This design comes from an exercise in tuning for small area and a short achievable clock period on the open sky130 flow, not from production work.
At most, simulation tests tie the RTL to the original design; equivalence was not proved.
The series may have gaps, and a smaller design here may also do less where the tests do not look.
Function not checked in runs 2 and 3: the RTL went through the layout flow alone.
In runs 4 to 6 the design's own scripts or RTL, not TritonCTS, make the clock network.
The flow treats the clock pin as an ideal source. Dropping or thinning the clock tree relies on that and would not hold on a real chip.
Power is estimated from default activity; no workload was simulated.

==> flow/run.sh <==
#!/bin/bash
# synth_recipe.tcl (not shown) runs the flow's synth.tcl, then flattens the netlist and writes it again
# the make line also repeats each setting of config.mk as NAME=value (left out here)
make -C /OpenROAD-flow-scripts/flow DESIGN_CONFIG=/design/flow/config.mk WORK_HOME=/design/flow/orfs CLKGATE_MAP_FILE= SYNTH_SCRIPT=/design/flow/synth_recipe.tcl finish
==> flow/config.mk <==
export PLATFORM = sky130hd
export DESIGN_NAME = atto
export DESIGN_NICKNAME = atto
export VERILOG_FILES = /design/flow/design.v
export SDC_FILE = /design/flow/constraint.sdc
export NUM_CORES = 4
export LEC_CHECK = 0
export CAP_MARGIN = 20
export CORE_MARGIN = 2
export CORE_UTILIZATION = 30
export SLEW_MARGIN = 20
==> flow/constraint.sdc <==
create_clock -name core_clock -period 3.2 [get_ports {clka}]
set_input_delay 0.6400 -clock core_clock [delete_from_list [all_inputs] [get_ports {clka}]]
set_output_delay 0.6400 -clock core_clock [all_outputs]
set_load 0.01 [all_outputs]
==> flow/design.v <==
module m21 (
  input   wire sel,
  input   wire a,
  input   wire b,
  output  wire o
);
  assign o = sel ? b : a;
endmodule
module m21x8 (
  input   wire sel,
  input   wire [7:0] a,
  input   wire [7:0] b,
  output  wire [7:0] o
);
genvar index;
  generate
    for (index = 0; index < 8;index = index + 1)
      begin: m21_slice
        m21 m21 (
                  .sel(sel),
                  .a(a[index]),
                  .b(b[index]),
                  .o(o[index])
                );
        end
    endgenerate
endmodule  
module m21x40 (
  input   wire sel,
  input   wire [39:0] a,
  input   wire [39:0] b,
  output  wire [39:0] o
);
genvar index;
  generate
    for (index = 0; index < 5;index = index + 1)
      begin: m21x8_slice
        m21x8 m21x8 (
                  .sel(sel),
                  .a(a[7 + (index * 8) : index * 8]),
                  .b(b[7 + (index * 8) : index * 8]),
                  .o(o[7 + (index * 8) : index * 8])
                );
        end
    endgenerate
endmodule  
module m21x48 (
  input   wire sel,
  input   wire [47:0] a,
  input   wire [47:0] b,
  output  wire [47:0] o
);
genvar index;
  generate
    for (index = 0; index < 6;index = index + 1)
      begin: m21x8_slice
        m21x8 m21x8 (
                  .sel(sel),
                  .a(a[7 + (index * 8) : index * 8]),
                  .b(b[7 + (index * 8) : index * 8]),
                  .o(o[7 + (index * 8) : index * 8])
                );
        end
    endgenerate
endmodule  
module input_flow_handler
	(
		input	wire clka,
		input	wire rsta,
		input	wire diff_pair_p,
		input	wire diff_pair_n,
		output	wire pipe_en
	);
        reg	diff_pair_p_reg;
        reg	diff_pair_n_reg;
        wire	pipe_enable;
always @(posedge clka)
	begin
		if (rsta)
			begin
				diff_pair_p_reg <= 1'b1;
				diff_pair_n_reg <= 1'b0;
 			end
		else
			begin
				if (pipe_enable)
					begin
						diff_pair_p_reg <= ~diff_pair_p_reg;
						diff_pair_n_reg <= ~diff_pair_n_reg;
					end
			end
	end
    assign 	pipe_enable = ((diff_pair_p ^ diff_pair_p_reg) & (diff_pair_n ^ diff_pair_n_reg)) ? 1'b1 : 1'b0;
    assign	pipe_en     = pipe_enable;
endmodule 
module output_flow_handler
	(
		input	wire clka,
		input	wire rsta,
		input	wire toggle,
		output	wire diff_pair_p,
    output	wire diff_pair_n
	);
reg	diff_pair_p_reg;
reg	diff_pair_n_reg;
always @(posedge clka)
	begin
		if (rsta)
			begin
				diff_pair_p_reg <= 1'b1;
				diff_pair_n_reg <= 1'b0;
 			end
		else
			begin
				if (toggle)
					begin
						diff_pair_p_reg <= ~diff_pair_p_reg;
						diff_pair_n_reg <= ~diff_pair_n_reg;
					end
			end
	end
assign diff_pair_p = diff_pair_p_reg;
assign diff_pair_n = diff_pair_n_reg;
endmodule 
module inport #(parameter X_LOCAL = 2, parameter Y_LOCAL = 2)
  (
      input   wire clka,
      input   wire rsta,
      input   wire [1:0]  diff_pair_din,
      input   wire [47:0] channel_din,
      output  wire        request_dout,
      output  wire        x_hit_dout,
      output  wire        y_hit_dout,
      output  wire [47:0] packet_dout
  );
        wire  request_unreg;
        reg [47:0]  input_pipe_reg;
        reg request_reg;
input_flow_handler inport_flow_handler
  	(
  		.clka       (clka),
  		.rsta       (rsta),
  		.diff_pair_p(diff_pair_din[1]),
  		.diff_pair_n(diff_pair_din[0]),
  		.pipe_en    (request_unreg)
  	);  
assign packet_dout  = input_pipe_reg[47:0];
assign request_dout = request_reg;
assign x_hit_dout = (input_pipe_reg[47:44] == X_LOCAL) ? 1'b1 : 1'b0;
assign y_hit_dout = (input_pipe_reg[43:40] == Y_LOCAL) ? 1'b1 : 1'b0;
        always @(posedge clka)
            if (request_unreg)
                input_pipe_reg <= channel_din;
        always @(posedge clka)
            request_reg <= request_unreg;
endmodule
module arbitro (
    input wire [2:0] pe_request_bundle,
    input wire [2:0] north_request_bundle,
    input wire [2:0] east_request_bundle,
    output reg [1:0] pe_cfg_bundle,
    output reg [2:0] south_cfg_bundle,
    output reg [2:0] west_cfg_bundle,
    output reg      r2pe_ack
  );
  localparam  MUX_EAST  = 3'b111;
  localparam  MUX_NORTH = 3'b101;
  localparam  MUX_PE    = 3'b001;
  localparam  MUX_NULL  = 3'b000;
  localparam  PE_NULL   = 2'b00;
  wire [2:0] request_vector;
  assign request_vector = {east_request_bundle[0], north_request_bundle[0], pe_request_bundle[0]};
always @(*)
  begin
  west_cfg_bundle  = MUX_NULL;
  south_cfg_bundle = MUX_NULL;
  pe_cfg_bundle    = PE_NULL;
  r2pe_ack         = 1'b0;
    case (request_vector)
      3'b000:  
        begin
        end
      3'b001:  
        begin
          r2pe_ack = 1'b1;
          case (pe_request_bundle[2:1])
            2'b00:  west_cfg_bundle  = MUX_PE;     
            2'b01:  west_cfg_bundle  = MUX_PE;     
            2'b10:  south_cfg_bundle = MUX_PE;     
            2'b11:
              begin
                r2pe_ack = 1'b0;
                south_cfg_bundle = MUX_NULL;   
              end
          endcase
        end
      3'b010:  
        case (north_request_bundle[2:1])
          2'b00:  west_cfg_bundle  = MUX_NORTH;  
          2'b01:  west_cfg_bundle  = MUX_NORTH;  
          2'b10:  south_cfg_bundle = MUX_NORTH;  
          2'b11:  pe_cfg_bundle    = 2'b01;      
        endcase
      3'b011:  
        begin
          r2pe_ack = 1'b1;
          case (north_request_bundle[2:1])
              2'b00:
                begin
                  west_cfg_bundle  = MUX_NORTH;  
                  south_cfg_bundle = MUX_PE;     
                end
            2'b01:
              begin
                west_cfg_bundle  = MUX_NORTH;  
                south_cfg_bundle = MUX_PE;     
              end
            2'b10:
              begin
                south_cfg_bundle = MUX_NORTH;  
                west_cfg_bundle  = MUX_PE;     
              end
            2'b11:
              begin
                west_cfg_bundle = MUX_PE;     
                pe_cfg_bundle   = 2'b01;      
              end
          endcase
        end
      3'b100:  
        case (east_request_bundle[2:1])
          2'b00:  west_cfg_bundle  = MUX_EAST;  
          2'b01:  west_cfg_bundle  = MUX_EAST;  
          2'b10:  south_cfg_bundle = MUX_EAST;  
          2'b11:  pe_cfg_bundle    = 2'b11;   
        endcase
      3'b101:  
        begin
          r2pe_ack = 1'b1;
          case (east_request_bundle[2:1])
            2'b00:
              begin
                west_cfg_bundle  = MUX_EAST;  
                south_cfg_bundle = MUX_PE;    
              end
            2'b01:
              begin
                west_cfg_bundle  = MUX_EAST;  
                south_cfg_bundle = MUX_PE;    
              end
            2'b10:
              begin
                south_cfg_bundle = MUX_EAST;  
                west_cfg_bundle  = MUX_PE;    
              end
            2'b11:
              begin
                west_cfg_bundle = MUX_PE;   
                pe_cfg_bundle   = 2'b11;    
              end
          endcase
        end
      3'b110:  
        case (east_request_bundle[2:1])
          2'b00:
            begin
              west_cfg_bundle  = MUX_EAST;   
              south_cfg_bundle = MUX_NORTH;  
            end
          2'b01:
            begin
              west_cfg_bundle  = MUX_EAST;   
              south_cfg_bundle = MUX_NORTH;  
            end
          2'b10:
            begin
              south_cfg_bundle = MUX_EAST;   
              west_cfg_bundle  = MUX_NORTH;  
            end
          2'b11:
            begin
              west_cfg_bundle  = MUX_NORTH;  
              pe_cfg_bundle   = 2'b11;       
            end
        endcase
      3'b111:  
        case (east_request_bundle[2:1])
          2'b00:
            begin
              west_cfg_bundle  = MUX_EAST;   
              south_cfg_bundle = MUX_NORTH;  
            end
          2'b01:
            begin
              west_cfg_bundle  = MUX_EAST;   
              if (north_request_bundle[2:1] == 2'b11)
                begin
                  south_cfg_bundle  = MUX_PE;  
                  pe_cfg_bundle     = 2'b01;   
                  r2pe_ack          = 1'b1;
                end
              else
                  south_cfg_bundle = MUX_NORTH;  
            end
          2'b10:
            begin
              west_cfg_bundle  = MUX_NORTH;  
              if (north_request_bundle[2:1] == 2'b11)
                begin
                  west_cfg_bundle = MUX_PE;  
                  pe_cfg_bundle   = 2'b01;   
                  r2pe_ack        = 1'b1;
                end
              else
                south_cfg_bundle = MUX_EAST;   
            end
          2'b11:
            begin
              if (north_request_bundle[2:1] == 2'b01)
                begin
                  west_cfg_bundle  = MUX_NORTH;  
                  south_cfg_bundle = MUX_PE;     
                end
              else
                begin
                  west_cfg_bundle  = MUX_PE;     
                  south_cfg_bundle = MUX_NORTH;   
                end
              pe_cfg_bundle   = 2'b11;       
              r2pe_ack        = 1'b1;
            end
        endcase
    endcase  
  end  
endmodule
module crossbar
	(
		input 	wire [47:0]	  north_channel,
		input 	wire [47:0]	  east_channel,
		input 	wire [47:0]	  pe_in_channel,
		input	wire [1:0]	south_ctrl,
		input	wire [1:0]	west_ctrl,
		input	wire 				pe_out_ctrl,
		output	wire [47:0]	  south_channel,
		output	wire [47:0]	  west_channel,
		output	wire [39:0]	  pe_out_channel
	);
	wire [47:0] south_mux0_output;
	m21x48 m21x48_south_mux0(
		.sel	(south_ctrl[0]),
		.a		(north_channel),
		.b		(east_channel),
		.o		(south_mux0_output)
	);  
	m21x48 m21x48_south_mux1(
		.sel	(south_ctrl[1]),
		.a		(pe_in_channel),
		.b		(south_mux0_output),
		.o		(south_channel)
	);  
	wire [47:0] west_mux0_output;
	m21x48 m21x48_west_mux0(
		.sel	(west_ctrl[0]),
		.a		(north_channel),
		.b		(east_channel),
		.o		(west_mux0_output)
	);  
	m21x48 m21x48_west_mux1(
		.sel	(west_ctrl[1]),
		.a		(pe_in_channel),
		.b		(west_mux0_output),
		.o		(west_channel)
	);  
	m21x40 m21x40_pe(
		.sel	(pe_out_ctrl),
		.a		(north_channel[39:0]),
		.b		(east_channel[39:0]),
		.o		(pe_out_channel)
	);  
endmodule
module outport
  (
      input   wire clka,
      input   wire rsta,
      input  wire        toggle_din,
      input  wire [47:0] crossbar_din,
      output wire [1:0]  diff_pair_dout,
      output wire [47:0] channel_dout
  );
reg [47:0]  output_pipe_reg;
always @(posedge clka)
  if (toggle_din)
    output_pipe_reg <= crossbar_din;
assign channel_dout = output_pipe_reg;
output_flow_handler output_flow_handler
	(
		.clka(clka),
		.rsta(rsta),
		.toggle(toggle_din),
		.diff_pair_p(diff_pair_dout[1]),
    .diff_pair_n(diff_pair_dout[0])
	);
endmodule
module pe_custom_outport
  (
      input   wire clka,
      input   wire rsta,
      input  wire        r2pe_ack_din,
      input  wire        toggle_din,
      input  wire [39:0] crossbar_din,
      output wire        r2pe_ack_dout,
      output wire [1:0]  diff_pair_dout,
      output wire [39:0] channel_dout
  );
reg [39:0]  output_pipe_reg;
reg         r2pe_ack_reg;
always @(posedge clka)
  if (toggle_din)
    begin
      output_pipe_reg <= crossbar_din;
      r2pe_ack_reg    <= r2pe_ack_din;
    end
assign channel_dout  = output_pipe_reg;
assign r2pe_ack_dout = r2pe_ack_reg;
output_flow_handler output_flow_handler
	(
		.clka(clka),
		.rsta(rsta),
		.toggle(toggle_din),
		.diff_pair_p(diff_pair_dout[1]),
    .diff_pair_n(diff_pair_dout[0])
	);
endmodule
module atto #(parameter X_LOCAL = 2, parameter Y_LOCAL = 2)
  (
    input   wire clka,
    input   wire rsta,
      input wire [47:0] north_channel_din,
      input wire [1:0]  north_diff_pair_din,
      input wire [47:0] east_channel_din,
      input wire [1:0]  east_diff_pair_din,
      input wire [47:0] pe_channel_din,
      input wire [1:0]  pe_diff_pair_din,
      output wire [47:0]  south_channel_dout,
      output wire [1:0]   south_diff_pair_dout,
      output wire [47:0]  west_channel_dout,
      output wire [1:0]   west_diff_pair_dout,
      output wire [39:0]  pe_channel_dout,
      output wire [1:0]   pe_diff_pair_dout,
      output wire         r2pe_ack_dout
  );
  wire [2:0]  north_request_bundle;
  wire [47:0] north_packet_reg;
    inport  #(
              .X_LOCAL  (X_LOCAL),
              .Y_LOCAL  (Y_LOCAL)
            )
    north_inport
      (
          .clka (clka),
          .rsta (rsta),
          .diff_pair_din  (north_diff_pair_din),
          .channel_din    (north_channel_din),
          .request_dout   (north_request_bundle[0]),
          .x_hit_dout     (north_request_bundle[2]),
          .y_hit_dout     (north_request_bundle[1]),
          .packet_dout    (north_packet_reg)
      );  
  wire [2:0]  east_request_bundle;
  wire [47:0] east_packet_reg;
    inport  #(
              .X_LOCAL  (X_LOCAL),
              .Y_LOCAL  (Y_LOCAL)
            )
    east_inport
      (
          .clka (clka),
          .rsta (rsta),
          .diff_pair_din  (east_diff_pair_din),
          .channel_din    (east_channel_din),
          .request_dout   (east_request_bundle[0]),
          .x_hit_dout     (east_request_bundle[2]),
          .y_hit_dout     (east_request_bundle[1]),
          .packet_dout    (east_packet_reg)
      );  
  wire [2:0]  pe_request_bundle;
  wire [47:0] pe_packet_reg;
  inport  #(
            .X_LOCAL  (X_LOCAL),
            .Y_LOCAL  (Y_LOCAL)
          )
  pe_inport
    (
        .clka (clka),
        .rsta (rsta),
        .diff_pair_din  (pe_diff_pair_din),
        .channel_din    (pe_channel_din),
        .request_dout   (pe_request_bundle[0]),
        .x_hit_dout     (pe_request_bundle[2]),
        .y_hit_dout     (pe_request_bundle[1]),
        .packet_dout    (pe_packet_reg)
    );  
wire [1:0] pe_cfg_bundle;
wire [2:0] south_cfg_bundle;
wire [2:0] west_cfg_bundle;
wire    r2pe_ack;
  arbitro arbiter(
      .pe_request_bundle    (pe_request_bundle),
      .north_request_bundle (north_request_bundle),
      .east_request_bundle  (east_request_bundle),
      .pe_cfg_bundle        (pe_cfg_bundle),
      .south_cfg_bundle     (south_cfg_bundle),
      .west_cfg_bundle      (west_cfg_bundle),
        .r2pe_ack           (r2pe_ack)
  );
wire [47:0] south_packet_out;
wire [47:0] west_packet_out;
wire [39:0] pe_packet_out;
  crossbar  crossbar
  	(
  		.north_channel  (north_packet_reg),
  		.east_channel   (east_packet_reg),
  		.pe_in_channel  (pe_packet_reg),
  		.south_ctrl     (south_cfg_bundle[2:1]),
  		.west_ctrl      (west_cfg_bundle[2:1]),
  		.pe_out_ctrl    (pe_cfg_bundle[1]),
  		.south_channel   (south_packet_out),
  		.west_channel    (west_packet_out),
  		.pe_out_channel  (pe_packet_out)
  	);
    outport south_outport
      (
          .clka (clka),
          .rsta (rsta),
          .toggle_din     (south_cfg_bundle[0]),
          .crossbar_din   (south_packet_out),
          .diff_pair_dout (south_diff_pair_dout),
          .channel_dout   (south_channel_dout)
      );
    outport west_outport
      (
          .clka (clka),
          .rsta (rsta),
          .toggle_din     (west_cfg_bundle[0]),
          .crossbar_din   (west_packet_out),
          .diff_pair_dout (west_diff_pair_dout),
          .channel_dout   (west_channel_dout)
      );
  pe_custom_outport pe_outport
    (
      .clka (clka),
      .rsta (rsta),
        .r2pe_ack_din   (r2pe_ack),
        .toggle_din     (pe_cfg_bundle[0]),
        .crossbar_din   (pe_packet_out),
        .r2pe_ack_dout  (r2pe_ack_dout),
        .diff_pair_dout (pe_diff_pair_dout),
        .channel_dout   (pe_channel_dout)
    );
endmodule
==> flow_summary.ini, run 1 <==
[outcome]
status = complete, no violations

[critical_path]
worstSetupEndpointType = flop
critPathKind = flop to flop
critPathSlowestCell = or4b_4
cp-start-kind = flop
crit_family = simple AND/OR/NAND/NOR gates
path_cells = or4b_4 > ha_1 > nand4_1 > a21oi_1 > a32oi_4 > buf_4 > mux2_2 > mux2_1

[worst_hold_path]
holdPathStages = 2
hold_path_end = pe_inport.inport_flow_handler.diff_pair_n_reg
hold_start = pe_inport.inport_flow_handler.diff_pair_n_reg

[yosys]
synth_area_um2 = 12120
synth_warnings = 6
syn_nets = 875
ys_top_cells_by_area = edfxtp_1 (70%), mux2_2 (9.2%), mux2i_1 (4.1%)
synth_edf_count = 281

[route]
drc = 0
vias_per_cell = 4.556
wl_met1_um = 13870
top_layer_used = met4

[floorplan]
core_area_um2 = 39820
ios = 295

[placement]
io_buffers = 294

[final_layout]
fillers = 3623

[timing]
setup_viol = 0
report.final.slew_viol_count = 0
finalCritPeriodShare_pct = 93.42
hold_viol_final = 0
finalCriticalPeriod_ns = 2.989

[power]
peakVddDrop_mv = 0.3288

[clock_network]
cts_tree = built
clk_latency_ns = 0.53

[global_routing]
grt_pass1_vias = 7623
antenna_found_initial = 0
==> run 1: layout by cell type, fill, tap and decap left out, types with 12 or more instances in the layout <==
| cell | instances |
|---|---|
| clkdlybuf4s50_1 | 294 |
| clkbuf_16 | 35 |
| mux2_1 | 40 |
| mux2i_1 | 50 |
| buf_12 | 12 |
| a21oi_1 | 55 |
| dfxtp_1 | 15 |
| edfxtp_1 | 281 |
| mux2_2 | 99 |
| nor2_1 | 57 |
==> run 1: area by class of cell <==
| type | instances | area, um^2 | share of cell area, % |
|---|---|---|---|
| inverters | 5 | 22.52 | 0.1329 |
| repair buffers | 316 | 3258 | 19.23 |
| multi-input cells | 375 | 3224 | 19.03 |
| well taps | 525 | 656.9 | 3.878 |
| clock buffers | 45 | 913.4 | 5.392 |
| clock inverters | 16 | 126.4 | 0.7460 |
| flip-flops and latches | 296 | 8738 | 51.58 |
==> run 1: routing by layer <==
layer  global-route usage [%]  up-vias
met5                        0        -
met2                    27.18      241
li1                         -     3366
met1                    19.79     3537
met3                    4.438       46
met4                    5.267        0
==> run 1: per-stage QoR <==
stage | utilization [%] | area (um^2) | std cells | setup slack [ns] | power, W
floorplan | - | 12150 | 717 | 0.04765 | 0.006159
global placement | 39.93 | 15900 | 1517 | 0.2333 | 0.007409
detailed placement | 39.93 | 15900 | 1517 | 0.1552 | 0.007426
CTS | 42.54 | 16940 | 1578 | 0.1613 | 0.01118
global route | 42.54 | 16940 | 1578 | 0.07164 | 0.01149
finish | 42.54 | 16940 | 1578 | 0.2105 | 0.01099
==> run 1: report_power, final <==
group | internal, W | leakage, nW | switching, W
Combinational | 0.00106 | 2.55 | 0.00107
Sequential | 0.00493 | 2.75 | 0.000243
Clock | 0.00217 | 0.506 | 0.00152
==> run 1: cells by family (layout without fill, tap and decap cells) <==
| logic type | count (synthesis) | after routing | synth area share [%] |
|---|---|---|---|
| multiplexers | 189 | 189 | 17.04 |
| adder cells (fa/ha/maj) | 6 | 6 | 0.6192 |
| buffers and inverters | 46 | 382 | 2.064 |
| XOR/XNOR | 9 | 9 | 0.6502 |
| AO/OA/AOI/OAI | 74 | 74 | 3.653 |
| AND/OR/NAND/NOR | 97 | 97 | 3.901 |
| flip-flops | 296 | 296 | 72.07 |
Figure 1. Routed metal, one colour a layer (run 1).
Scale: 2 px per um.
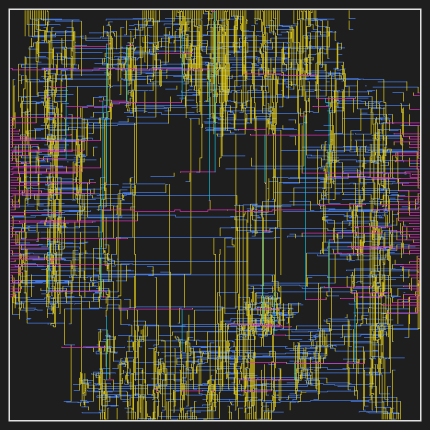
| layer | colour | wire length |
|---|---|---|
| met4 | cyan | 781 um |
| met3 | magenta | 2490 um |
| met2 | yellow | 16800 um |
| met1 | blue | 13900 um |
total global-route track usage: 16.06%
drt total wl: 33940 um
Routed WL per cell: 21.51 um
via count: 7190

Figure 2. Clock tree branches (run 1).
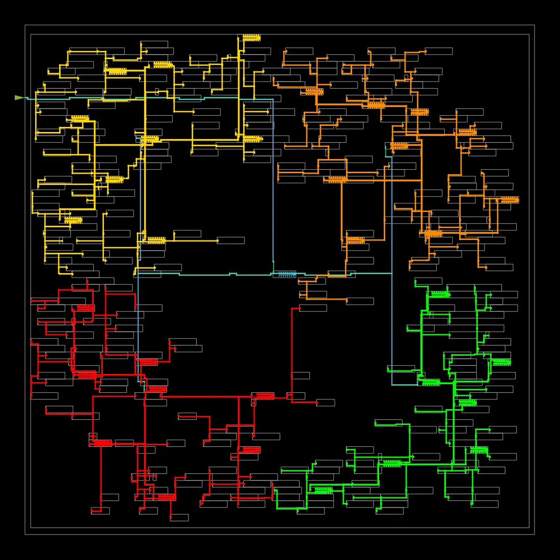
H-tree depth: 2
clock sinks: 296
TritonCTS Buffers: 34

Figure 3. Placement density heat map (run 1).
Scale: 2 px per um. The die is cut into 21 by 21 equal tiles; dark purple is low, yellow is high, 0 to 100% covered.
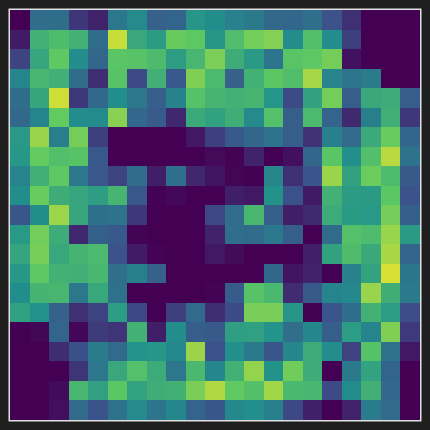
fullest tile: 94%
mean over tiles: 39%
nearly empty tiles: 16%
emptiest ninth of the die: centre

Figure 4. The metal 1 layer (run 1).
Scale: 2 px per um. Supply wires on this layer in grey.
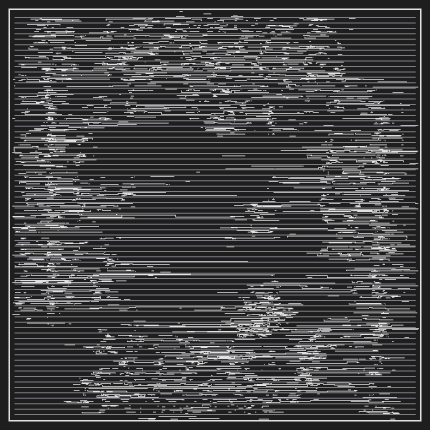

==> run 2: a larger rewrite; changed files in full <==
==> flow/design.v <==
module arbitro (
    input wire [2:0] pe_request_bundle,
    input wire [2:0] north_request_bundle,
    input wire [2:0] east_request_bundle,
    output reg [1:0] pe_cfg_bundle,
    output reg [2:0] south_cfg_bundle,
    output reg [2:0] west_cfg_bundle,
    output reg      r2pe_ack
  );
  localparam  MUX_EAST  = 3'b111;
  localparam  MUX_NORTH = 3'b101;
  localparam  MUX_PE    = 3'b001;
  localparam  MUX_NULL  = 3'b000;
  localparam  PE_NULL   = 2'b00;
  wire [2:0] request_vector;
  assign request_vector = {east_request_bundle[0], north_request_bundle[0], pe_request_bundle[0]};
always @(*)
  begin
  west_cfg_bundle  = MUX_NULL;
  south_cfg_bundle = MUX_NULL;
  pe_cfg_bundle    = PE_NULL;
  r2pe_ack         = 1'b0;
    case (request_vector)
      3'b000:  
        begin
        end
      3'b001:  
        begin
          r2pe_ack = 1'b1;
          case (pe_request_bundle[2:1])
            2'b00:  west_cfg_bundle  = MUX_PE;     
            2'b01:  west_cfg_bundle  = MUX_PE;     
            2'b10:  south_cfg_bundle = MUX_PE;     
            2'b11:
              begin
                r2pe_ack = 1'b0;
                south_cfg_bundle = MUX_NULL;   
              end
          endcase
        end
      3'b010:  
        case (north_request_bundle[2:1])
          2'b00:  west_cfg_bundle  = MUX_NORTH;  
          2'b01:  west_cfg_bundle  = MUX_NORTH;  
          2'b10:  south_cfg_bundle = MUX_NORTH;  
          2'b11:  pe_cfg_bundle    = 2'b01;      
        endcase
      3'b011:  
        begin
          r2pe_ack = 1'b1;
          case (north_request_bundle[2:1])
              2'b00:
                begin
                  west_cfg_bundle  = MUX_NORTH;  
                  south_cfg_bundle = MUX_PE;     
                end
            2'b01:
              begin
                west_cfg_bundle  = MUX_NORTH;  
                south_cfg_bundle = MUX_PE;     
              end
            2'b10:
              begin
                south_cfg_bundle = MUX_NORTH;  
                west_cfg_bundle  = MUX_PE;     
              end
            2'b11:
              begin
                west_cfg_bundle = MUX_PE;     
                pe_cfg_bundle   = 2'b01;      
              end
          endcase
        end
      3'b100:  
        case (east_request_bundle[2:1])
          2'b00:  west_cfg_bundle  = MUX_EAST;  
          2'b01:  west_cfg_bundle  = MUX_EAST;  
          2'b10:  south_cfg_bundle = MUX_EAST;  
          2'b11:  pe_cfg_bundle    = 2'b11;   
        endcase
      3'b101:  
        begin
          r2pe_ack = 1'b1;
          case (east_request_bundle[2:1])
            2'b00:
              begin
                west_cfg_bundle  = MUX_EAST;  
                south_cfg_bundle = MUX_PE;    
              end
            2'b01:
              begin
                west_cfg_bundle  = MUX_EAST;  
                south_cfg_bundle = MUX_PE;    
              end
            2'b10:
              begin
                south_cfg_bundle = MUX_EAST;  
                west_cfg_bundle  = MUX_PE;    
              end
            2'b11:
              begin
                west_cfg_bundle = MUX_PE;   
                pe_cfg_bundle   = 2'b11;    
              end
          endcase
        end
      3'b110:  
        case (east_request_bundle[2:1])
          2'b00:
            begin
              west_cfg_bundle  = MUX_EAST;   
              south_cfg_bundle = MUX_NORTH;  
            end
          2'b01:
            begin
              west_cfg_bundle  = MUX_EAST;   
              south_cfg_bundle = MUX_NORTH;  
            end
          2'b10:
            begin
              south_cfg_bundle = MUX_EAST;   
              west_cfg_bundle  = MUX_NORTH;  
            end
          2'b11:
            begin
              west_cfg_bundle  = MUX_NORTH;  
              pe_cfg_bundle   = 2'b11;       
            end
        endcase
      3'b111:  
        case (east_request_bundle[2:1])
          2'b00:
            begin
              west_cfg_bundle  = MUX_EAST;   
              south_cfg_bundle = MUX_NORTH;  
            end
          2'b01:
            begin
              west_cfg_bundle  = MUX_EAST;   
              if (north_request_bundle[2:1] == 2'b11)
                begin
                  south_cfg_bundle  = MUX_PE;  
                  pe_cfg_bundle     = 2'b01;   
                  r2pe_ack          = 1'b1;
                end
              else
                  south_cfg_bundle = MUX_NORTH;  
            end
          2'b10:
            begin
              west_cfg_bundle  = MUX_NORTH;  
              if (north_request_bundle[2:1] == 2'b11)
                begin
                  west_cfg_bundle = MUX_PE;  
                  pe_cfg_bundle   = 2'b01;   
                  r2pe_ack        = 1'b1;
                end
              else
                south_cfg_bundle = MUX_EAST;   
            end
          2'b11:
            begin
              if (north_request_bundle[2:1] == 2'b01)
                begin
                  west_cfg_bundle  = MUX_NORTH;  
                  south_cfg_bundle = MUX_PE;     
                end
              else
                begin
                  west_cfg_bundle  = MUX_PE;     
                  south_cfg_bundle = MUX_NORTH;   
                end
              pe_cfg_bundle   = 2'b11;       
              r2pe_ack        = 1'b1;
            end
        endcase
    endcase  
  end  
endmodule
module atto #(parameter X_LOCAL = 2, parameter Y_LOCAL = 2)
  (
    input   wire clka,
    input   wire rsta,
      input wire [47:0] north_channel_din,
      input wire [1:0]  north_diff_pair_din,
      input wire [47:0] east_channel_din,
      input wire [1:0]  east_diff_pair_din,
      input wire [47:0] pe_channel_din,
      input wire [1:0]  pe_diff_pair_din,
      output wire [47:0]  south_channel_dout,
      output wire [1:0]   south_diff_pair_dout,
      output wire [47:0]  west_channel_dout,
      output wire [1:0]   west_diff_pair_dout,
      output wire [39:0]  pe_channel_dout,
      output wire [1:0]   pe_diff_pair_dout,
      output wire         r2pe_ack_dout
  );
reg north_exp, east_exp, pe_exp;
wire north_acc = (north_diff_pair_din[1] ^ north_exp) & ~(north_diff_pair_din[0] ^ north_exp);
wire east_acc  = (east_diff_pair_din[1]  ^ east_exp)  & ~(east_diff_pair_din[0]  ^ east_exp);
wire pe_acc    = (pe_diff_pair_din[1]    ^ pe_exp)    & ~(pe_diff_pair_din[0]    ^ pe_exp);
always @(posedge clka)
  if (rsta)
    begin
      north_exp <= 1'b1;
      east_exp  <= 1'b1;
      pe_exp    <= 1'b1;
    end
  else
    begin
      north_exp <= north_exp ^ north_acc;
      east_exp  <= east_exp  ^ east_acc;
      pe_exp    <= pe_exp    ^ pe_acc;
    end
wire [1:0] pe_cfg;
wire [2:0] south_cfg;
wire [2:0] west_cfg;
wire       r2pe_ack;
arbitro arbiter (
    .pe_request_bundle    ({pe_channel_din[47:44] == X_LOCAL,
                            pe_channel_din[43:40] == Y_LOCAL,    pe_acc}),
    .north_request_bundle ({north_channel_din[47:44] == X_LOCAL,
                            north_channel_din[43:40] == Y_LOCAL, north_acc}),
    .east_request_bundle  ({east_channel_din[47:44] == X_LOCAL,
                            east_channel_din[43:40] == Y_LOCAL,  east_acc}),
    .pe_cfg_bundle        (pe_cfg),
    .south_cfg_bundle     (south_cfg),
    .west_cfg_bundle      (west_cfg),
    .r2pe_ack             (r2pe_ack)
  );
reg [47:0] north_flit, east_flit, pe_flit;
reg south_n, south_e, south_p, south_hold, south_tgl;
reg west_n,  west_e,  west_p,  west_hold,  west_tgl;
reg pe_n,    pe_e,             pe_hold,    pe_tgl;
reg pe_ack;
always @(posedge clka)
  begin
    north_flit <= north_channel_din;
    east_flit  <= east_channel_din;
    pe_flit    <= pe_channel_din;
    south_n    <= south_cfg == 3'b101;
    south_e    <= south_cfg == 3'b111;
    south_p    <= south_cfg == 3'b001;
    south_hold <= ~south_cfg[0];
    south_tgl  <=  south_cfg[0];
    west_n     <= west_cfg == 3'b101;
    west_e     <= west_cfg == 3'b111;
    west_p     <= west_cfg == 3'b001;
    west_hold  <= ~west_cfg[0];
    west_tgl   <=  west_cfg[0];
    pe_n       <= pe_cfg == 2'b01;
    pe_e       <= pe_cfg == 2'b11;
    pe_hold    <= ~pe_cfg[0];
    pe_tgl     <=  pe_cfg[0];
    pe_ack     <= r2pe_ack;
  end
reg [47:0] south_q, west_q;
reg [39:0] pe_q;
reg        ack_q;
reg [1:0]  south_dp, west_dp, pe_dp;
always @(posedge clka)
  begin
    south_q <= ({48{south_n}} & north_flit) | ({48{south_e}} & east_flit)
             | ({48{south_p}} & pe_flit)    | ({48{south_hold}} & south_q);
    west_q  <= ({48{west_n}}  & north_flit) | ({48{west_e}}  & east_flit)
             | ({48{west_p}}  & pe_flit)    | ({48{west_hold}}  & west_q);
    pe_q    <= ({40{pe_n}} & north_flit[39:0]) | ({40{pe_e}} & east_flit[39:0])
             | ({40{pe_hold}} & pe_q);
    ack_q   <= (pe_tgl & pe_ack) | (pe_hold & ack_q);
  end
always @(posedge clka)
  if (rsta)
    begin
      south_dp <= 2'b10;
      west_dp  <= 2'b10;
      pe_dp    <= 2'b10;
    end
  else
    begin
      south_dp <= south_dp ^ {2{south_tgl}};
      west_dp  <= west_dp  ^ {2{west_tgl}};
      pe_dp    <= pe_dp    ^ {2{pe_tgl}};
    end
assign south_channel_dout   = south_q;
assign south_diff_pair_dout = south_dp;
assign west_channel_dout    = west_q;
assign west_diff_pair_dout  = west_dp;
assign pe_channel_dout      = pe_q;
assign pe_diff_pair_dout    = pe_dp;
assign r2pe_ack_dout        = ack_q;
endmodule
Figure 5. The metal 1 layer (run 2).
Scale: 2 px per um. Supply wires on this layer in grey.
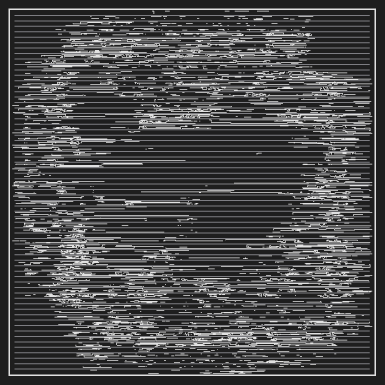
nets with wire on the layer: 1192
longest straight run: 65.3 um
main direction: horizontal
share of all routed wire: 43%
wire length on this layer: 13400 um

Figure 6. Supply network (run 2).
Scale: 2 px per um. Pins as bars on the die edge.
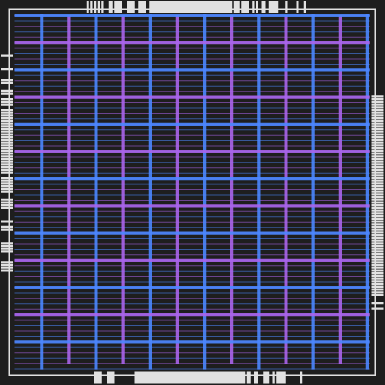
| net | colour |
|---|---|
| VDD | purple |
| VSS | blue |
met1 rails: 66
rows: 65
met4 straps: 13
Die Wd: 182.3 um
DIE HEIGHT: 182.3 um
Worst IR Drop VDD: 0.4395 mV
core area: 31390 um^2

==> run 2 against run 1 <==
  * Still clean on timing, DRC and antenna
  * Fmax rose by 13%
  * Combinational power fell by 4%
  * Clock skew down 0.0090 ns
  * Wire length is 8.9% lower
  * Largest power group unchanged
==> flow_summary.ini, run 2 <==
[global_routing]
track_usage_pct = 18.19
grt_pass1_vias = 8003
antenna_found_initial = 0

[critical_path]
path_cells = clkdlybuf4s50_1 > nor4b_1 > buf_4 > inv_1 > ha_1 > or4_1 > a21oi_1 > a221oi_1 > a21o_1 > a211oi_2
critPathKind = input pin to flop
critPathArrivalTime_ns = 3.07
cp-start-kind = input pin

[clock_network]
cts_buffers = 35
cts.sinks = 305
htree_levels = 2
clk_latency_ns = 0.50

[placement]
post-place-cells = 1506
dp_hpwl_um = 20560
io_buffers = 294

[worst_hold_path]
holdPathStages = 2

[route]
postRouteAntennaNets = 0
wl_um = 30930
wl_per_cell_um = 19.74
drc = 0
num_vias = 7747
vias_per_cell = 4.944

[floorplan]
ios = 295

[final_layout]
layout_common_cells = dfxtp_1 (294), clkdlybuf4s50_1 (294), a22oi_1 (193)
nets = 1299
stdcell_area_um2 = 14080
final_cell_count_no_fill = 1567

[timing]
hold_viol_final = 0
report.final.slew_viol_count = 0
setup_viol = 0
finalCriticalPeriod_ns = 2.656
finalCritPeriodShare_pct = 83.01

[power]
total_power_w = 0.01062

[yosys]
yosysSeqAreaShare_pct = 64.05
synth_edf_count = 0
synth_warnings = 2
synth_area_um2 = 9533
synth_flop_cell = dfxtp_1
ys_top_cells_by_area = dfxtp_1 (64%), a22oi_1 (15%), a222oi_1 (4.2%)
syn_nets = 999

[outcome]
status = complete, no violations
run 2: how the worst min path moves through the flow:
stage | from | end | slack [ns]
detailed placement | pe_q[28] | pe_q[28] | 0.45
global route | pe_q[8] | pe_q[8] | 0.48
floorplan | pe_ack | ack_q | 0.43
finish | pe_q[28] | pe_q[28] | 0.46
global placement | pe_q[27] | pe_q[27] | 0.45
CTS | pe_q[28] | pe_q[28] | 0.46
run 2: critical path: cells and delay by family:
| family | cells | cell delay [ns] |
|---|---|---|
| adders and majority gates | 1 | 0.19 |
| AOI/OAI and AO/OA | 4 | 0.62 |
| and+or+nand+nor | 2 | 0.92 |
| buffers and inverters | 3 | 0.70 |
run 2: cell families after synthesis:
kind of cell / Yosys count / share of synthesized area, %
AND/OR/NAND/NOR: 152 / 7.665
XOR/XNOR: 7 / 0.6431
AO/OA/AOI/OAI: 261 / 21.97
buffers and inverters: 104 / 4.253
flip-flops: 305 / 64.05
adder cells (fa/ha/maj): 9 / 1.102
multiplexers: 3 / 0.3150
run 2: routing by layer:
layer / part of all wire [%] / GRT usage (%) / vias to the layer above / wire length, um
met2: 47 / 30.76 / 291 / 14640
met1: 43 / 23.32 / 3697 / 13360
met3: 7.3 / 3.911 / 49 / 2262
li1: - / - / 3710 / -
met5: 0 / 0 / - / 0
met4: 2.2 / 5.419 / 0 / 668
run 2: layout make-up:
cell class | instances | area, um^2
timing repair buffer | 320 | 3138
clock inverter | 12 | 101.3
multi-input combinational | 432 | 3022
sequential | 305 | 6120
fill | 2942 | 17310
tap | 402 | 503.0
inverter | 47 | 176.4
clock buffer | 49 | 1021
run 2: per-stage QoR:
step | utilization, % | setup WS [ns]
floorplan | - | 0.4788
global placement | 41.28 | -0.02520
detailed placement | 41.28 | -0.01724
CTS | 44.85 | 0.4945
global route | 44.85 | 0.3894
finish | 44.85 | 0.5436
run 2: report_power, final:
part	internal [W]	leakage (nW)	total, W	switching, W
Combinational	0.00120	2.79	0.00204	0.000835
Clock	0.00231	0.551	0.00383	0.00151
Sequential	0.00436	2.56	0.00476	0.000400
Total	0.00788	5.90	0.0106	0.00275
Figure 7. Clock tree branches (run 2).
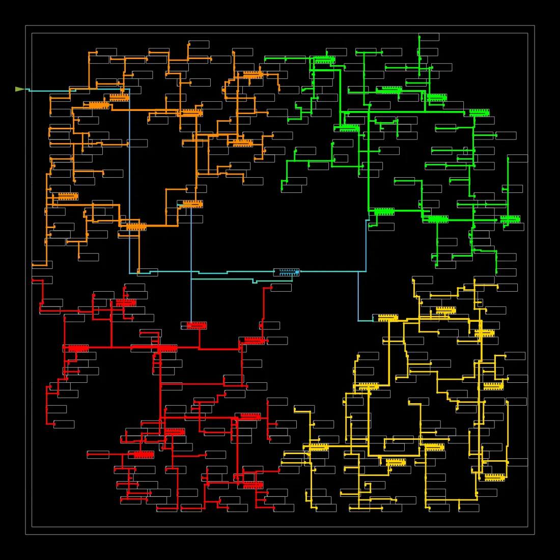

## Run 3: what changed since run 2
==> flow/flow/run.sh (new file) <==
#!/bin/bash
# Standard ORFS layout, with the port buffers that buffer_ports inserts made
# of the smallest buffer (repair may still resize them).
set -euo pipefail
export BUFFER_PORTS_ARGS="-buffer_cell sky130_fd_sc_hd__buf_1"
bash standard.sh > standard_flow.log 2>&1
==> flow/standard.sh (new file) <==
#!/bin/bash
# synth_recipe.tcl (not shown) runs the flow's synth.tcl, then flattens the netlist and writes it again
# the make line also repeats each setting of config.mk as NAME=value (left out here)
make -C /OpenROAD-flow-scripts/flow DESIGN_CONFIG=/design/flow/config.mk WORK_HOME=/design/flow/orfs CLKGATE_MAP_FILE= SYNTH_SCRIPT=/design/flow/synth_recipe.tcl "${@:-finish}"
--- a/flow/config.mk
+++ b/flow/config.mk
@@ -8,4 +8,4 @@
 export CAP_MARGIN = 20
 export CORE_MARGIN = 2
-export CORE_UTILIZATION = 30
+export CORE_UTILIZATION = 60
 export SLEW_MARGIN = 20
removed: flow/run.sh
Figure 8. Clock tree branches (run 3).
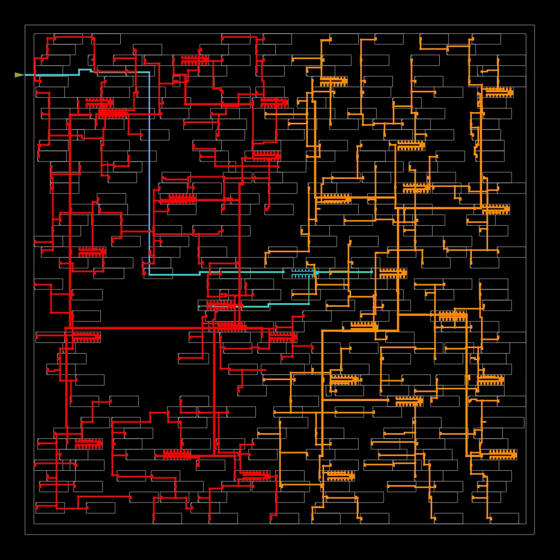
Clock Tree Root: clkbuf_16
Seq cells: 305
TritonCTS Buffers: 29
clock sinks: 305
H-tree depth: 1

==> run 3 against run 2 <==
  * Still clean
  * Sequential share of layout area is 8.7 points higher
  * Core utilization is 30 points higher
  * Clock power is 7.8% lower
  * Critical endpoint unchanged
==> flow_summary.ini, run 3 <==
[outcome]
status = complete, no violations

[critical_path]
path_cells = buf_1 > nor4b_1 > buf_4 > inv_1 > ha_1 > or4_1 > a21oi_1 > a221oi_1 > a21o_1 > a211oi_2
critPathArrivalTime_ns = 2.63
critPathKind = input pin to flop
worstSetupEndpointType = flop
critPathSlowestCell = or4_1
crit_family = simple AND/OR/NAND/NOR gates

[placement]
placed_cell_area_um2 = 10760
pre_cts_slack_ns = 0.4819
dp_hpwl_um = 16900

[yosys]
ys_top_cells_by_area = dfxtp_1 (64%), a22oi_1 (15%), a222oi_1 (4.2%)
synth_area_um2 = 9533
synth_flop_cell = dfxtp_1
yosysSeqAreaShare_pct = 64.05
synth_edf_count = 0
syn_nets = 999

[global_routing]
grt_use_met1_pct = 36.85
grt_use_met3_pct = 7.995
track_usage_pct = 30.08
antenna_found_initial = 3

[route]
num_vias = 7788
wl_um = 26760
wl_per_cell_um = 19.76

[final_layout]
postLayoutCoreUtil_pct = 74.80
nets = 1275
stdcell_area_um2 = 11750

[timing]
finalCriticalPeriod_ns = 2.180
finalWorstSetupSlack_ns = 1.020
hold_viol_final = 0

[clock_network]
cts_tree = built
clk_latency_ns = 0.53

[floorplan]
ios = 295
Figure 9. Supply network (run 3).
Scale: 4 px per um. Pins as bars on the die edge.
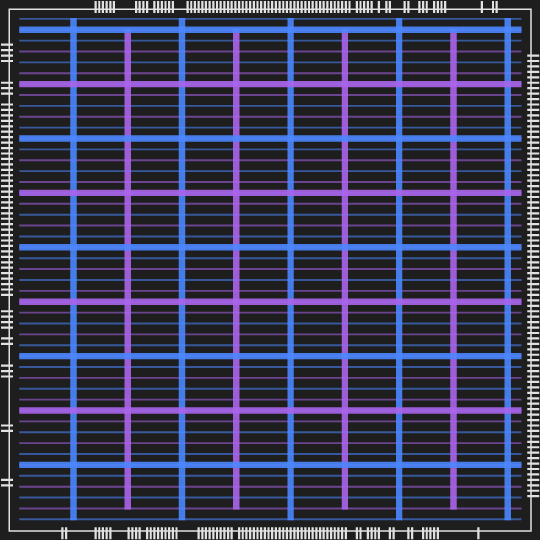
| net | colour |
|---|---|
| VDD | purple |
| VSS | blue |
met5 straps: 9
rows: 46
DIE HEIGHT: 130.1 um
Die Wd: 130.1 um
core area: 15710 um^2
Worst IR Drop VDD: 0.6118 mV

-- run 3: changes by cell type in the layout (fill, tap and decap cells not counted), sizes merged --
cell / before / now
clkdlybuf4s50: 294 / 0
clkinvlp: 2 / 0
clkbuf: 49 / 38
inv: 49 / 48
buf: 26 / 302
clkinv: 7 / 6
bufinv: 1 / 5
diode: 0 / 2
-- run 3: final timing paths --
path / endpoint / slack (ns) / start / cells past startpoint
worst min-delay path: east_flit[6] / 0.20 / east_channel_din[6] / 1
worst max-delay path: south_p / 1.02 / east_channel_din[40] / 10
worst max register to register: south_p / 1.45 / flop / 5
worst min register to register: pe_q[24] / 0.46 / pe_q[24] / 2
-- run 3: per-layer routing --
metal	part of all wire (%)	up-vias
met4	3.4	2
li1	-	3662
met2	48	379
met1	39	3669
met3	9.7	76
met5	0.049	-
-- run 3: final cells by class --
| cell class | count | area [um^2] |
|---|---|---|
| fill | 1195 | 3959 |
| antenna | 2 | 5.005 |
| inverter | 47 | 176.4 |
| tap | 216 | 270.3 |
| clock inverter | 12 | 190.2 |
| clock buffer | 38 | 799.5 |
| timing repair buffer | 302 | 1164 |
| multi-input combinational | 432 | 3022 |
| sequential | 305 | 6127 |
-- run 3: kinds of logic after synthesis --
kind of cell | Yosys count | share of synthesized area [%]
DFF | 305 | 64.05
muxes | 3 | 0.3150
and+or+nand+nor | 152 | 7.665
AOI/OAI and AO/OA | 261 | 21.97
adders and majority gates | 9 | 1.102
buffers and inverters | 104 | 4.253
xor gates and xnor gates | 7 | 0.6431
-- run 3: report_power, final --
part	internal [W]	switching, W	total, W
clock network	0.00215	0.00138	0.00353
registers	0.00436	0.000432	0.00479
logic	0.000545	0.000775	0.00132
total	0.00705	0.00259	0.00963
-- run 3: worst reg2reg max path: stages, from the launching register on --
cell and delay, ns:
dfxtp_1 0.33, or3b_4 0.43, and2_4 0.20, nor4_1 0.35
nor3_2 0.14, a211oi_2 0.21
-- run 3: metrics by stage --
| stage | total power [W] | hold WS, ns | cells |
|---|---|---|---|
| 2_1_floorplan | 0.005520 | 0.4331 | 841 |
| 3_3_place_gp | 0.006130 | 0.4434 | 1302 |
| 3_5_place_dp | 0.006164 | 0.4470 | 1302 |
| 4_1_cts | 0.009668 | 0.1802 | 1352 |
| 5_1_grt | 0.01001 | 0.1853 | 1352 |
| 6_report | 0.009635 | 0.1957 | 1354 |
Figure 10. Routed metal, one colour a layer (run 3).
Scale: 4 px per um.
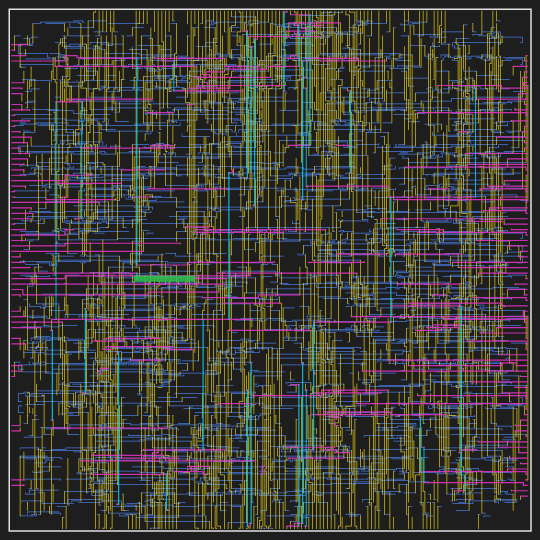

==> run 4: a larger rewrite; changed files in full <==
==> flow/design.v <==
module g_inv   (input wire a, output wire y);                 assign y = ~a;                 endmodule
module g_nand2 (input wire a, b, output wire y);              assign y = ~(a & b);           endmodule
module g_nand3 (input wire a, b, c, output wire y);           assign y = ~(a & b & c);       endmodule
module g_nand4 (input wire a, b, c, d, output wire y);        assign y = ~(a & b & c & d);   endmodule
module g_nor2  (input wire a, b, output wire y);              assign y = ~(a | b);           endmodule
module g_nor3  (input wire a, b, c, output wire y);           assign y = ~(a | b | c);       endmodule
module g_nor2b (input wire a, b_n, output wire y);            assign y = ~(a | ~b_n);        endmodule
module g_nand2b (input wire a_n, b, output wire y);           assign y = ~(~a_n & b);        endmodule
module g_mux2i (input wire a0, a1, s, output wire y);         assign y = ~(s ? a1 : a0);     endmodule
module g_and2  (input wire a, b, output wire y);              assign y = a & b;              endmodule
module g_or2   (input wire a, b, output wire y);              assign y = a | b;              endmodule
module g_a222oi (input wire a1, a2, b1, b2, c1, c2, output wire y);
  assign y = ~((a1 & a2) | (b1 & b2) | (c1 & c2));
endmodule
module accept (
    input  wire [1:0] pair,
    input  wire       expected,
    output wire       acc,
    output wire       acc_n
  );
  wire u, v, u_n, v_n;
  g_nor2b  g_u  (.a(pair[1]), .b_n(pair[0]), .y(u));      
  g_nor2b  g_v  (.a(pair[0]), .b_n(pair[1]), .y(v));      
  g_nand2b g_un (.a_n(pair[1]), .b(pair[0]), .y(u_n));    
  g_nand2b g_vn (.a_n(pair[0]), .b(pair[1]), .y(v_n));    
  g_mux2i  g_an (.a0(v),   .a1(u),   .s(expected), .y(acc_n));
  g_mux2i  g_ap (.a0(v_n), .a1(u_n), .s(expected), .y(acc));
endmodule
module pair_match #(parameter [1:0] V = 2'b00) (
    input  wire [1:0] f,
    output wire       m,
    output wire       m_n
  );
  generate
    if (V == 2'b11) begin : v11
      g_and2   g_m  (.a(f[0]), .b(f[1]), .y(m));
      g_nand2  g_mn (.a(f[0]), .b(f[1]), .y(m_n));
    end else if (V == 2'b10) begin : v10
      g_nor2b  g_m  (.a(f[0]), .b_n(f[1]), .y(m));
      g_nand2b g_mn (.a_n(f[0]), .b(f[1]), .y(m_n));
    end else if (V == 2'b01) begin : v01
      g_nor2b  g_m  (.a(f[1]), .b_n(f[0]), .y(m));
      g_nand2b g_mn (.a_n(f[1]), .b(f[0]), .y(m_n));
    end else begin : v00
      g_nor2   g_m  (.a(f[0]), .b(f[1]), .y(m));
      g_or2    g_mn (.a(f[0]), .b(f[1]), .y(m_n));
    end
  endgenerate
endmodule
module hit #(parameter [3:0] V = 4'd2) (
    input  wire [3:0] f,
    output wire       hit,
    output wire       hit_n
  );
  wire lo, lo_n, hi, hi_n;
  pair_match #(.V(V[1:0])) m_lo (.f(f[1:0]), .m(lo), .m_n(lo_n));
  pair_match #(.V(V[3:2])) m_hi (.f(f[3:2]), .m(hi), .m_n(hi_n));
  g_nor2  g_h  (.a(lo_n), .b(hi_n), .y(hit));
  g_nand2 g_hn (.a(lo),   .b(hi),   .y(hit_n));
endmodule
module arbitro (
    input  wire an, an_n, ae, ae_n, ap, ap_n, nx, nx_n, ny, ny_n, ex, ex_n, ey, ey_n, px, px_n, py, py_n,
    output wire south_n_n, south_e, south_p_n, west_n, west_e, west_p_n, pe_n, pe_e
  );
  wire w1;
  wire w2;
  wire w3;
  wire w4;
  wire w5;
  wire w6;
  wire w7;
  wire w8;
  wire w9;
  wire w10;
  wire w11;
  wire w12;
  wire w13;
  wire w14;
  wire w15;
  wire w16;
  wire w17;
  wire w18;
  wire w19;
  wire w20;
  wire w21;
  wire w22;
  wire w23;
  wire w24;
  wire w25;
  wire w26;
  wire w27;
  wire w28;
  wire w29;
  wire w30;
  wire w31;
  wire w32;
  wire w33;
  wire w34;
  wire w35;
  wire w36;
  wire w37;
  wire w38;
  wire w39;
  wire w40;
  wire w41;
  wire w42;
  wire w43;
  wire w44;
  wire w45;
  wire w46;
  wire w47;
  wire w48;
  wire w49;
  wire w50;
  wire w51;
  g_nand4 g1 (an, ae, ex_n, ey_n, w1);
  g_nand4 g2 (an, ae_n, nx, ny_n, w2);
  g_nand4 g3 (an, ae, nx_n, ex_n, w3);
  g_nand4 g4 (an, ae, ap_n, ex_n, w4);
  g_nor3 g5 (ap_n, ny, ey_n, w5);
  g_nand3 g6 (an, ae, w5, w6);
  g_nor3 g7 (nx_n, ex_n, ey_n, w7);
  g_nand4 g8 (an, ae, ap, w7, w8);
  g_nand3 g9 (w1, w2, w3, w9);
  g_nand3 g10 (w4, w6, w8, w10);
  g_nor2 g11 (w9, w10, w11);
  g_nand4 g12 (ae, ny_n, ex, ey_n, w12);
  g_nand4 g13 (ae, nx_n, ex, ey_n, w13);
  g_nand4 g14 (ae, ap_n, ex, ey_n, w14);
  g_nand4 g15 (an_n, ae, ex, ey_n, w15);
  g_nand4 g16 (w12, w13, w14, w15, w16);
  g_nand4 g17 (an, ae_n, ap, nx_n, w17);
  g_nand4 g18 (an_n, ae, ap, ex_n, w18);
  g_nor3 g19 (ny_n, ex, ey_n, w19);
  g_nand4 g20 (ae, ap, nx, w19, w20);
  g_nor3 g21 (ny_n, ex_n, ey_n, w21);
  g_nand4 g22 (an, ap, nx_n, w21, w22);
  g_nor3 g23 (ap_n, px_n, py, w23);
  g_nand3 g24 (an_n, ae_n, w23, w24);
  g_nand3 g25 (w17, w18, w20, w25);
  g_nand2 g26 (w22, w24, w26);
  g_nor2 g27 (w25, w26, w27);
  g_nand3 g28 (an, ae_n, nx_n, w28);
  g_nor3 g29 (ny, ex_n, ey, w29);
  g_nand3 g30 (an, ae, w29, w30);
  g_nand4 g31 (an, ae, ap_n, ex, w31);
  g_nand4 g32 (an, nx_n, ny, ex, w32);
  g_nand4 g33 (w28, w30, w31, w32, w33);
  g_nor2 g34 (ae_n, ex, w34);
  g_nand4 g35 (an_n, ae_n, ap, px_n, w35);
  g_nor3 g36 (ny, ex_n, ey_n, w36);
  g_nand3 g37 (ae, ap, w36, w37);
  g_nand4 g38 (an, ae_n, ap, nx, w38);
  g_nand4 g39 (an_n, ae, ap, ex, w39);
  g_nor3 g40 (nx_n, ny_n, ex_n, w40);
  g_nand3 g41 (an, ap, w40, w41);
  g_nand3 g42 (w35, w37, w38, w42);
  g_nand2 g43 (w39, w41, w43);
  g_nor2 g44 (w42, w43, w44);
  g_nand4 g45 (an, ae_n, nx, ny, w45);
  g_nor3 g46 (ny_n, ex_n, ey, w46);
  g_nand4 g47 (an, ap, nx, w46, w47);
  g_nor3 g48 (ny_n, ex, ey_n, w48);
  g_nand4 g49 (an, ap, nx, w48, w49);
  g_nand3 g50 (w45, w47, w49, w50);
  g_nor3 g51 (ae_n, ex_n, ey_n, w51);
  assign south_n_n = w11;
  assign south_e = w16;
  assign south_p_n = w27;
  assign west_n = w33;
  assign west_e = w34;
  assign west_p_n = w44;
  assign pe_n = w50;
  assign pe_e = w51;
endmodule
module out_next3 #(parameter W = 48) (
    input  wire [W-1:0] a, b, c, q,
    input  wire         sa, sb, sc, hold,
    output wire [W-1:0] d
  );
  genvar i;
  generate
    for (i = 0; i < W; i = i + 1) begin : bit_
      wire y1, y2;
      g_a222oi g_abc (.a1(sa), .a2(a[i]), .b1(sb), .b2(b[i]), .c1(sc), .c2(c[i]), .y(y1));
      g_nand2  g_q   (.a(hold), .b(q[i]), .y(y2));
      g_nand2  g_d   (.a(y1), .b(y2), .y(d[i]));
    end
  endgenerate
endmodule
module out_next2 #(parameter W = 40) (
    input  wire [W-1:0] a, b, q,
    input  wire         sa, sb, hold,
    output wire [W-1:0] d
  );
  genvar i;
  generate
    for (i = 0; i < W; i = i + 1) begin : bit_
      wire y;
      g_a222oi g_abq (.a1(sa), .a2(a[i]), .b1(sb), .b2(b[i]), .c1(hold), .c2(q[i]), .y(y));
      g_inv    g_d   (.a(y), .y(d[i]));
    end
  endgenerate
endmodule
module atto #(parameter X_LOCAL = 2, parameter Y_LOCAL = 2)
  (
    input   wire clka,
    input   wire rsta,
      input wire [47:0] north_channel_din,
      input wire [1:0]  north_diff_pair_din,
      input wire [47:0] east_channel_din,
      input wire [1:0]  east_diff_pair_din,
      input wire [47:0] pe_channel_din,
      input wire [1:0]  pe_diff_pair_din,
      output wire [47:0]  south_channel_dout,
      output wire [1:0]   south_diff_pair_dout,
      output wire [47:0]  west_channel_dout,
      output wire [1:0]   west_diff_pair_dout,
      output wire [39:0]  pe_channel_dout,
      output wire [1:0]   pe_diff_pair_dout,
      output wire         r2pe_ack_dout
  );
reg  n_exp, e_exp, p_exp;
wire an, ae, ap, an_n, ae_n, ap_n;
accept n_accept (.pair(north_diff_pair_din), .expected(n_exp), .acc(an), .acc_n(an_n));
accept e_accept (.pair(east_diff_pair_din),  .expected(e_exp), .acc(ae), .acc_n(ae_n));
accept p_accept (.pair(pe_diff_pair_din),    .expected(p_exp), .acc(ap), .acc_n(ap_n));
always @(posedge clka)
  if (rsta)
    begin
      n_exp <= 1'b1;
      e_exp <= 1'b1;
      p_exp <= 1'b1;
    end
  else
    begin
      n_exp <= n_exp ^ an;
      e_exp <= e_exp ^ ae;
      p_exp <= p_exp ^ ap;
    end
wire nx, ny, ex, ey, px, py, nx_n, ny_n, ex_n, ey_n, px_n, py_n;
hit #(.V(X_LOCAL)) n_xhit (.f(north_channel_din[47:44]), .hit(nx), .hit_n(nx_n));
hit #(.V(Y_LOCAL)) n_yhit (.f(north_channel_din[43:40]), .hit(ny), .hit_n(ny_n));
hit #(.V(X_LOCAL)) e_xhit (.f(east_channel_din[47:44]),  .hit(ex), .hit_n(ex_n));
hit #(.V(Y_LOCAL)) e_yhit (.f(east_channel_din[43:40]),  .hit(ey), .hit_n(ey_n));
hit #(.V(X_LOCAL)) p_xhit (.f(pe_channel_din[47:44]),    .hit(px), .hit_n(px_n));
hit #(.V(Y_LOCAL)) p_yhit (.f(pe_channel_din[43:40]),    .hit(py), .hit_n(py_n));
wire south_n_n, south_e, south_p_n, west_n, west_e, west_p_n, pe_n, pe_e;
arbitro arbiter (
    .an(an), .an_n(an_n), .ae(ae), .ae_n(ae_n), .ap(ap), .ap_n(ap_n),
    .nx(nx), .nx_n(nx_n), .ny(ny), .ny_n(ny_n),
    .ex(ex), .ex_n(ex_n), .ey(ey), .ey_n(ey_n),
    .px(px), .px_n(px_n), .py(py), .py_n(py_n),
    .south_n_n(south_n_n), .south_e(south_e), .south_p_n(south_p_n),
    .west_n(west_n), .west_e(west_e), .west_p_n(west_p_n),
    .pe_n(pe_n), .pe_e(pe_e)
  );
reg [47:0] n_flit, e_flit, p_flit;
reg s_n_n, s_e, s_p_n;
reg w_n, w_e, w_p_n;
reg p_n, p_e;
reg p_ack;
always @(posedge clka)
  begin
    n_flit <= north_channel_din;
    e_flit <= east_channel_din;
    p_flit <= pe_channel_din;
    s_n_n  <= south_n_n;
    s_e    <= south_e;
    s_p_n  <= south_p_n;
    w_n    <= west_n;
    w_e    <= west_e;
    w_p_n  <= west_p_n;
    p_n    <= pe_n;
    p_e    <= pe_e;
    p_ack  <= ap;
  end
wire sn = ~s_n_n, se = s_e, sp = ~s_p_n;
wire wn = w_n,    we = w_e, wp = ~w_p_n;
wire pn = p_n,    pe = p_e;
wire s_tgl = sn | se | sp;
wire w_tgl = wn | we | wp;
wire p_tgl = pn | pe;
reg [47:0] s_q, w_q;
reg [39:0] p_q;
reg        ack_q;
reg [1:0]  s_dp, w_dp, p_dp;
wire [47:0] s_d, w_d;
wire [39:0] p_d;
wire        ack_d;
out_next3 #(.W(48)) s_next (.a(n_flit), .b(e_flit), .c(p_flit), .q(s_q),
                            .sa(sn), .sb(se), .sc(sp), .hold(~s_tgl), .d(s_d));
out_next3 #(.W(48)) w_next (.a(n_flit), .b(e_flit), .c(p_flit), .q(w_q),
                            .sa(wn), .sb(we), .sc(wp), .hold(~w_tgl), .d(w_d));
out_next2 #(.W(40)) p_next (.a(n_flit[39:0]), .b(e_flit[39:0]), .q(p_q),
                            .sa(pn), .sb(pe), .hold(~p_tgl), .d(p_d));
out_next2 #(.W(1))  a_next (.a(p_ack), .b(p_ack), .q(ack_q),
                            .sa(pn), .sb(pe), .hold(~p_tgl), .d(ack_d));
always @(posedge clka)
  begin
    s_q   <= s_d;
    w_q   <= w_d;
    p_q   <= p_d;
    ack_q <= ack_d;
  end
always @(posedge clka)
  if (rsta)
    begin
      s_dp <= 2'b10;
      w_dp <= 2'b10;
      p_dp <= 2'b10;
    end
  else
    begin
      s_dp <= s_dp ^ {2{s_tgl}};
      w_dp <= w_dp ^ {2{w_tgl}};
      p_dp <= p_dp ^ {2{p_tgl}};
    end
assign south_channel_dout   = s_q;
assign south_diff_pair_dout = s_dp;
assign west_channel_dout    = w_q;
assign west_diff_pair_dout  = w_dp;
assign pe_channel_dout      = p_q;
assign pe_diff_pair_dout    = p_dp;
assign r2pe_ack_dout        = ack_q;
endmodule
==> flow/flow/run.sh <==
#!/bin/bash
# The standard ORFS layout (standard.sh), with two changes:
#  - the port buffers that buffer_ports inserts are the smallest buffer,
#    sky130_fd_sc_hd__buf_1 (repair may still resize them);
#  - the clock tree is built by flow/cts_tree.tcl, run as the CTS step's
#    PRE hook: two balanced levels of buffers (4 driven by the clock port,
#    then leaves over k-means clusters of the flip-flops), in place of
#    clock_tree_synthesis. The rest of the CTS step (legalisation, timing
#    repair) and all other steps are ORFS's own.
# ORFS writes each tool's log under orfs/logs/; make's output goes to
# standard_flow.log here.
set -euo pipefail
export BUFFER_PORTS_ARGS="-buffer_cell sky130_fd_sc_hd__buf_1"
export PRE_CTS_TCL=$PWD/flow/cts_tree.tcl
bash standard.sh "$@" > standard_flow.log 2>&1
==> flow/flow/cts_tree.tcl <==
# Clock tree of two levels, built in place of clock_tree_synthesis (sourced as
# the CTS step's PRE hook, PRE_CTS_TCL):
# clka -> K1 root buffers -> K2 leaf buffers -> flip-flops.
# Leaves cluster the flip-flops by position (k-means), roots cluster the leaves.
proc tree_kmeans {pts K iters} {
  # pts: list of {x y}; returns list of assignments and centroids
  set n [llength $pts]
  set sorted [lsort -real -index 0 $pts]
  set cents {}
  for {set k 0} {$k < $K} {incr k} {
    # init: spread along a serpentine of x-sorted points
    lappend cents [lindex $sorted [expr {int(($k + 0.5) * $n / $K)}]]
  }
  for {set it 0} {$it < $iters} {incr it} {
    set asg {}
    set sx [lrepeat $K 0.0]; set sy [lrepeat $K 0.0]; set sc [lrepeat $K 0]
    foreach p $pts {
      lassign $p x y
      set best 0; set bd 1e18
      for {set k 0} {$k < $K} {incr k} {
        lassign [lindex $cents $k] kx ky
        set d [expr {hypot($x - $kx, $y - $ky)}]
        if {$d < $bd} { set bd $d; set best $k }
      }
      lappend asg $best
      lset sx $best [expr {[lindex $sx $best] + $x}]
      lset sy $best [expr {[lindex $sy $best] + $y}]
      lset sc $best [expr {[lindex $sc $best] + 1}]
    }
    for {set k 0} {$k < $K} {incr k} {
      if {[lindex $sc $k] > 0} {
        lset cents $k [list [expr {[lindex $sx $k] / [lindex $sc $k]}] [expr {[lindex $sy $k] / [lindex $sc $k]}]]
      }
    }
  }
  return [list $asg $cents $sc]
}

proc build_clock_tree {clk_name K1 K2 root_cell leaf_cell} {
  set block [ord::get_db_block]
  set db [ord::get_db]
  set clknet [$block findNet $clk_name]
  set sinks {}
  set pts {}
  foreach it [$clknet getITerms] {
    set inst [$it getInst]
    set bb [$inst getBBox]
    lappend sinks $it
    lappend pts [list [expr {([$bb xMin] + [$bb xMax]) / 2.0}] [expr {([$bb yMin] + [$bb yMax]) / 2.0}]]
  }
  lassign [tree_kmeans $pts $K2 40] asg2 cents2 sc2
  puts "clock tree: [llength $sinks] sinks, leaf clusters $sc2"
  lassign [tree_kmeans $cents2 $K1 40] asg1 cents1 sc1
  puts "clock tree: root clusters $sc1"
  set rmaster [$db findMaster $root_cell]
  set lmaster [$db findMaster $leaf_cell]
  for {set k 0} {$k < $K1} {incr k} {
    set inst [odb::dbInst_create $block $rmaster "clkroot_$k"]
    lassign [lindex $cents1 $k] x y
    $inst setLocation [expr {int($x)}] [expr {int($y)}]
    $inst setPlacementStatus PLACED
    set net [odb::dbNet_create $block "clknet_root_$k"]
    $net setSigType CLOCK
    [$inst findITerm A] connect $clknet
    [$inst findITerm X] connect $net
    set rnet($k) $net
  }
  for {set k 0} {$k < $K2} {incr k} {
    set inst [odb::dbInst_create $block $lmaster "clkleaf_$k"]
    lassign [lindex $cents2 $k] x y
    $inst setLocation [expr {int($x)}] [expr {int($y)}]
    $inst setPlacementStatus PLACED
    set net [odb::dbNet_create $block "clknet_leaf_$k"]
    $net setSigType CLOCK
    [$inst findITerm A] connect $rnet([lindex $asg1 $k])
    [$inst findITerm X] connect $net
    set lnet($k) $net
  }
  set i 0
  foreach it $sinks {
    $it disconnect
    $it connect $lnet([lindex $asg2 $i])
    incr i
  }
}

build_clock_tree clka 4 24 sky130_fd_sc_hd__clkbuf_16 sky130_fd_sc_hd__clkbuf_8
# the tree is built: the flow's own clock tree synthesis is not run
proc clock_tree_synthesis {args} { puts "clock_tree_synthesis skipped: clock tree built by cts_tree.tcl" }
==> flow/config.mk <==
export PLATFORM = sky130hd
export DESIGN_NAME = atto
export DESIGN_NICKNAME = atto
export VERILOG_FILES = /design/flow/design.v
export SDC_FILE = /design/flow/constraint.sdc
export NUM_CORES = 4
export LEC_CHECK = 0
export CAP_MARGIN = 20
export CORE_MARGIN = 2
export CORE_UTILIZATION = 60
export SETUP_SLACK_MARGIN = 1.85
export SLEW_MARGIN = 20
export SYNTH_HIERARCHICAL = 1
export SYNTH_MINIMUM_KEEP_SIZE = 0
Figure 11. Routed metal, one colour a layer (run 4).
Scale: 4 px per um.
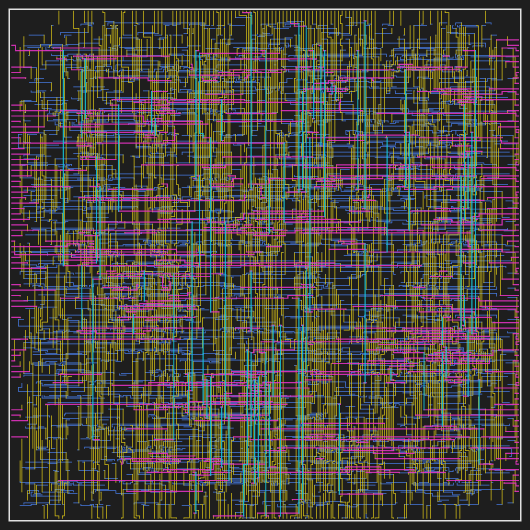
| layer | colour | wire length |
|---|---|---|
| met1 | blue | 11600 um |
| met4 | cyan | 1860 um |
| met2 | yellow | 16300 um |
| met3 | magenta | 4380 um |
total global-route track usage: 34.97%
via count: 9055
Routed WL per cell: 24.67 um
drt total wl: 34090 um

Figure 12. Placement density heat map (run 4).
Scale: 3 px per um. The die is cut into 13 by 13 equal tiles; dark purple is low, yellow is high, 0 to 100% covered.
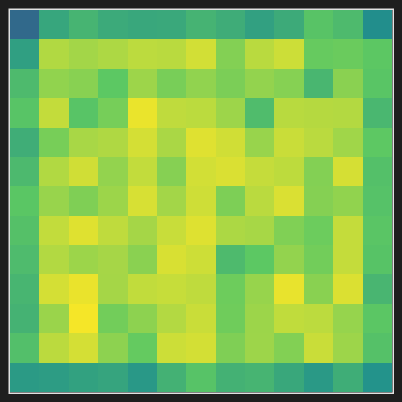
fullest tile: 99%
tiles over 75% full: 68%
mean over tiles: 80%
starting density of the core: 60.86%
post-layout util: 88.10%
core area: 15030 um^2

==> run 4 against run 3 <==
  * Total power is 0.20% higher
  * Synthesized cell count down 5.0%
  * Final area grew 13%
  * Sequential cell count down 6
  * Setup slack gained 0.73 ns
  * Combinational power increased by 100%
  * Register-to-register slack improved by 0.34 ns
  * Global-route usage is 4.9 points higher
  * Via count is 16% higher
  * Core utilization increased by 13 points
  * Final cell count rose by 2.1%
  * Largest cell class unchanged
  * Largest power group unchanged
==> flow_summary.ini, run 4 <==
[outcome]
status = complete, no violations

[timing]
hold_viol_final = 0
setup_viol = 0
finalCritPeriodShare_pct = 45.23
whs_ns = 0.3905
report.final.slew_viol_count = 0
finalWorstSetupSlack_ns = 1.753
fmax_mhz = 690.9

[placement]
post-place-cells = 1282
dp_hpwl_um = 15970
pre_cts_slack_ns = 1.315
io_buffers = 294

[worst_hold_path]
holdPathStages = 1
hold_path_end = p_flit[8]
hold_start = pe_channel_din[8]

[yosys]
synth_area_um2 = 9149
syn_nets = 951
synth_warnings = 7

[critical_path]
critPathKind = flop to primary output
path_buf_inv = 1
worstSetupEndpointType = primary output
critPathLaunch = p_q[26]
path_cells = buf_4
cp-start-kind = flop
rrSetupSlack_ns = 1.79
critPathSlowestCell = dfxtp_2
r2r_end = w_q[4]
critPathArrivalTime_ns = 0.81
ff2ff_path_depth = 5
crit_family = flip-flops
regToRegStartpoint = w_p_n

[final_layout]
final_cell_count_no_fill = 1382
fillers = 717
nets = 1346
layout_commonest_cell = nand2_1

[power]
peakVddDrop_mv = 0.5274

[route]
drc = 0
vias_per_cell = 6.552
postRouteAntennaNets = 0

[floorplan]
die_w_um = 127.5
die_h_um = 127.5

[global_routing]
antenna_found_initial = 1

[clock_network]
clk_latency_ns = 0.33
run 4: how the worst max path moves through the flow:
| stage | to | slack [ns] | cells past startpoint |
|---|---|---|---|
| 3_5_place_dp | s_n_n | 1.31 | 7 |
| 4_1_cts | w_p_n | 1.59 | 7 |
| 6_report | pe_channel_dout[26] | 1.75 | 1 |
| 2_1_floorplan | w_dp[0] | 1.23 | 2 |
| 5_1_grt | pe_channel_dout[26] | 1.74 | 1 |
| 3_3_place_gp | w_dp[0] | 1.35 | 3 |
run 4: cell type report:
cell class	count	area, um^2	share of cell area, %
tap	188	235.2	1.776
multi-input combinational	459	3239	24.46
buffer	28	430.4	3.250
timing repair buffer	362	2957	22.32
sequential	299	6190	46.74
antenna	2	5.005	0.03779
inverter	44	187.7	1.417
run 4: timing repair:
item                       4_1_cts  5_1_grt
gates cloned                     5        1
setup endpoints to repair      153      267
gates resized for setup         45      614
setup buffers                   26       38
pin swaps                       10       13
run 4: through the flow:
step / util (%) / total power (W) / instance area [um^2]
2_1_floorplan: - / 0.005638 / 9289
3_3_place_gp: 70.74 / 0.006370 / 10640
3_5_place_dp: 70.74 / 0.006413 / 10640
4_1_cts: 77.35 / 0.008172 / 11630
5_1_grt: 88.06 / 0.009967 / 13240
6_report: 88.10 / 0.009654 / 13240
run 4: routing by layer:
layer / GRT usage, % / up-vias / routed length [um]
met2: 59.11 / 788 / 16250
li1: - / 3811 / -
met1: 45.75 / 4302 / 11600
met5: 0 / - / 0
met4: 13.19 / 0 / 1860
met3: 5.067 / 154 / 4384
run 4: report_power, final:
group | leakage, nW | total, W | switching (W) | internal, W
clock network | 0.222 | 0.00201 | 0.00111 | 0.000900
logic | 3.27 | 0.00270 | 0.00125 | 0.00145
registers | 2.54 | 0.00495 | 0.000496 | 0.00445
total | 6.03 | 0.00965 | 0.00285 | 0.00680
Figure 13. Supply network (run 4).
Scale: 4 px per um. Pins as bars on the die edge.
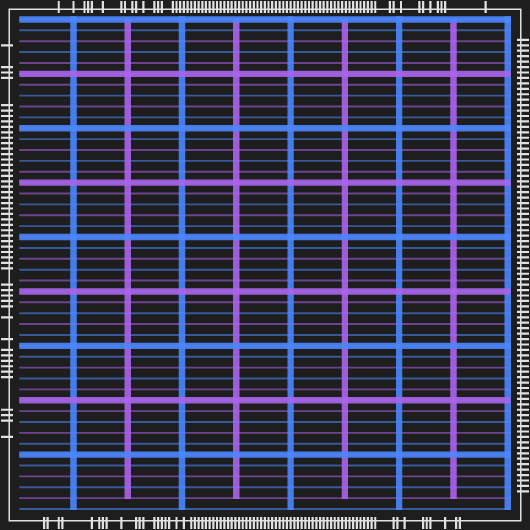

--- run 5 (changed files replaced; the others as in run 4) ---
==> flow/design.v <==
module g_inv   (input wire a, output wire y);                 assign y = ~a;                 endmodule
module g_nand2 (input wire a, b, output wire y);              assign y = ~(a & b);           endmodule
module g_nand3 (input wire a, b, c, output wire y);           assign y = ~(a & b & c);       endmodule
module g_nand4 (input wire a, b, c, d, output wire y);        assign y = ~(a & b & c & d);   endmodule
module g_nor2  (input wire a, b, output wire y);              assign y = ~(a | b);           endmodule
module g_nor3  (input wire a, b, c, output wire y);           assign y = ~(a | b | c);       endmodule
module g_nor2b (input wire a, b_n, output wire y);            assign y = ~(a | ~b_n);        endmodule
module g_nand2b (input wire a_n, b, output wire y);           assign y = ~(~a_n & b);        endmodule
module g_mux2i (input wire a0, a1, s, output wire y);         assign y = ~(s ? a1 : a0);     endmodule
module g_and2  (input wire a, b, output wire y);              assign y = a & b;              endmodule
module g_or2   (input wire a, b, output wire y);              assign y = a | b;              endmodule
module g_a222oi (input wire a1, a2, b1, b2, c1, c2, output wire y);
  assign y = ~((a1 & a2) | (b1 & b2) | (c1 & c2));
endmodule
module g_buf   (input wire a, output wire y);                 assign y = a;                  endmodule
module g_and3  (input wire a, b, c, output wire y);           assign y = a & b & c;          endmodule
module g_and4  (input wire a, b, c, d, output wire y);        assign y = a & b & c & d;      endmodule
module g_a22oi (input wire a1, a2, b1, b2, output wire y);    assign y = ~((a1 & a2) | (b1 & b2)); endmodule
module accept_pos (
    input  wire [1:0] pair,
    input  wire       expected,
    output wire       y            
  );
  wire u_n, v_n;
  g_nand2b g_un (.a_n(pair[1]), .b(pair[0]), .y(u_n));    
  g_nand2b g_vn (.a_n(pair[0]), .b(pair[1]), .y(v_n));    
  g_mux2i  g_y  (.a0(v_n), .a1(u_n), .s(expected), .y(y));
endmodule
module accept_neg (
    input  wire [1:0] pair,
    input  wire       expected,
    output wire       y            
  );
  wire u, v;
  g_nor2b  g_u  (.a(pair[1]), .b_n(pair[0]), .y(u));      
  g_nor2b  g_v  (.a(pair[0]), .b_n(pair[1]), .y(v));      
  g_mux2i  g_y  (.a0(v), .a1(u), .s(expected), .y(y));
endmodule
module pair_eq #(parameter [1:0] V = 2'b00) (
    input  wire [1:0] f,
    output wire       m
  );
  generate
    if (V == 2'b11) begin : v11
      g_and2   g_m (.a(f[0]), .b(f[1]), .y(m));
    end else if (V == 2'b10) begin : v10
      g_nor2b  g_m (.a(f[0]), .b_n(f[1]), .y(m));
    end else if (V == 2'b01) begin : v01
      g_nor2b  g_m (.a(f[1]), .b_n(f[0]), .y(m));
    end else begin : v00
      g_nor2   g_m (.a(f[0]), .b(f[1]), .y(m));
    end
  endgenerate
endmodule
module pair_ne #(parameter [1:0] V = 2'b00) (
    input  wire [1:0] f,
    output wire       m_n
  );
  generate
    if (V == 2'b11) begin : v11
      g_nand2  g_m (.a(f[0]), .b(f[1]), .y(m_n));
    end else if (V == 2'b10) begin : v10
      g_nand2b g_m (.a_n(f[0]), .b(f[1]), .y(m_n));
    end else if (V == 2'b01) begin : v01
      g_nand2b g_m (.a_n(f[1]), .b(f[0]), .y(m_n));
    end else begin : v00
      g_or2    g_m (.a(f[0]), .b(f[1]), .y(m_n));
    end
  endgenerate
endmodule
module hit_pos #(parameter [3:0] V = 4'd2) (
    input  wire [3:0] f,
    output wire       y
  );
  generate
    if (V[3:2] == 2'b00 && V[1:0] == 2'b00) begin : both00
      wire lo_n;
      g_or2  g_lo (.a(f[0]), .b(f[1]), .y(lo_n));
      g_nor3 g_y  (.a(lo_n), .b(f[2]), .c(f[3]), .y(y));
    end else if (V[3:2] == 2'b00) begin : hi00
      wire lo_n;
      pair_ne #(.V(V[1:0])) m_lo (.f(f[1:0]), .m_n(lo_n));
      g_nor3 g_y (.a(lo_n), .b(f[2]), .c(f[3]), .y(y));
    end else if (V[1:0] == 2'b00) begin : lo00
      wire hi_n;
      pair_ne #(.V(V[3:2])) m_hi (.f(f[3:2]), .m_n(hi_n));
      g_nor3 g_y (.a(hi_n), .b(f[0]), .c(f[1]), .y(y));
    end else begin : none00
      wire lo_n, hi_n;
      pair_ne #(.V(V[1:0])) m_lo (.f(f[1:0]), .m_n(lo_n));
      pair_ne #(.V(V[3:2])) m_hi (.f(f[3:2]), .m_n(hi_n));
      g_nor2 g_y (.a(lo_n), .b(hi_n), .y(y));
    end
  endgenerate
endmodule
module hit_neg #(parameter [3:0] V = 4'd2) (
    input  wire [3:0] f,
    output wire       y
  );
  wire lo, hi;
  pair_eq #(.V(V[1:0])) m_lo (.f(f[1:0]), .m(lo));
  pair_eq #(.V(V[3:2])) m_hi (.f(f[3:2]), .m(hi));
  g_nand2 g_y (.a(lo), .b(hi), .y(y));
endmodule
module arb_products #(parameter X_LOCAL = 2, parameter Y_LOCAL = 2) (
    input  wire [1:0] north_pair, east_pair, pe_pair,
    input  wire       north_exp,  east_exp,  pe_exp,
    input  wire [7:0] north_dest, east_dest, pe_dest,
    output wire [28:0] p_n
  );
  wire ae_n_0;
  wire ae_n_1;
  wire ae_0;
  wire ae_1;
  wire ae_2;
  wire an_n_0;
  wire an_0;
  wire an_1;
  wire an_2;
  wire ap_n_0;
  wire ap_0;
  wire ap_1;
  wire ap_2;
  wire ex_n_0;
  wire ex_n_1;
  wire ex_0;
  wire ex_1;
  wire ey_n_0;
  wire ey_n_1;
  wire ey_0;
  wire nx_n_0;
  wire nx_n_1;
  wire nx_0;
  wire ny_n_0;
  wire ny_n_1;
  wire ny_0;
  wire px_n_0;
  wire py_0;
  wire w1;
  wire w2;
  wire w3;
  wire w4;
  wire w5;
  wire w6;
  wire w7;
  wire w8;
  wire w9;
  wire w10;
  wire w11;
  wire w12;
  wire w13;
  wire w14;
  wire w15;
  wire w16;
  wire w17;
  wire w18;
  wire w19;
  wire w20;
  wire w21;
  wire w22;
  wire w23;
  wire w24;
  wire w25;
  wire w26;
  wire w27;
  wire w28;
  wire w29;
  wire w30;
  wire w31;
  wire w32;
  wire w33;
  wire w34;
  wire w35;
  wire w36;
  wire w37;
  wire w38;
  wire w39;
  wire w40;
  wire w41;
  wire w42;
  wire w43;
  accept_neg d_ae_n_0 (.pair(east_pair), .expected(east_exp), .y(ae_n_0));
  accept_neg d_ae_n_1 (.pair(east_pair), .expected(east_exp), .y(ae_n_1));
  accept_pos d_ae_0 (.pair(east_pair), .expected(east_exp), .y(ae_0));
  accept_pos d_ae_1 (.pair(east_pair), .expected(east_exp), .y(ae_1));
  accept_pos d_ae_2 (.pair(east_pair), .expected(east_exp), .y(ae_2));
  accept_neg d_an_n_0 (.pair(north_pair), .expected(north_exp), .y(an_n_0));
  accept_pos d_an_0 (.pair(north_pair), .expected(north_exp), .y(an_0));
  accept_pos d_an_1 (.pair(north_pair), .expected(north_exp), .y(an_1));
  accept_pos d_an_2 (.pair(north_pair), .expected(north_exp), .y(an_2));
  accept_neg d_ap_n_0 (.pair(pe_pair), .expected(pe_exp), .y(ap_n_0));
  accept_pos d_ap_0 (.pair(pe_pair), .expected(pe_exp), .y(ap_0));
  accept_pos d_ap_1 (.pair(pe_pair), .expected(pe_exp), .y(ap_1));
  accept_pos d_ap_2 (.pair(pe_pair), .expected(pe_exp), .y(ap_2));
  hit_neg #(.V(X_LOCAL)) d_ex_n_0 (.f(east_dest[7:4]), .y(ex_n_0));
  hit_neg #(.V(X_LOCAL)) d_ex_n_1 (.f(east_dest[7:4]), .y(ex_n_1));
  hit_pos #(.V(X_LOCAL)) d_ex_0 (.f(east_dest[7:4]), .y(ex_0));
  hit_pos #(.V(X_LOCAL)) d_ex_1 (.f(east_dest[7:4]), .y(ex_1));
  hit_neg #(.V(Y_LOCAL)) d_ey_n_0 (.f(east_dest[3:0]), .y(ey_n_0));
  hit_neg #(.V(Y_LOCAL)) d_ey_n_1 (.f(east_dest[3:0]), .y(ey_n_1));
  hit_pos #(.V(Y_LOCAL)) d_ey_0 (.f(east_dest[3:0]), .y(ey_0));
  hit_neg #(.V(X_LOCAL)) d_nx_n_0 (.f(north_dest[7:4]), .y(nx_n_0));
  hit_neg #(.V(X_LOCAL)) d_nx_n_1 (.f(north_dest[7:4]), .y(nx_n_1));
  hit_pos #(.V(X_LOCAL)) d_nx_0 (.f(north_dest[7:4]), .y(nx_0));
  hit_neg #(.V(Y_LOCAL)) d_ny_n_0 (.f(north_dest[3:0]), .y(ny_n_0));
  hit_neg #(.V(Y_LOCAL)) d_ny_n_1 (.f(north_dest[3:0]), .y(ny_n_1));
  hit_pos #(.V(Y_LOCAL)) d_ny_0 (.f(north_dest[3:0]), .y(ny_0));
  hit_neg #(.V(X_LOCAL)) d_px_n_0 (.f(pe_dest[7:4]), .y(px_n_0));
  hit_pos #(.V(Y_LOCAL)) d_py_0 (.f(pe_dest[3:0]), .y(py_0));
  g_nand4 g1 (an_0, ae_0, ex_n_0, ey_n_0, w1);
  g_nand4 g2 (an_1, ae_n_0, nx_0, ny_n_0, w2);
  g_nand4 g3 (an_2, ae_1, nx_n_0, ex_n_1, w3);
  g_nand4 g4 (an_0, ae_2, ap_n_0, ex_n_0, w4);
  g_nor2 g5 (ny_0, ey_n_1, w5);
  g_nand4 g6 (an_1, ae_0, ap_0, w5, w6);
  g_nor3 g7 (nx_n_1, ex_n_1, ey_n_0, w7);
  g_nand4 g8 (an_2, ae_1, ap_1, w7, w8);
  g_nand4 g9 (ae_2, ny_n_1, ex_0, ey_n_1, w9);
  g_nand4 g10 (ae_0, nx_n_0, ex_1, ey_n_0, w10);
  g_nand4 g11 (ae_1, ap_n_0, ex_0, ey_n_1, w11);
  g_nand4 g12 (an_n_0, ae_2, ex_1, ey_n_0, w12);
  g_nand4 g13 (an_0, ae_n_1, ap_2, nx_n_1, w13);
  g_nand4 g14 (an_n_0, ae_0, ap_0, ex_n_0, w14);
  g_nor2 g15 (nx_n_0, ny_n_0, w15);
  g_nor2 g16 (ex_0, ey_n_1, w16);
  g_nand4 g17 (ae_1, ap_1, w15, w16, w17);
  g_nor2 g18 (nx_0, ny_n_1, w18);
  g_nor2 g19 (ex_n_1, ey_n_0, w19);
  g_nand4 g20 (an_1, ap_2, w18, w19, w20);
  g_nor2 g21 (px_n_0, py_0, w21);
  g_nand4 g22 (an_n_0, ae_n_0, ap_0, w21, w22);
  g_nand3 g23 (an_2, ae_n_1, nx_n_1, w23);
  g_nor3 g24 (ny_0, ex_n_0, ey_0, w24);
  g_nand3 g25 (an_0, ae_2, w24, w25);
  g_nand4 g26 (an_1, ae_0, ap_n_0, ex_1, w26);
  g_nand4 g27 (an_2, nx_n_0, ny_0, ex_0, w27);
  g_nand2 g28 (ae_1, ex_n_1, w28);
  g_nand4 g29 (an_n_0, ae_n_0, ap_1, px_n_0, w29);
  g_nor3 g30 (ny_0, ex_n_0, ey_n_1, w30);
  g_nand3 g31 (ae_2, ap_2, w30, w31);
  g_nand4 g32 (an_0, ae_n_1, ap_0, nx_0, w32);
  g_nand4 g33 (an_n_0, ae_0, ap_1, ex_1, w33);
  g_nor3 g34 (nx_n_1, ny_n_0, ex_n_1, w34);
  g_nand3 g35 (an_1, ap_2, w34, w35);
  g_nand4 g36 (an_2, ae_n_0, nx_0, ny_0, w36);
  g_nor2 g37 (nx_n_0, ny_n_1, w37);
  g_nor2 g38 (ex_n_0, ey_0, w38);
  g_nand4 g39 (an_0, ap_0, w37, w38, w39);
  g_nor2 g40 (nx_n_1, ny_n_0, w40);
  g_nor2 g41 (ex_0, ey_n_0, w41);
  g_nand4 g42 (an_1, ap_1, w40, w41, w42);
  g_nand3 g43 (ae_1, ex_1, ey_0, w43);
  assign p_n[0] = w1;
  assign p_n[1] = w2;
  assign p_n[2] = w3;
  assign p_n[3] = w4;
  assign p_n[4] = w6;
  assign p_n[5] = w8;
  assign p_n[6] = w9;
  assign p_n[7] = w10;
  assign p_n[8] = w11;
  assign p_n[9] = w12;
  assign p_n[10] = w13;
  assign p_n[11] = w14;
  assign p_n[12] = w17;
  assign p_n[13] = w20;
  assign p_n[14] = w22;
  assign p_n[15] = w23;
  assign p_n[16] = w25;
  assign p_n[17] = w26;
  assign p_n[18] = w27;
  assign p_n[19] = w28;
  assign p_n[20] = w29;
  assign p_n[21] = w31;
  assign p_n[22] = w32;
  assign p_n[23] = w33;
  assign p_n[24] = w35;
  assign p_n[25] = w36;
  assign p_n[26] = w39;
  assign p_n[27] = w42;
  assign p_n[28] = w43;
endmodule
module arb_selects (
    input  wire [28:0] p_n,
    output wire [2:0] south_n, south_e, south_p, west_n, west_e, west_p, pe_n, pe_e, south_hold, west_hold, pe_hold
  );
  wire v1;
  wire v2;
  wire v3;
  wire v4;
  wire v5;
  wire v6;
  wire v7;
  wire v8;
  wire v9;
  wire v10;
  wire v11;
  wire v12;
  wire v13;
  wire v14;
  wire v15;
  wire v16;
  wire v17;
  wire v18;
  wire v19;
  wire v20;
  wire v21;
  wire v22;
  wire v23;
  wire v24;
  wire v25;
  wire v26;
  wire v27;
  wire v28;
  wire v29;
  wire v30;
  wire v31;
  wire v32;
  wire v33;
  wire v34;
  wire v35;
  wire v36;
  wire v37;
  wire v38;
  wire v39;
  wire v40;
  wire v41;
  wire v42;
  wire v43;
  wire v44;
  wire v45;
  wire v46;
  wire v47;
  wire v48;
  wire v49;
  wire v50;
  g_and3 h1 (p_n[0], p_n[1], p_n[2], v1);
  g_and3 h2 (p_n[3], p_n[4], p_n[5], v2);
  g_nand2 h3 (v1, v2, v3);
  g_nand2 h4 (v1, v2, v4);
  g_nand2 h5 (v1, v2, v5);
  g_nand4 h6 (p_n[6], p_n[7], p_n[8], p_n[9], v6);
  g_nand4 h7 (p_n[6], p_n[7], p_n[8], p_n[9], v7);
  g_nand4 h8 (p_n[6], p_n[7], p_n[8], p_n[9], v8);
  g_and3 h9 (p_n[10], p_n[11], p_n[12], v9);
  g_and2 h10 (p_n[13], p_n[14], v10);
  g_nand2 h11 (v9, v10, v11);
  g_nand2 h12 (v9, v10, v12);
  g_nand2 h13 (v9, v10, v13);
  g_nand4 h14 (p_n[15], p_n[16], p_n[17], p_n[18], v14);
  g_nand4 h15 (p_n[15], p_n[16], p_n[17], p_n[18], v15);
  g_nand4 h16 (p_n[15], p_n[16], p_n[17], p_n[18], v16);
  g_inv h17 (p_n[19], v17);
  g_inv h18 (p_n[19], v18);
  g_inv h19 (p_n[19], v19);
  g_and3 h20 (p_n[20], p_n[21], p_n[22], v20);
  g_and2 h21 (p_n[23], p_n[24], v21);
  g_nand2 h22 (v20, v21, v22);
  g_nand2 h23 (v20, v21, v23);
  g_nand2 h24 (v20, v21, v24);
  g_nand3 h25 (p_n[25], p_n[26], p_n[27], v25);
  g_nand3 h26 (p_n[25], p_n[26], p_n[27], v26);
  g_nand3 h27 (p_n[25], p_n[26], p_n[27], v27);
  g_inv h28 (p_n[28], v28);
  g_inv h29 (p_n[28], v29);
  g_inv h30 (p_n[28], v30);
  g_and4 h31 (p_n[0], p_n[1], p_n[2], p_n[3], v31);
  g_and4 h32 (p_n[4], p_n[5], p_n[6], p_n[7], v32);
  g_and4 h33 (p_n[8], p_n[9], p_n[10], p_n[11], v33);
  g_and3 h34 (p_n[12], p_n[13], p_n[14], v34);
  g_nand2 h35 (v31, v32, v35);
  g_nand2 h36 (v33, v34, v36);
  g_nor2 h37 (v35, v36, v37);
  g_nor2 h38 (v35, v36, v38);
  g_nor2 h39 (v35, v36, v39);
  g_nand4 h40 (p_n[15], p_n[16], p_n[17], p_n[18], v40);
  g_nand4 h41 (p_n[19], p_n[20], p_n[21], p_n[22], v41);
  g_nand2 h42 (p_n[23], p_n[24], v42);
  g_nor3 h43 (v40, v41, v42, v43);
  g_nor3 h44 (v40, v41, v42, v44);
  g_nor3 h45 (v40, v41, v42, v45);
  g_nand2 h46 (p_n[25], p_n[26], v46);
  g_nand2 h47 (p_n[27], p_n[28], v47);
  g_nor2 h48 (v46, v47, v48);
  g_nor2 h49 (v46, v47, v49);
  g_nor2 h50 (v46, v47, v50);
  assign south_n = {v5, v4, v3};
  assign south_e = {v8, v7, v6};
  assign south_p = {v13, v12, v11};
  assign west_n = {v16, v15, v14};
  assign west_e = {v19, v18, v17};
  assign west_p = {v24, v23, v22};
  assign pe_n = {v27, v26, v25};
  assign pe_e = {v30, v29, v28};
  assign south_hold = {v39, v38, v37};
  assign west_hold = {v45, v44, v43};
  assign pe_hold = {v50, v49, v48};
endmodule
module out_next3 #(parameter W = 48, parameter K = 3) (
    input  wire [W-1:0] a, b, c, q,
    input  wire [K-1:0] sa, sb, sc, hold,
    output wire [W-1:0] d
  );
  genvar i;
  generate
    for (i = 0; i < W; i = i + 1) begin : bit_
      wire y1, y2;
      localparam k = i * K / W;
      g_a22oi g_ab (.a1(sa[k]), .a2(a[i]), .b1(sb[k]), .b2(b[i]), .y(y1));
      g_a22oi g_cq (.a1(sc[k]), .a2(c[i]), .b1(hold[k]), .b2(q[i]), .y(y2));
      g_nand2 g_d  (.a(y1), .b(y2), .y(d[i]));
    end
  endgenerate
endmodule
module out_next2 #(parameter W = 40, parameter K = 3) (
    input  wire [W-1:0] a, b, q,
    input  wire [K-1:0] sa, sb, hold,
    output wire [W-1:0] d
  );
  genvar i;
  generate
    for (i = 0; i < W; i = i + 1) begin : bit_
      wire y1, y2;
      localparam k = i * K / W;
      g_a22oi g_ab (.a1(sa[k]), .a2(a[i]), .b1(sb[k]), .b2(b[i]), .y(y1));
      g_nand2 g_q  (.a(hold[k]), .b(q[i]), .y(y2));
      g_nand2 g_d  (.a(y1), .b(y2), .y(d[i]));
    end
  endgenerate
endmodule
module atto #(parameter X_LOCAL = 2, parameter Y_LOCAL = 2)
  (
    input   wire clka,
    input   wire rsta,
      input wire [47:0] north_channel_din,
      input wire [1:0]  north_diff_pair_din,
      input wire [47:0] east_channel_din,
      input wire [1:0]  east_diff_pair_din,
      input wire [47:0] pe_channel_din,
      input wire [1:0]  pe_diff_pair_din,
      output wire [47:0]  south_channel_dout,
      output wire [1:0]   south_diff_pair_dout,
      output wire [47:0]  west_channel_dout,
      output wire [1:0]   west_diff_pair_dout,
      output wire [39:0]  pe_channel_dout,
      output wire [1:0]   pe_diff_pair_dout,
      output wire         r2pe_ack_dout
  );
reg  n_exp, e_exp, p_exp;
wire an = (north_diff_pair_din[1] ^ n_exp) & ~(north_diff_pair_din[0] ^ n_exp);
wire ae = (east_diff_pair_din[1]  ^ e_exp) & ~(east_diff_pair_din[0]  ^ e_exp);
wire ap = (pe_diff_pair_din[1]    ^ p_exp) & ~(pe_diff_pair_din[0]    ^ p_exp);
always @(posedge clka)
  if (rsta)
    begin
      n_exp <= 1'b1;
      e_exp <= 1'b1;
      p_exp <= 1'b1;
    end
  else
    begin
      n_exp <= n_exp ^ an;
      e_exp <= e_exp ^ ae;
      p_exp <= p_exp ^ ap;
    end
wire [28:0] prod_n;
arb_products #(.X_LOCAL(X_LOCAL), .Y_LOCAL(Y_LOCAL)) products (
    .north_pair(north_diff_pair_din), .east_pair(east_diff_pair_din), .pe_pair(pe_diff_pair_din),
    .north_exp(n_exp), .east_exp(e_exp), .pe_exp(p_exp),
    .north_dest(north_channel_din[47:40]), .east_dest(east_channel_din[47:40]),
    .pe_dest(pe_channel_din[47:40]),
    .p_n(prod_n)
  );
reg [47:0] n_flit, e_flit, p_flit;
reg [28:0] prod_n_q;
always @(posedge clka)
  begin
    n_flit   <= north_channel_din;
    e_flit   <= east_channel_din;
    p_flit   <= pe_channel_din;
    prod_n_q <= prod_n;
  end
wire [2:0] sn, se, sp, wn, we, wp, pn, pe, s_hold, w_hold, p_hold;
arb_selects selects (
    .p_n(prod_n_q),
    .south_n(sn), .south_e(se), .south_p(sp),
    .west_n(wn),  .west_e(we),  .west_p(wp),
    .pe_n(pn),    .pe_e(pe),
    .south_hold(s_hold), .west_hold(w_hold), .pe_hold(p_hold)
  );
reg [47:0] s_q, w_q;
reg [39:0] p_q;
reg        ack_q;
reg [1:0]  s_dp, w_dp, p_dp;
wire [47:0] s_d, w_d;
wire [39:0] p_d;
wire        ack_d;
out_next3 #(.W(48)) s_next (.a(n_flit), .b(e_flit), .c(p_flit), .q(s_q),
                            .sa(sn), .sb(se), .sc(sp), .hold(s_hold), .d(s_d));
out_next3 #(.W(48)) w_next (.a(n_flit), .b(e_flit), .c(p_flit), .q(w_q),
                            .sa(wn), .sb(we), .sc(wp), .hold(w_hold), .d(w_d));
out_next2 #(.W(40)) p_next (.a(n_flit[39:0]), .b(e_flit[39:0]), .q(p_q),
                            .sa(pn), .sb(pe), .hold(p_hold), .d(p_d));
wire p_ack = sp[0] | wp[0];
out_next2 #(.W(1), .K(1)) a_next (.a(p_ack), .b(p_ack), .q(ack_q),
                            .sa(pn[0]), .sb(pe[0]), .hold(p_hold[0]), .d(ack_d));
always @(posedge clka)
  begin
    s_q   <= s_d;
    w_q   <= w_d;
    p_q   <= p_d;
    ack_q <= ack_d;
  end
always @(posedge clka)
  if (rsta)
    begin
      s_dp <= 2'b10;
      w_dp <= 2'b10;
      p_dp <= 2'b10;
    end
  else
    begin
      s_dp <= s_dp ^ {2{~s_hold[0]}};
      w_dp <= w_dp ^ {2{~w_hold[0]}};
      p_dp <= p_dp ^ {2{~p_hold[0]}};
    end
assign south_channel_dout   = s_q;
assign south_diff_pair_dout = s_dp;
assign west_channel_dout    = w_q;
assign west_diff_pair_dout  = w_dp;
assign pe_channel_dout      = p_q;
assign pe_diff_pair_dout    = p_dp;
assign r2pe_ack_dout        = ack_q;
endmodule
==> flow/flow/run.sh <==
#!/bin/bash
# The standard ORFS layout (standard.sh), with these changes:
#  - each logic gate of the synthesised netlist starts at its cell's smallest
#    drive strength (flow/downsize.tcl, the floorplan step's PRE hook);
#  - the port buffers that buffer_ports inserts are the smallest buffer,
#    sky130_fd_sc_hd__buf_1 (repair may still resize them);
#  - the clock tree is built by flow/cts_tree.tcl, run as the CTS step's
#    PRE hook: two balanced levels of inverters (4 driven by the clock port,
#    then leaves over k-means clusters of the flip-flops), in place of
#    clock_tree_synthesis; the same hook makes each output port's buffer a
#    buf_2 and keeps it and the flip-flop driving it out of timing repair
#    (set_dont_touch). The rest of the CTS step (legalisation, timing
#    repair) and all other steps are ORFS's own.
# ORFS writes each tool's log under orfs/logs/; make's output goes to
# standard_flow.log here.
set -euo pipefail
export BUFFER_PORTS_ARGS="-buffer_cell sky130_fd_sc_hd__buf_1"
export PRE_FLOORPLAN_TCL=$PWD/flow/downsize.tcl
export PRE_CTS_TCL=$PWD/flow/cts_tree.tcl
bash standard.sh "$@" > standard_flow.log 2>&1
==> flow/flow/cts_tree.tcl <==
# Clock tree of two levels, built in place of clock_tree_synthesis (sourced as
# the CTS step's PRE hook, PRE_CTS_TCL):
# clka -> K1 root cells -> K2 leaf cells -> flip-flops.
# Leaves cluster the flip-flops by position (k-means), roots cluster the leaves.
# The cells are buffers or inverters; with inverters at both levels the
# flip-flops still see clka's rising edge, after two short stages.
proc tree_kmeans {pts K iters} {
  # pts: list of {x y}; returns list of assignments and centroids
  set n [llength $pts]
  set sorted [lsort -real -index 0 $pts]
  set cents {}
  for {set k 0} {$k < $K} {incr k} {
    # init: spread along a serpentine of x-sorted points
    lappend cents [lindex $sorted [expr {int(($k + 0.5) * $n / $K)}]]
  }
  for {set it 0} {$it < $iters} {incr it} {
    set asg {}
    set sx [lrepeat $K 0.0]; set sy [lrepeat $K 0.0]; set sc [lrepeat $K 0]
    foreach p $pts {
      lassign $p x y
      set best 0; set bd 1e18
      for {set k 0} {$k < $K} {incr k} {
        lassign [lindex $cents $k] kx ky
        set d [expr {hypot($x - $kx, $y - $ky)}]
        if {$d < $bd} { set bd $d; set best $k }
      }
      lappend asg $best
      lset sx $best [expr {[lindex $sx $best] + $x}]
      lset sy $best [expr {[lindex $sy $best] + $y}]
      lset sc $best [expr {[lindex $sc $best] + 1}]
    }
    for {set k 0} {$k < $K} {incr k} {
      if {[lindex $sc $k] > 0} {
        lset cents $k [list [expr {[lindex $sx $k] / [lindex $sc $k]}] [expr {[lindex $sy $k] / [lindex $sc $k]}]]
      }
    }
  }
  return [list $asg $cents $sc]
}

proc cell_output {inst} {
  foreach it [$inst getITerms] {
    if {[$it isOutputSignal]} { return $it }
  }
  error "no output on [$inst getName]"
}

proc build_clock_tree {clk_name K1 K2 root_cell leaf_cell} {
  set block [ord::get_db_block]
  set db [ord::get_db]
  set clknet [$block findNet $clk_name]
  set sinks {}
  set pts {}
  foreach it [$clknet getITerms] {
    set inst [$it getInst]
    set bb [$inst getBBox]
    lappend sinks $it
    lappend pts [list [expr {([$bb xMin] + [$bb xMax]) / 2.0}] [expr {([$bb yMin] + [$bb yMax]) / 2.0}]]
  }
  lassign [tree_kmeans $pts $K2 40] asg2 cents2 sc2
  puts "clock tree: [llength $sinks] sinks, leaf clusters $sc2"
  lassign [tree_kmeans $cents2 $K1 40] asg1 cents1 sc1
  puts "clock tree: root clusters $sc1"
  set rmaster [$db findMaster $root_cell]
  set lmaster [$db findMaster $leaf_cell]
  for {set k 0} {$k < $K1} {incr k} {
    set inst [odb::dbInst_create $block $rmaster "clkroot_$k"]
    lassign [lindex $cents1 $k] x y
    $inst setLocation [expr {int($x)}] [expr {int($y)}]
    $inst setPlacementStatus PLACED
    set net [odb::dbNet_create $block "clknet_root_$k"]
    $net setSigType CLOCK
    [$inst findITerm A] connect $clknet
    [cell_output $inst] connect $net
    set rnet($k) $net
  }
  for {set k 0} {$k < $K2} {incr k} {
    set inst [odb::dbInst_create $block $lmaster "clkleaf_$k"]
    lassign [lindex $cents2 $k] x y
    $inst setLocation [expr {int($x)}] [expr {int($y)}]
    $inst setPlacementStatus PLACED
    set net [odb::dbNet_create $block "clknet_leaf_$k"]
    $net setSigType CLOCK
    [$inst findITerm A] connect $rnet([lindex $asg1 $k])
    [cell_output $inst] connect $net
    set lnet($k) $net
  }
  set i 0
  foreach it $sinks {
    $it disconnect
    $it connect $lnet([lindex $asg2 $i])
    incr i
  }
}

proc fix_output_drivers {buf_cell} {
  set block [ord::get_db_block]
  set master [[ord::get_db] findMaster $buf_cell]
  set nb 0; set nf 0; set keep {}
  foreach bt [$block getBTerms] {
    if {[$bt getIoType] ne "OUTPUT"} { continue }
    set net [$bt getNet]
    foreach it [$net getITerms] {
      if {![$it isOutputSignal]} { continue }
      set inst [$it getInst]
      if {[string match "*buf*" [[$inst getMaster] getName]]} {
        $inst swapMaster $master
        lappend keep [$inst getName]
        incr nb
        set in [[$inst findITerm A] getNet]
        foreach it2 [$in getITerms] {
          if {[$it2 isOutputSignal] && [string match "*df*" [[[$it2 getInst] getMaster] getName]]} {
            lappend keep [[$it2 getInst] getName]
            incr nf
          }
        }
      }
    }
  }
  # power and ground pins of the new masters (before set_dont_touch, which
  # global_connect would skip)
  global_connect
  foreach name $keep { set_dont_touch [get_cells $name] }
  puts "output drivers: $nb buffers made $buf_cell, $nf flip-flops kept"
}

build_clock_tree clka 4 16 sky130_fd_sc_hd__inv_16 sky130_fd_sc_hd__clkinv_8
fix_output_drivers sky130_fd_sc_hd__buf_2
# The tree is built: the flow's own clock tree synthesis is not run, nor
# repair_clock_inverters (it would clone the tree's inverters next to each
# flip-flop).
proc clock_tree_synthesis {args} { puts "clock_tree_synthesis skipped: clock tree built by cts_tree.tcl" }
proc repair_clock_inverters {args} { puts "repair_clock_inverters skipped: clock tree built by cts_tree.tcl" }
==> flow/flow/downsize.tcl <==
# Sourced as the floorplan step's PRE hook (PRE_FLOORPLAN_TCL): every logic
# gate of the synthesised netlist (not the flip-flops) is set to the smallest
# drive strength of its cell; the flow's timing repair then sizes up the gates
# on critical paths. Technology mapping, run on small modules, otherwise
# picks larger strengths than the design needs.
proc downsize_gates {} {
  set db [ord::get_db]
  set block [ord::get_db_block]
  set smallest [dict create]
  foreach lib [$db getLibs] {
    foreach m [$lib getMasters] {
      set name [$m getName]
      if {![regexp {^(sky130_fd_sc_hd__[a-z0-9]+)_([0-9]+)$} $name -> base size]} { continue }
      if {[dict exists $smallest $base]} {
        lassign [dict get $smallest $base] s0 m0
        if {$size < $s0} { dict set smallest $base [list $size $m] }
      } else {
        dict set smallest $base [list $size $m]
      }
    }
  }
  set n 0
  foreach inst [$block getInsts] {
    set name [[$inst getMaster] getName]
    if {![regexp {^(sky130_fd_sc_hd__([a-z0-9]+))_([0-9]+)$} $name -> base short size]} { continue }
    if {[regexp {^(df|edf|sdf|dl|sdl|einv|ebuf|conb|tap|fill|decap|diode)} $short]} { continue }
    lassign [dict get $smallest $base] s0 m0
    if {$s0 < $size} {
      $inst swapMaster $m0
      incr n
    }
  }
  puts "downsize_gates: $n gates set to their smallest strength"
}
downsize_gates
==> flow/config.mk <==
export PLATFORM = sky130hd
export DESIGN_NAME = atto
export DESIGN_NICKNAME = atto
export VERILOG_FILES = /design/flow/design.v
export SDC_FILE = /design/flow/constraint.sdc
export NUM_CORES = 4
export LEC_CHECK = 0
export CAP_MARGIN = 20
export CORE_MARGIN = 2
export CORE_UTILIZATION = 50
export SETUP_SLACK_MARGIN = 1.65
export SLEW_MARGIN = 20
export SYNTH_HIERARCHICAL = 1
export SYNTH_MINIMUM_KEEP_SIZE = 0
Figure 14. Supply network (run 5).
Scale: 3 px per um. Pins as bars on the die edge.
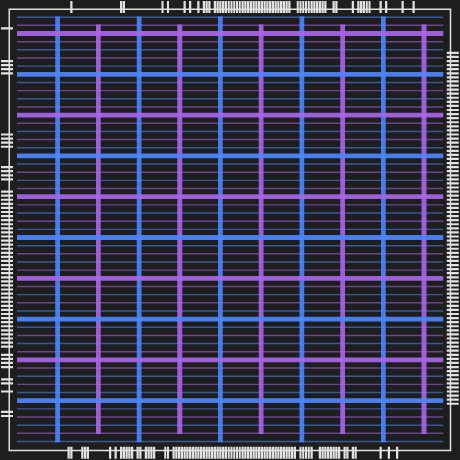
| net | colour |
|---|---|
| VSS | blue |
| VDD | purple |
met5 straps: 10
rows: 52
met1 rails: 53

Figure 15. Routed metal, one colour a layer (run 5).
Scale: 3 px per um.
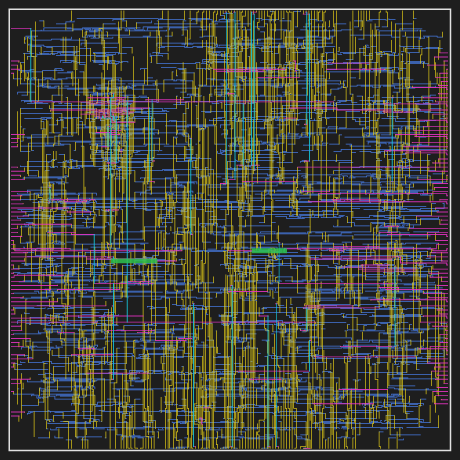
| layer | colour | wire length |
|---|---|---|
| met4 | cyan | 909 um |
| met2 | yellow | 13500 um |
| met3 | magenta | 2320 um |
| met1 | blue | 12500 um |
| met5 | green | 23.9 um |
drt total wl: 29190 um
Routed WL per cell: 18.99 um

==> run 5 against run 4 <==
  * Clock skew down 0.010 ns
  * Highest routed layer is now met5
  * Critical path type is now flop to flop
  * Wire length down 14%
  * Sequential power down 3%
  * Global-route usage down 9.2 points
==> flow_summary.ini, run 5 <==
[global_routing]
grt_pass1_vias = 7903
antenna_found_initial = 6
track_usage_pct = 25.75
grt_max_degree = 26

[route]
postRouteAntennaNets = 0
num_vias = 8359
drc = 0
drt_iter0_markers = 526
vias_per_cell = 5.439

[critical_path]
path_buf_inv = 0
rrSetupSlack_ns = 1.61
worstSetupEndpointType = flop
crit_family = simple AND/OR/NAND/NOR gates
path_cells = and3_1 > nand2_2 > or2_0 > a22oi_1 > nand2_1
critPathArrivalTime_ns = 1.61
cp.required_ns = 3.22
critPathKind = flop to flop
critPathSlowestCell = dfxtp_1
cp-start-kind = flop

[floorplan]
die_w_um = 146.6
ios = 295
num_rows = 52
die_h_um = 146.6
core_area_um2 = 20100
start_util_pct = 50.54

[power]
total_power_w = 0.008115
peakVddDrop_mv = 0.3424
p_leak_nw = 5.514

[placement]
dp_hpwl_um = 20270
io_buffers = 294

[final_layout]
fillers = 1801
layout_common_cells = dfxtp_1 (319), a22oi_1 (233), nand2_1 (191)
layout_commonest_cell = dfxtp_1
multi_input_area_um2 = 3755
ff_latch_area_um2 = 6386
postLayoutCoreUtil_pct = 61.48
nets = 1417

[timing]
hold_viol_final = 0
finalCritPeriodShare_pct = 49.69
finClkSkew_ns = 0.05401
setup_viol = 0
report.final.slew_viol_count = 0
fmax_mhz = 628.9
finalCriticalPeriod_ns = 1.590

[clock_network]
clk_latency_ns = 0.15

[yosys]
syn_nets = 1141
synth_warnings = 7

[outcome]
status = complete, no violations
-- run 5: changes by cell type in the layout (fill, tap and decap cells not counted), sizes merged, moves of 9 or more --
cell    delta
a222oi   -137
clkbuf    -29
inv       -34
a22oi    +233
buf       -43
dfxtp     +20
clkinv    +16
nand2b    +14
nor2       +9
-- run 5: area by class of cell --
cell class              instances  share of cell area [%]
well taps                     270                   2.733
flip-flops and latches        319                   51.67
repair buffers                317                   12.21
inverters                      26                   2.936
diodes                          4                 0.08098
multi-input cells             601                   30.38
-- run 5: final timing paths --
check           end          from  cells past startpoint
max reg2reg   ack_q  prod_n_q[20]                      5
min          p_q[4]        p_q[4]                      2
max           ack_q  prod_n_q[20]                      5
min reg2reg  p_q[4]        p_q[4]                      2
-- run 5: worst register-to-register path, cell delays in order, from the launching register on --
cell	delay, ns
dfxtp_1	0.35
and3_1	0.26
nand2_2	0.31
or2_0	0.34
a22oi_1	0.18
nand2_1	0.07
-- run 5: routing by layer --
| metal | global-route usage (%) | share of wire [%] | vias to the layer above |
|---|---|---|---|
| li1 | - | - | 4065 |
| met3 | 4.594 | 8.0 | 65 |
| met4 | 7.282 | 3.1 | 4 |
| met5 | 0 | 0.079 | - |
| met1 | 35.10 | 43 | 3876 |
| met2 | 42.33 | 46 | 349 |
-- run 5: what timing repair did --
action,in CTS,in global routing
setup buffers,8,5
gates resized for setup,52,7
pin swaps,4,4
setup endpoints to repair,152,81
-- run 5: stage by stage --
step                instances  hold WS [ns]  setup WS [ns]  instance area (um^2)
global route             1537        0.4574          1.488                 12360
finish                   1537        0.4324          1.610                 12360
detailed placement       1500        0.4278          1.354                 11460
CTS                      1528        0.4237          1.509                 12260
global placement         1500        0.4237          1.388                 11460
floorplan                 989        0.4438          1.717                 10160
-- run 5: report_power, final --
| group | total, W | internal, W | switching, W |
|---|---|---|---|
| Sequential | 0.00480 | 0.00450 | 0.000294 |
| Combinational | 0.00163 | 0.000688 | 0.000944 |
| Clock | 0.00169 | 0.000312 | 0.00138 |
Figure 16. The metal 1 layer (run 5).
Scale: 3 px per um. Supply wires on this layer in grey.
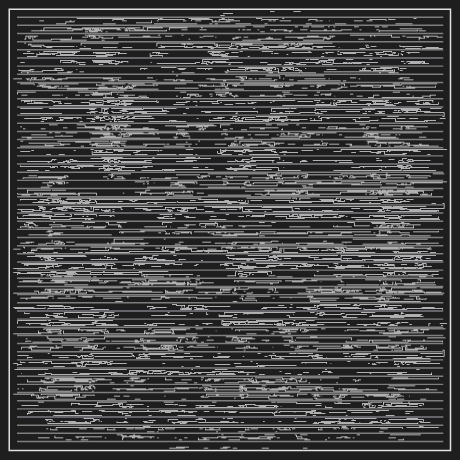

## Run 6: what changed since run 5
--- a/flow/design.v
+++ b/flow/design.v
@@ -107,5 +107,5 @@
     input  wire       north_exp,  east_exp,  pe_exp,
     input  wire [7:0] north_dest, east_dest, pe_dest,
-    output wire [28:0] p_n
+    output wire [32:0] p_n
   );
   wire ae_n_0;
@@ -115,4 +115,5 @@
   wire ae_2;
   wire an_n_0;
+  wire an_n_1;
   wire an_0;
   wire an_1;
@@ -136,4 +137,5 @@
   wire ny_0;
   wire px_n_0;
+  wire px_0;
   wire py_0;
   wire w1;
@@ -180,4 +182,8 @@
   wire w42;
   wire w43;
+  wire w44;
+  wire w45;
+  wire w46;
+  wire w47;
   accept_neg d_ae_n_0 (.pair(east_pair), .expected(east_exp), .y(ae_n_0));
   accept_neg d_ae_n_1 (.pair(east_pair), .expected(east_exp), .y(ae_n_1));
@@ -186,4 +192,5 @@
   accept_pos d_ae_2 (.pair(east_pair), .expected(east_exp), .y(ae_2));
   accept_neg d_an_n_0 (.pair(north_pair), .expected(north_exp), .y(an_n_0));
+  accept_neg d_an_n_1 (.pair(north_pair), .expected(north_exp), .y(an_n_1));
   accept_pos d_an_0 (.pair(north_pair), .expected(north_exp), .y(an_0));
   accept_pos d_an_1 (.pair(north_pair), .expected(north_exp), .y(an_1));
@@ -207,4 +214,5 @@
   hit_pos #(.V(Y_LOCAL)) d_ny_0 (.f(north_dest[3:0]), .y(ny_0));
   hit_neg #(.V(X_LOCAL)) d_px_n_0 (.f(pe_dest[7:4]), .y(px_n_0));
+  hit_pos #(.V(X_LOCAL)) d_px_0 (.f(pe_dest[7:4]), .y(px_0));
   hit_pos #(.V(Y_LOCAL)) d_py_0 (.f(pe_dest[3:0]), .y(py_0));
   g_nand4 g1 (an_0, ae_0, ex_n_0, ey_n_0, w1);
@@ -221,5 +229,5 @@
   g_nand4 g12 (an_n_0, ae_2, ex_1, ey_n_0, w12);
   g_nand4 g13 (an_0, ae_n_1, ap_2, nx_n_1, w13);
-  g_nand4 g14 (an_n_0, ae_0, ap_0, ex_n_0, w14);
+  g_nand4 g14 (an_n_1, ae_0, ap_0, ex_n_0, w14);
   g_nor2 g15 (nx_n_0, ny_n_0, w15);
   g_nor2 g16 (ex_0, ey_n_1, w16);
@@ -236,5 +244,5 @@
   g_nand4 g27 (an_2, nx_n_0, ny_0, ex_0, w27);
   g_nand2 g28 (ae_1, ex_n_1, w28);
-  g_nand4 g29 (an_n_0, ae_n_0, ap_1, px_n_0, w29);
+  g_nand4 g29 (an_n_1, ae_n_0, ap_1, px_n_0, w29);
   g_nor3 g30 (ny_0, ex_n_0, ey_n_1, w30);
   g_nand3 g31 (ae_2, ap_2, w30, w31);
@@ -251,4 +259,8 @@
   g_nand4 g42 (an_1, ap_1, w40, w41, w42);
   g_nand3 g43 (ae_1, ex_1, ey_0, w43);
+  g_nand3 g44 (an_n_1, ae_n_1, ap_n_0, w44);
+  g_nand3 g45 (ae_n_0, ap_n_0, nx_0, w45);
+  g_nand3 g46 (an_n_0, ap_n_0, ex_0, w46);
+  g_nand3 g47 (an_n_1, ae_n_1, px_0, w47);
   assign p_n[0] = w1;
   assign p_n[1] = w2;
@@ -280,8 +292,12 @@
   assign p_n[27] = w42;
   assign p_n[28] = w43;
+  assign p_n[29] = w44;
+  assign p_n[30] = w45;
+  assign p_n[31] = w46;
+  assign p_n[32] = w47;
 endmodule
 module arb_selects (
-    input  wire [28:0] p_n,
-    output wire [2:0] south_n, south_e, south_p, west_n, west_e, west_p, pe_n, pe_e, south_hold, west_hold, pe_hold
+    input  wire [32:0] p_n,
+    output wire [3:0] south_n, south_e, south_p, west_n, west_e, west_p, pe_n, pe_e, south_hold, west_hold, pe_hold
   );
   wire v1;
@@ -335,4 +351,12 @@
   wire v49;
   wire v50;
+  wire v51;
+  wire v52;
+  wire v53;
+  wire v54;
+  wire v55;
+  wire v56;
+  wire v57;
+  wire v58;
   g_and3 h1 (p_n[0], p_n[1], p_n[2], v1);
   g_and3 h2 (p_n[3], p_n[4], p_n[5], v2);
@@ -340,60 +364,68 @@
   g_nand2 h4 (v1, v2, v4);
   g_nand2 h5 (v1, v2, v5);
-  g_nand4 h6 (p_n[6], p_n[7], p_n[8], p_n[9], v6);
+  g_nand2 h6 (v1, v2, v6);
   g_nand4 h7 (p_n[6], p_n[7], p_n[8], p_n[9], v7);
   g_nand4 h8 (p_n[6], p_n[7], p_n[8], p_n[9], v8);
-  g_and3 h9 (p_n[10], p_n[11], p_n[12], v9);
-  g_and2 h10 (p_n[13], p_n[14], v10);
-  g_nand2 h11 (v9, v10, v11);
-  g_nand2 h12 (v9, v10, v12);
-  g_nand2 h13 (v9, v10, v13);
-  g_nand4 h14 (p_n[15], p_n[16], p_n[17], p_n[18], v14);
-  g_nand4 h15 (p_n[15], p_n[16], p_n[17], p_n[18], v15);
-  g_nand4 h16 (p_n[15], p_n[16], p_n[17], p_n[18], v16);
-  g_inv h17 (p_n[19], v17);
-  g_inv h18 (p_n[19], v18);
-  g_inv h19 (p_n[19], v19);
-  g_and3 h20 (p_n[20], p_n[21], p_n[22], v20);
-  g_and2 h21 (p_n[23], p_n[24], v21);
-  g_nand2 h22 (v20, v21, v22);
-  g_nand2 h23 (v20, v21, v23);
-  g_nand2 h24 (v20, v21, v24);
-  g_nand3 h25 (p_n[25], p_n[26], p_n[27], v25);
-  g_nand3 h26 (p_n[25], p_n[26], p_n[27], v26);
-  g_nand3 h27 (p_n[25], p_n[26], p_n[27], v27);
-  g_inv h28 (p_n[28], v28);
-  g_inv h29 (p_n[28], v29);
-  g_inv h30 (p_n[28], v30);
-  g_and4 h31 (p_n[0], p_n[1], p_n[2], p_n[3], v31);
-  g_and4 h32 (p_n[4], p_n[5], p_n[6], p_n[7], v32);
-  g_and4 h33 (p_n[8], p_n[9], p_n[10], p_n[11], v33);
-  g_and3 h34 (p_n[12], p_n[13], p_n[14], v34);
-  g_nand2 h35 (v31, v32, v35);
-  g_nand2 h36 (v33, v34, v36);
-  g_nor2 h37 (v35, v36, v37);
-  g_nor2 h38 (v35, v36, v38);
-  g_nor2 h39 (v35, v36, v39);
-  g_nand4 h40 (p_n[15], p_n[16], p_n[17], p_n[18], v40);
-  g_nand4 h41 (p_n[19], p_n[20], p_n[21], p_n[22], v41);
-  g_nand2 h42 (p_n[23], p_n[24], v42);
-  g_nor3 h43 (v40, v41, v42, v43);
-  g_nor3 h44 (v40, v41, v42, v44);
-  g_nor3 h45 (v40, v41, v42, v45);
-  g_nand2 h46 (p_n[25], p_n[26], v46);
-  g_nand2 h47 (p_n[27], p_n[28], v47);
-  g_nor2 h48 (v46, v47, v48);
-  g_nor2 h49 (v46, v47, v49);
-  g_nor2 h50 (v46, v47, v50);
-  assign south_n = {v5, v4, v3};
-  assign south_e = {v8, v7, v6};
-  assign south_p = {v13, v12, v11};
-  assign west_n = {v16, v15, v14};
-  assign west_e = {v19, v18, v17};
-  assign west_p = {v24, v23, v22};
-  assign pe_n = {v27, v26, v25};
-  assign pe_e = {v30, v29, v28};
-  assign south_hold = {v39, v38, v37};
-  assign west_hold = {v45, v44, v43};
-  assign pe_hold = {v50, v49, v48};
+  g_nand4 h9 (p_n[6], p_n[7], p_n[8], p_n[9], v9);
+  g_nand4 h10 (p_n[6], p_n[7], p_n[8], p_n[9], v10);
+  g_and3 h11 (p_n[10], p_n[11], p_n[12], v11);
+  g_and2 h12 (p_n[13], p_n[14], v12);
+  g_nand2 h13 (v11, v12, v13);
+  g_nand2 h14 (v11, v12, v14);
+  g_nand2 h15 (v11, v12, v15);
+  g_nand2 h16 (v11, v12, v16);
+  g_nand4 h17 (p_n[15], p_n[16], p_n[17], p_n[18], v17);
+  g_nand4 h18 (p_n[15], p_n[16], p_n[17], p_n[18], v18);
+  g_nand4 h19 (p_n[15], p_n[16], p_n[17], p_n[18], v19);
+  g_nand4 h20 (p_n[15], p_n[16], p_n[17], p_n[18], v20);
+  g_inv h21 (p_n[19], v21);
+  g_inv h22 (p_n[19], v22);
+  g_inv h23 (p_n[19], v23);
+  g_inv h24 (p_n[19], v24);
+  g_and3 h25 (p_n[20], p_n[21], p_n[22], v25);
+  g_and2 h26 (p_n[23], p_n[24], v26);
+  g_nand2 h27 (v25, v26, v27);
+  g_nand2 h28 (v25, v26, v28);
+  g_nand2 h29 (v25, v26, v29);
+  g_nand2 h30 (v25, v26, v30);
+  g_nand3 h31 (p_n[25], p_n[26], p_n[27], v31);
+  g_nand3 h32 (p_n[25], p_n[26], p_n[27], v32);
+  g_nand3 h33 (p_n[25], p_n[26], p_n[27], v33);
+  g_nand3 h34 (p_n[25], p_n[26], p_n[27], v34);
+  g_inv h35 (p_n[28], v35);
+  g_inv h36 (p_n[28], v36);
+  g_inv h37 (p_n[28], v37);
+  g_inv h38 (p_n[28], v38);
+  g_and4 h39 (p_n[0], p_n[1], p_n[2], p_n[3], v39);
+  g_and4 h40 (p_n[4], p_n[5], p_n[6], p_n[7], v40);
+  g_and4 h41 (p_n[8], p_n[9], p_n[10], p_n[11], v41);
+  g_and3 h42 (p_n[12], p_n[13], p_n[14], v42);
+  g_nand2 h43 (v39, v40, v43);
+  g_nand2 h44 (v41, v42, v44);
+  g_nor2 h45 (v43, v44, v45);
+  g_nor2 h46 (v43, v44, v46);
+  g_nor2 h47 (v43, v44, v47);
+  g_nor2 h48 (v43, v44, v48);
+  g_nand4 h49 (p_n[29], p_n[30], p_n[31], p_n[32], v49);
+  g_nand4 h50 (p_n[29], p_n[30], p_n[31], p_n[32], v50);
+  g_nand4 h51 (p_n[29], p_n[30], p_n[31], p_n[32], v51);
+  g_nand4 h52 (p_n[29], p_n[30], p_n[31], p_n[32], v52);
+  g_nand2 h53 (p_n[25], p_n[26], v53);
+  g_nand2 h54 (p_n[27], p_n[28], v54);
+  g_nor2 h55 (v53, v54, v55);
+  g_nor2 h56 (v53, v54, v56);
+  g_nor2 h57 (v53, v54, v57);
+  g_nor2 h58 (v53, v54, v58);
+  assign south_n = {v6, v5, v4, v3};
+  assign south_e = {v10, v9, v8, v7};
+  assign south_p = {v16, v15, v14, v13};
+  assign west_n = {v20, v19, v18, v17};
+  assign west_e = {v24, v23, v22, v21};
+  assign west_p = {v30, v29, v28, v27};
+  assign pe_n = {v34, v33, v32, v31};
+  assign pe_e = {v38, v37, v36, v35};
+  assign south_hold = {v48, v47, v46, v45};
+  assign west_hold = {v52, v51, v50, v49};
+  assign pe_hold = {v58, v57, v56, v55};
 endmodule
 module out_next3 #(parameter W = 48, parameter K = 3) (
@@ -464,5 +496,5 @@
       p_exp <= p_exp ^ ap;
     end
-wire [28:0] prod_n;
+wire [32:0] prod_n;
 arb_products #(.X_LOCAL(X_LOCAL), .Y_LOCAL(Y_LOCAL)) products (
     .north_pair(north_diff_pair_din), .east_pair(east_diff_pair_din), .pe_pair(pe_diff_pair_din),
@@ -473,5 +505,6 @@
   );
 reg [47:0] n_flit, e_flit, p_flit;
-reg [28:0] prod_n_q;
+reg [32:0] prod_n_q;
+reg        p_ack;
 always @(posedge clka)
   begin
@@ -480,6 +513,7 @@
     p_flit   <= pe_channel_din;
     prod_n_q <= prod_n;
+    p_ack    <= ap;
   end
-wire [2:0] sn, se, sp, wn, we, wp, pn, pe, s_hold, w_hold, p_hold;
+wire [3:0] sn, se, sp, wn, we, wp, pn, pe, s_hold, w_hold, p_hold;
 arb_selects selects (
     .p_n(prod_n_q),
@@ -496,11 +530,10 @@
 wire [39:0] p_d;
 wire        ack_d;
-out_next3 #(.W(48)) s_next (.a(n_flit), .b(e_flit), .c(p_flit), .q(s_q),
+out_next3 #(.W(48), .K(4)) s_next (.a(n_flit), .b(e_flit), .c(p_flit), .q(s_q),
                             .sa(sn), .sb(se), .sc(sp), .hold(s_hold), .d(s_d));
-out_next3 #(.W(48)) w_next (.a(n_flit), .b(e_flit), .c(p_flit), .q(w_q),
+out_next3 #(.W(48), .K(4)) w_next (.a(n_flit), .b(e_flit), .c(p_flit), .q(w_q),
                             .sa(wn), .sb(we), .sc(wp), .hold(w_hold), .d(w_d));
-out_next2 #(.W(40)) p_next (.a(n_flit[39:0]), .b(e_flit[39:0]), .q(p_q),
+out_next2 #(.W(40), .K(4)) p_next (.a(n_flit[39:0]), .b(e_flit[39:0]), .q(p_q),
                             .sa(pn), .sb(pe), .hold(p_hold), .d(p_d));
-wire p_ack = sp[0] | wp[0];
 out_next2 #(.W(1), .K(1)) a_next (.a(p_ack), .b(p_ack), .q(ack_q),
                             .sa(pn[0]), .sb(pe[0]), .hold(p_hold[0]), .d(ack_d));
--- a/flow/config.mk
+++ b/flow/config.mk
@@ -9,5 +9,5 @@
 export CORE_MARGIN = 2
 export CORE_UTILIZATION = 50
-export SETUP_SLACK_MARGIN = 1.65
+export SETUP_SLACK_MARGIN = 1.78
 export SLEW_MARGIN = 20
 export SYNTH_HIERARCHICAL = 1
Figure 17. The metal 1 layer (run 6).
Scale: 3 px per um. Supply wires on this layer in grey.
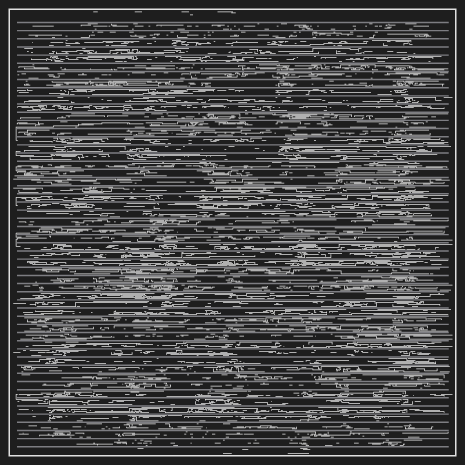
wire length on this layer: 12300 um
nets with wire on the layer: 1304
grt met1 use: 34.81%
via count: 8551
drt total wl: 29470 um

==> run 6 against run 5 <==
  * Still clean
  * Register-to-register slack improved by 0.19 ns
  * Wire length increased by 0.94%
  * Total power increased by 1.3%
  * First-iteration DRC count increased by 23%
  * Critical endpoint is now s_q[1]
==> flow_summary.ini, run 6 <==
[final_layout]
drive_gt1_share_pct = 25.00
multi_input_area_um2 = 4299
nets = 1442
fillers = 1725
ff_latch_area_um2 = 6500
layout_commonest_cell = dfxtp_1
stdcell_area_um2 = 13140
layout_common_cells = dfxtp_1 (313), a22oi_1 (233), nand2_1 (181)

[placement]
placed_cell_area_um2 = 11610
dp_hpwl_um = 20410
io_buffers = 294

[floorplan]
start_util_pct = 51.14
die_h_um = 148.3
ios = 295
dieArea_um2 = 22000
core_area_um2 = 20360
num_rows = 52
die_w_um = 148.3

[timing]
finalCritPeriodShare_pct = 43.72
report.final.slew_viol_count = 0
hold_viol_final = 0
setup_viol = 0
finalCriticalPeriod_ns = 1.399
whs_ns = 0.4310
fmax_mhz = 714.8
finClkSkew_ns = 0.03623

[route]
top_layer_used = met4
wl_met3_um = 2141
vias_per_cell = 5.481
drt_iter0_markers = 647
drc = 0
drt_pre_antenna_iters = 5
wl_met2_um = 14310
wl_met1_um = 12300
postRouteAntennaNets = 0

[critical_path]
cp.required_ns = 3.21
rrSetupSlack_ns = 1.80
ff2ff_path_depth = 4
regToRegStartpoint = prod_n_q[4]
r2r_end = s_q[1]
critPathKind = flop to flop
critPathArrivalTime_ns = 1.41
cp-start-kind = flop
worstSetupEndpointType = flop

[power]
peakVddDrop_mv = 0.3073
total_power_w = 0.008218
p_leak_nw = 5.916

[clock_network]
clk_latency_ns = 0.14
clkTransAtPathRegs_ns = 0.08

[yosys]
synth_warnings = 7
synth_cells = 1027
syn_nets = 1179

[outcome]
status = complete, no violations

[global_routing]
antenna_found_initial = 0
grt_max_degree = 30
grt_pass1_vias = 8212
grt.overflow.total = 0

[worst_hold_path]
hold_path_end = p_q[16]
holdPathStages = 2
hold_start = p_q[16]
Figure 18. Routed metal, one colour a layer (run 6).
Scale: 3 px per um.
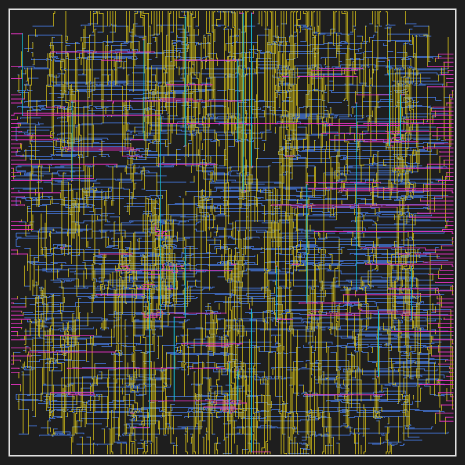
| layer | colour | wire length |
|---|---|---|
| met3 | magenta | 2140 um |
| met4 | cyan | 719 um |
| met1 | blue | 12300 um |
| met2 | yellow | 14300 um |
Routed WL per cell: 18.89 um
total global-route track usage: 25.59%

run 6: through the flow:
stage | instances | setup slack (ns) | util (%)
floorplan | 1027 | 1.803 | -
global placement | 1517 | 1.411 | 57.02
detailed placement | 1517 | 1.362 | 57.02
CTS | 1554 | 1.661 | 63.80
global route | 1558 | 1.704 | 64.48
finish | 1560 | 1.801 | 64.51
run 6: metal layers:
metal	GRT usage [%]	up-vias
met2	44.44	330
li1	-	4161
met5	0	-
met3	2.669	50
met4	5.476	0
met1	34.81	4010
run 6: how the worst max path moves through the flow:
stage                           startpoint      endpoint  slack (ns)  cells after the start
floorplan           north_diff_pair_din[1]   prod_n_q[0]        1.80                      4
global placement       pe_diff_pair_din[1]  prod_n_q[30]        1.41                      4
detailed placement     pe_diff_pair_din[1]  prod_n_q[30]        1.36                      4
CTS                           prod_n_q[14]       s_q[28]        1.66                      4
global route                   prod_n_q[4]       s_q[35]        1.70                      4
finish                         prod_n_q[4]        s_q[1]        1.80                      4
run 6: power breakdown:
group          switching, W  internal (W)
Combinational      0.000945      0.000723
Sequential         0.000296       0.00456
Clock               0.00139      0.000310
Total               0.00263       0.00559
run 6: timing repair:
item                                    in CTS  in global routing
cloned                                       0                  1
resized for setup                          169                 40
endpoints found under the setup margin     170                154
pin swaps                                   34                  0
hold buffers                                 0                  0
setup buffers                               17                  3
run 6: critical path: stages (launching register included):
cell	delay, ns
dfxtp_1	0.36
and3_1	0.29
nand2_2	0.27
a22oi_1	0.27
nand2_1	0.07
run 6: area by class of cell:
class | instances | share of cell area [%]
tap | 270 | 2.572
antenna | 2 | 0.03810
timing repair buffer | 319 | 12.36
multi-input combinational | 617 | 32.73
inverter | 28 | 2.819
sequential | 324 | 49.48

==> afterwards: timing with drivers on the ports <==
How much do the figures lean on ideal ports? The routed layouts below were timed once more, with nothing changed but the port constraints.
Step 1, drivers: a clkbuf_16 drives clka and a buf_2 each remaining input, both assumed.
Step 2 times the ports against the registers' clock, not the clock port: input delays grow and output delays shrink by t, the midpoint of the rising clock arrivals with the driver on.
a / b / c = ideal ports / drivers / drivers and shift; a / b = the first two.
| run | shift t [ns] | setup WS [ns] | worst setup path after step 2 | clock arrival spread, ns | worst data-port slew with drivers (ns) |
|---|---|---|---|---|---|
| run 1 | 0.573 | 0.211 / 0.211 / 0.211 | register to register | 0.023 / 0.022 | 0.08 |
| run 2 | 0.538 | 0.544 / 0.569 / 0.031 | input to register | 0.013 / 0.012 | 0.07 |
| run 3 | 0.573 | 1.020 / 1.043 / 0.470 | input to register | 0.007 / 0.007 | 0.07 |
| run 4 | 0.404 | 1.753 / 1.647 / 1.517 | input to register | 0.069 / 0.069 | 0.10 |
| run 5 | 0.317 | 1.610 / 1.616 / 1.563 | input to register | 0.055 / 0.067 | 0.09 |
| run 6 | 0.318 | 1.801 / 1.703 / 1.702 | input to register | 0.037 / 0.049 | 0.09 |
After both steps setup and hold are still met in every run listed. For run 3, which loses most, drivers alone change the setup slack by +0.023 ns; drivers and shift together by -0.550 ns.
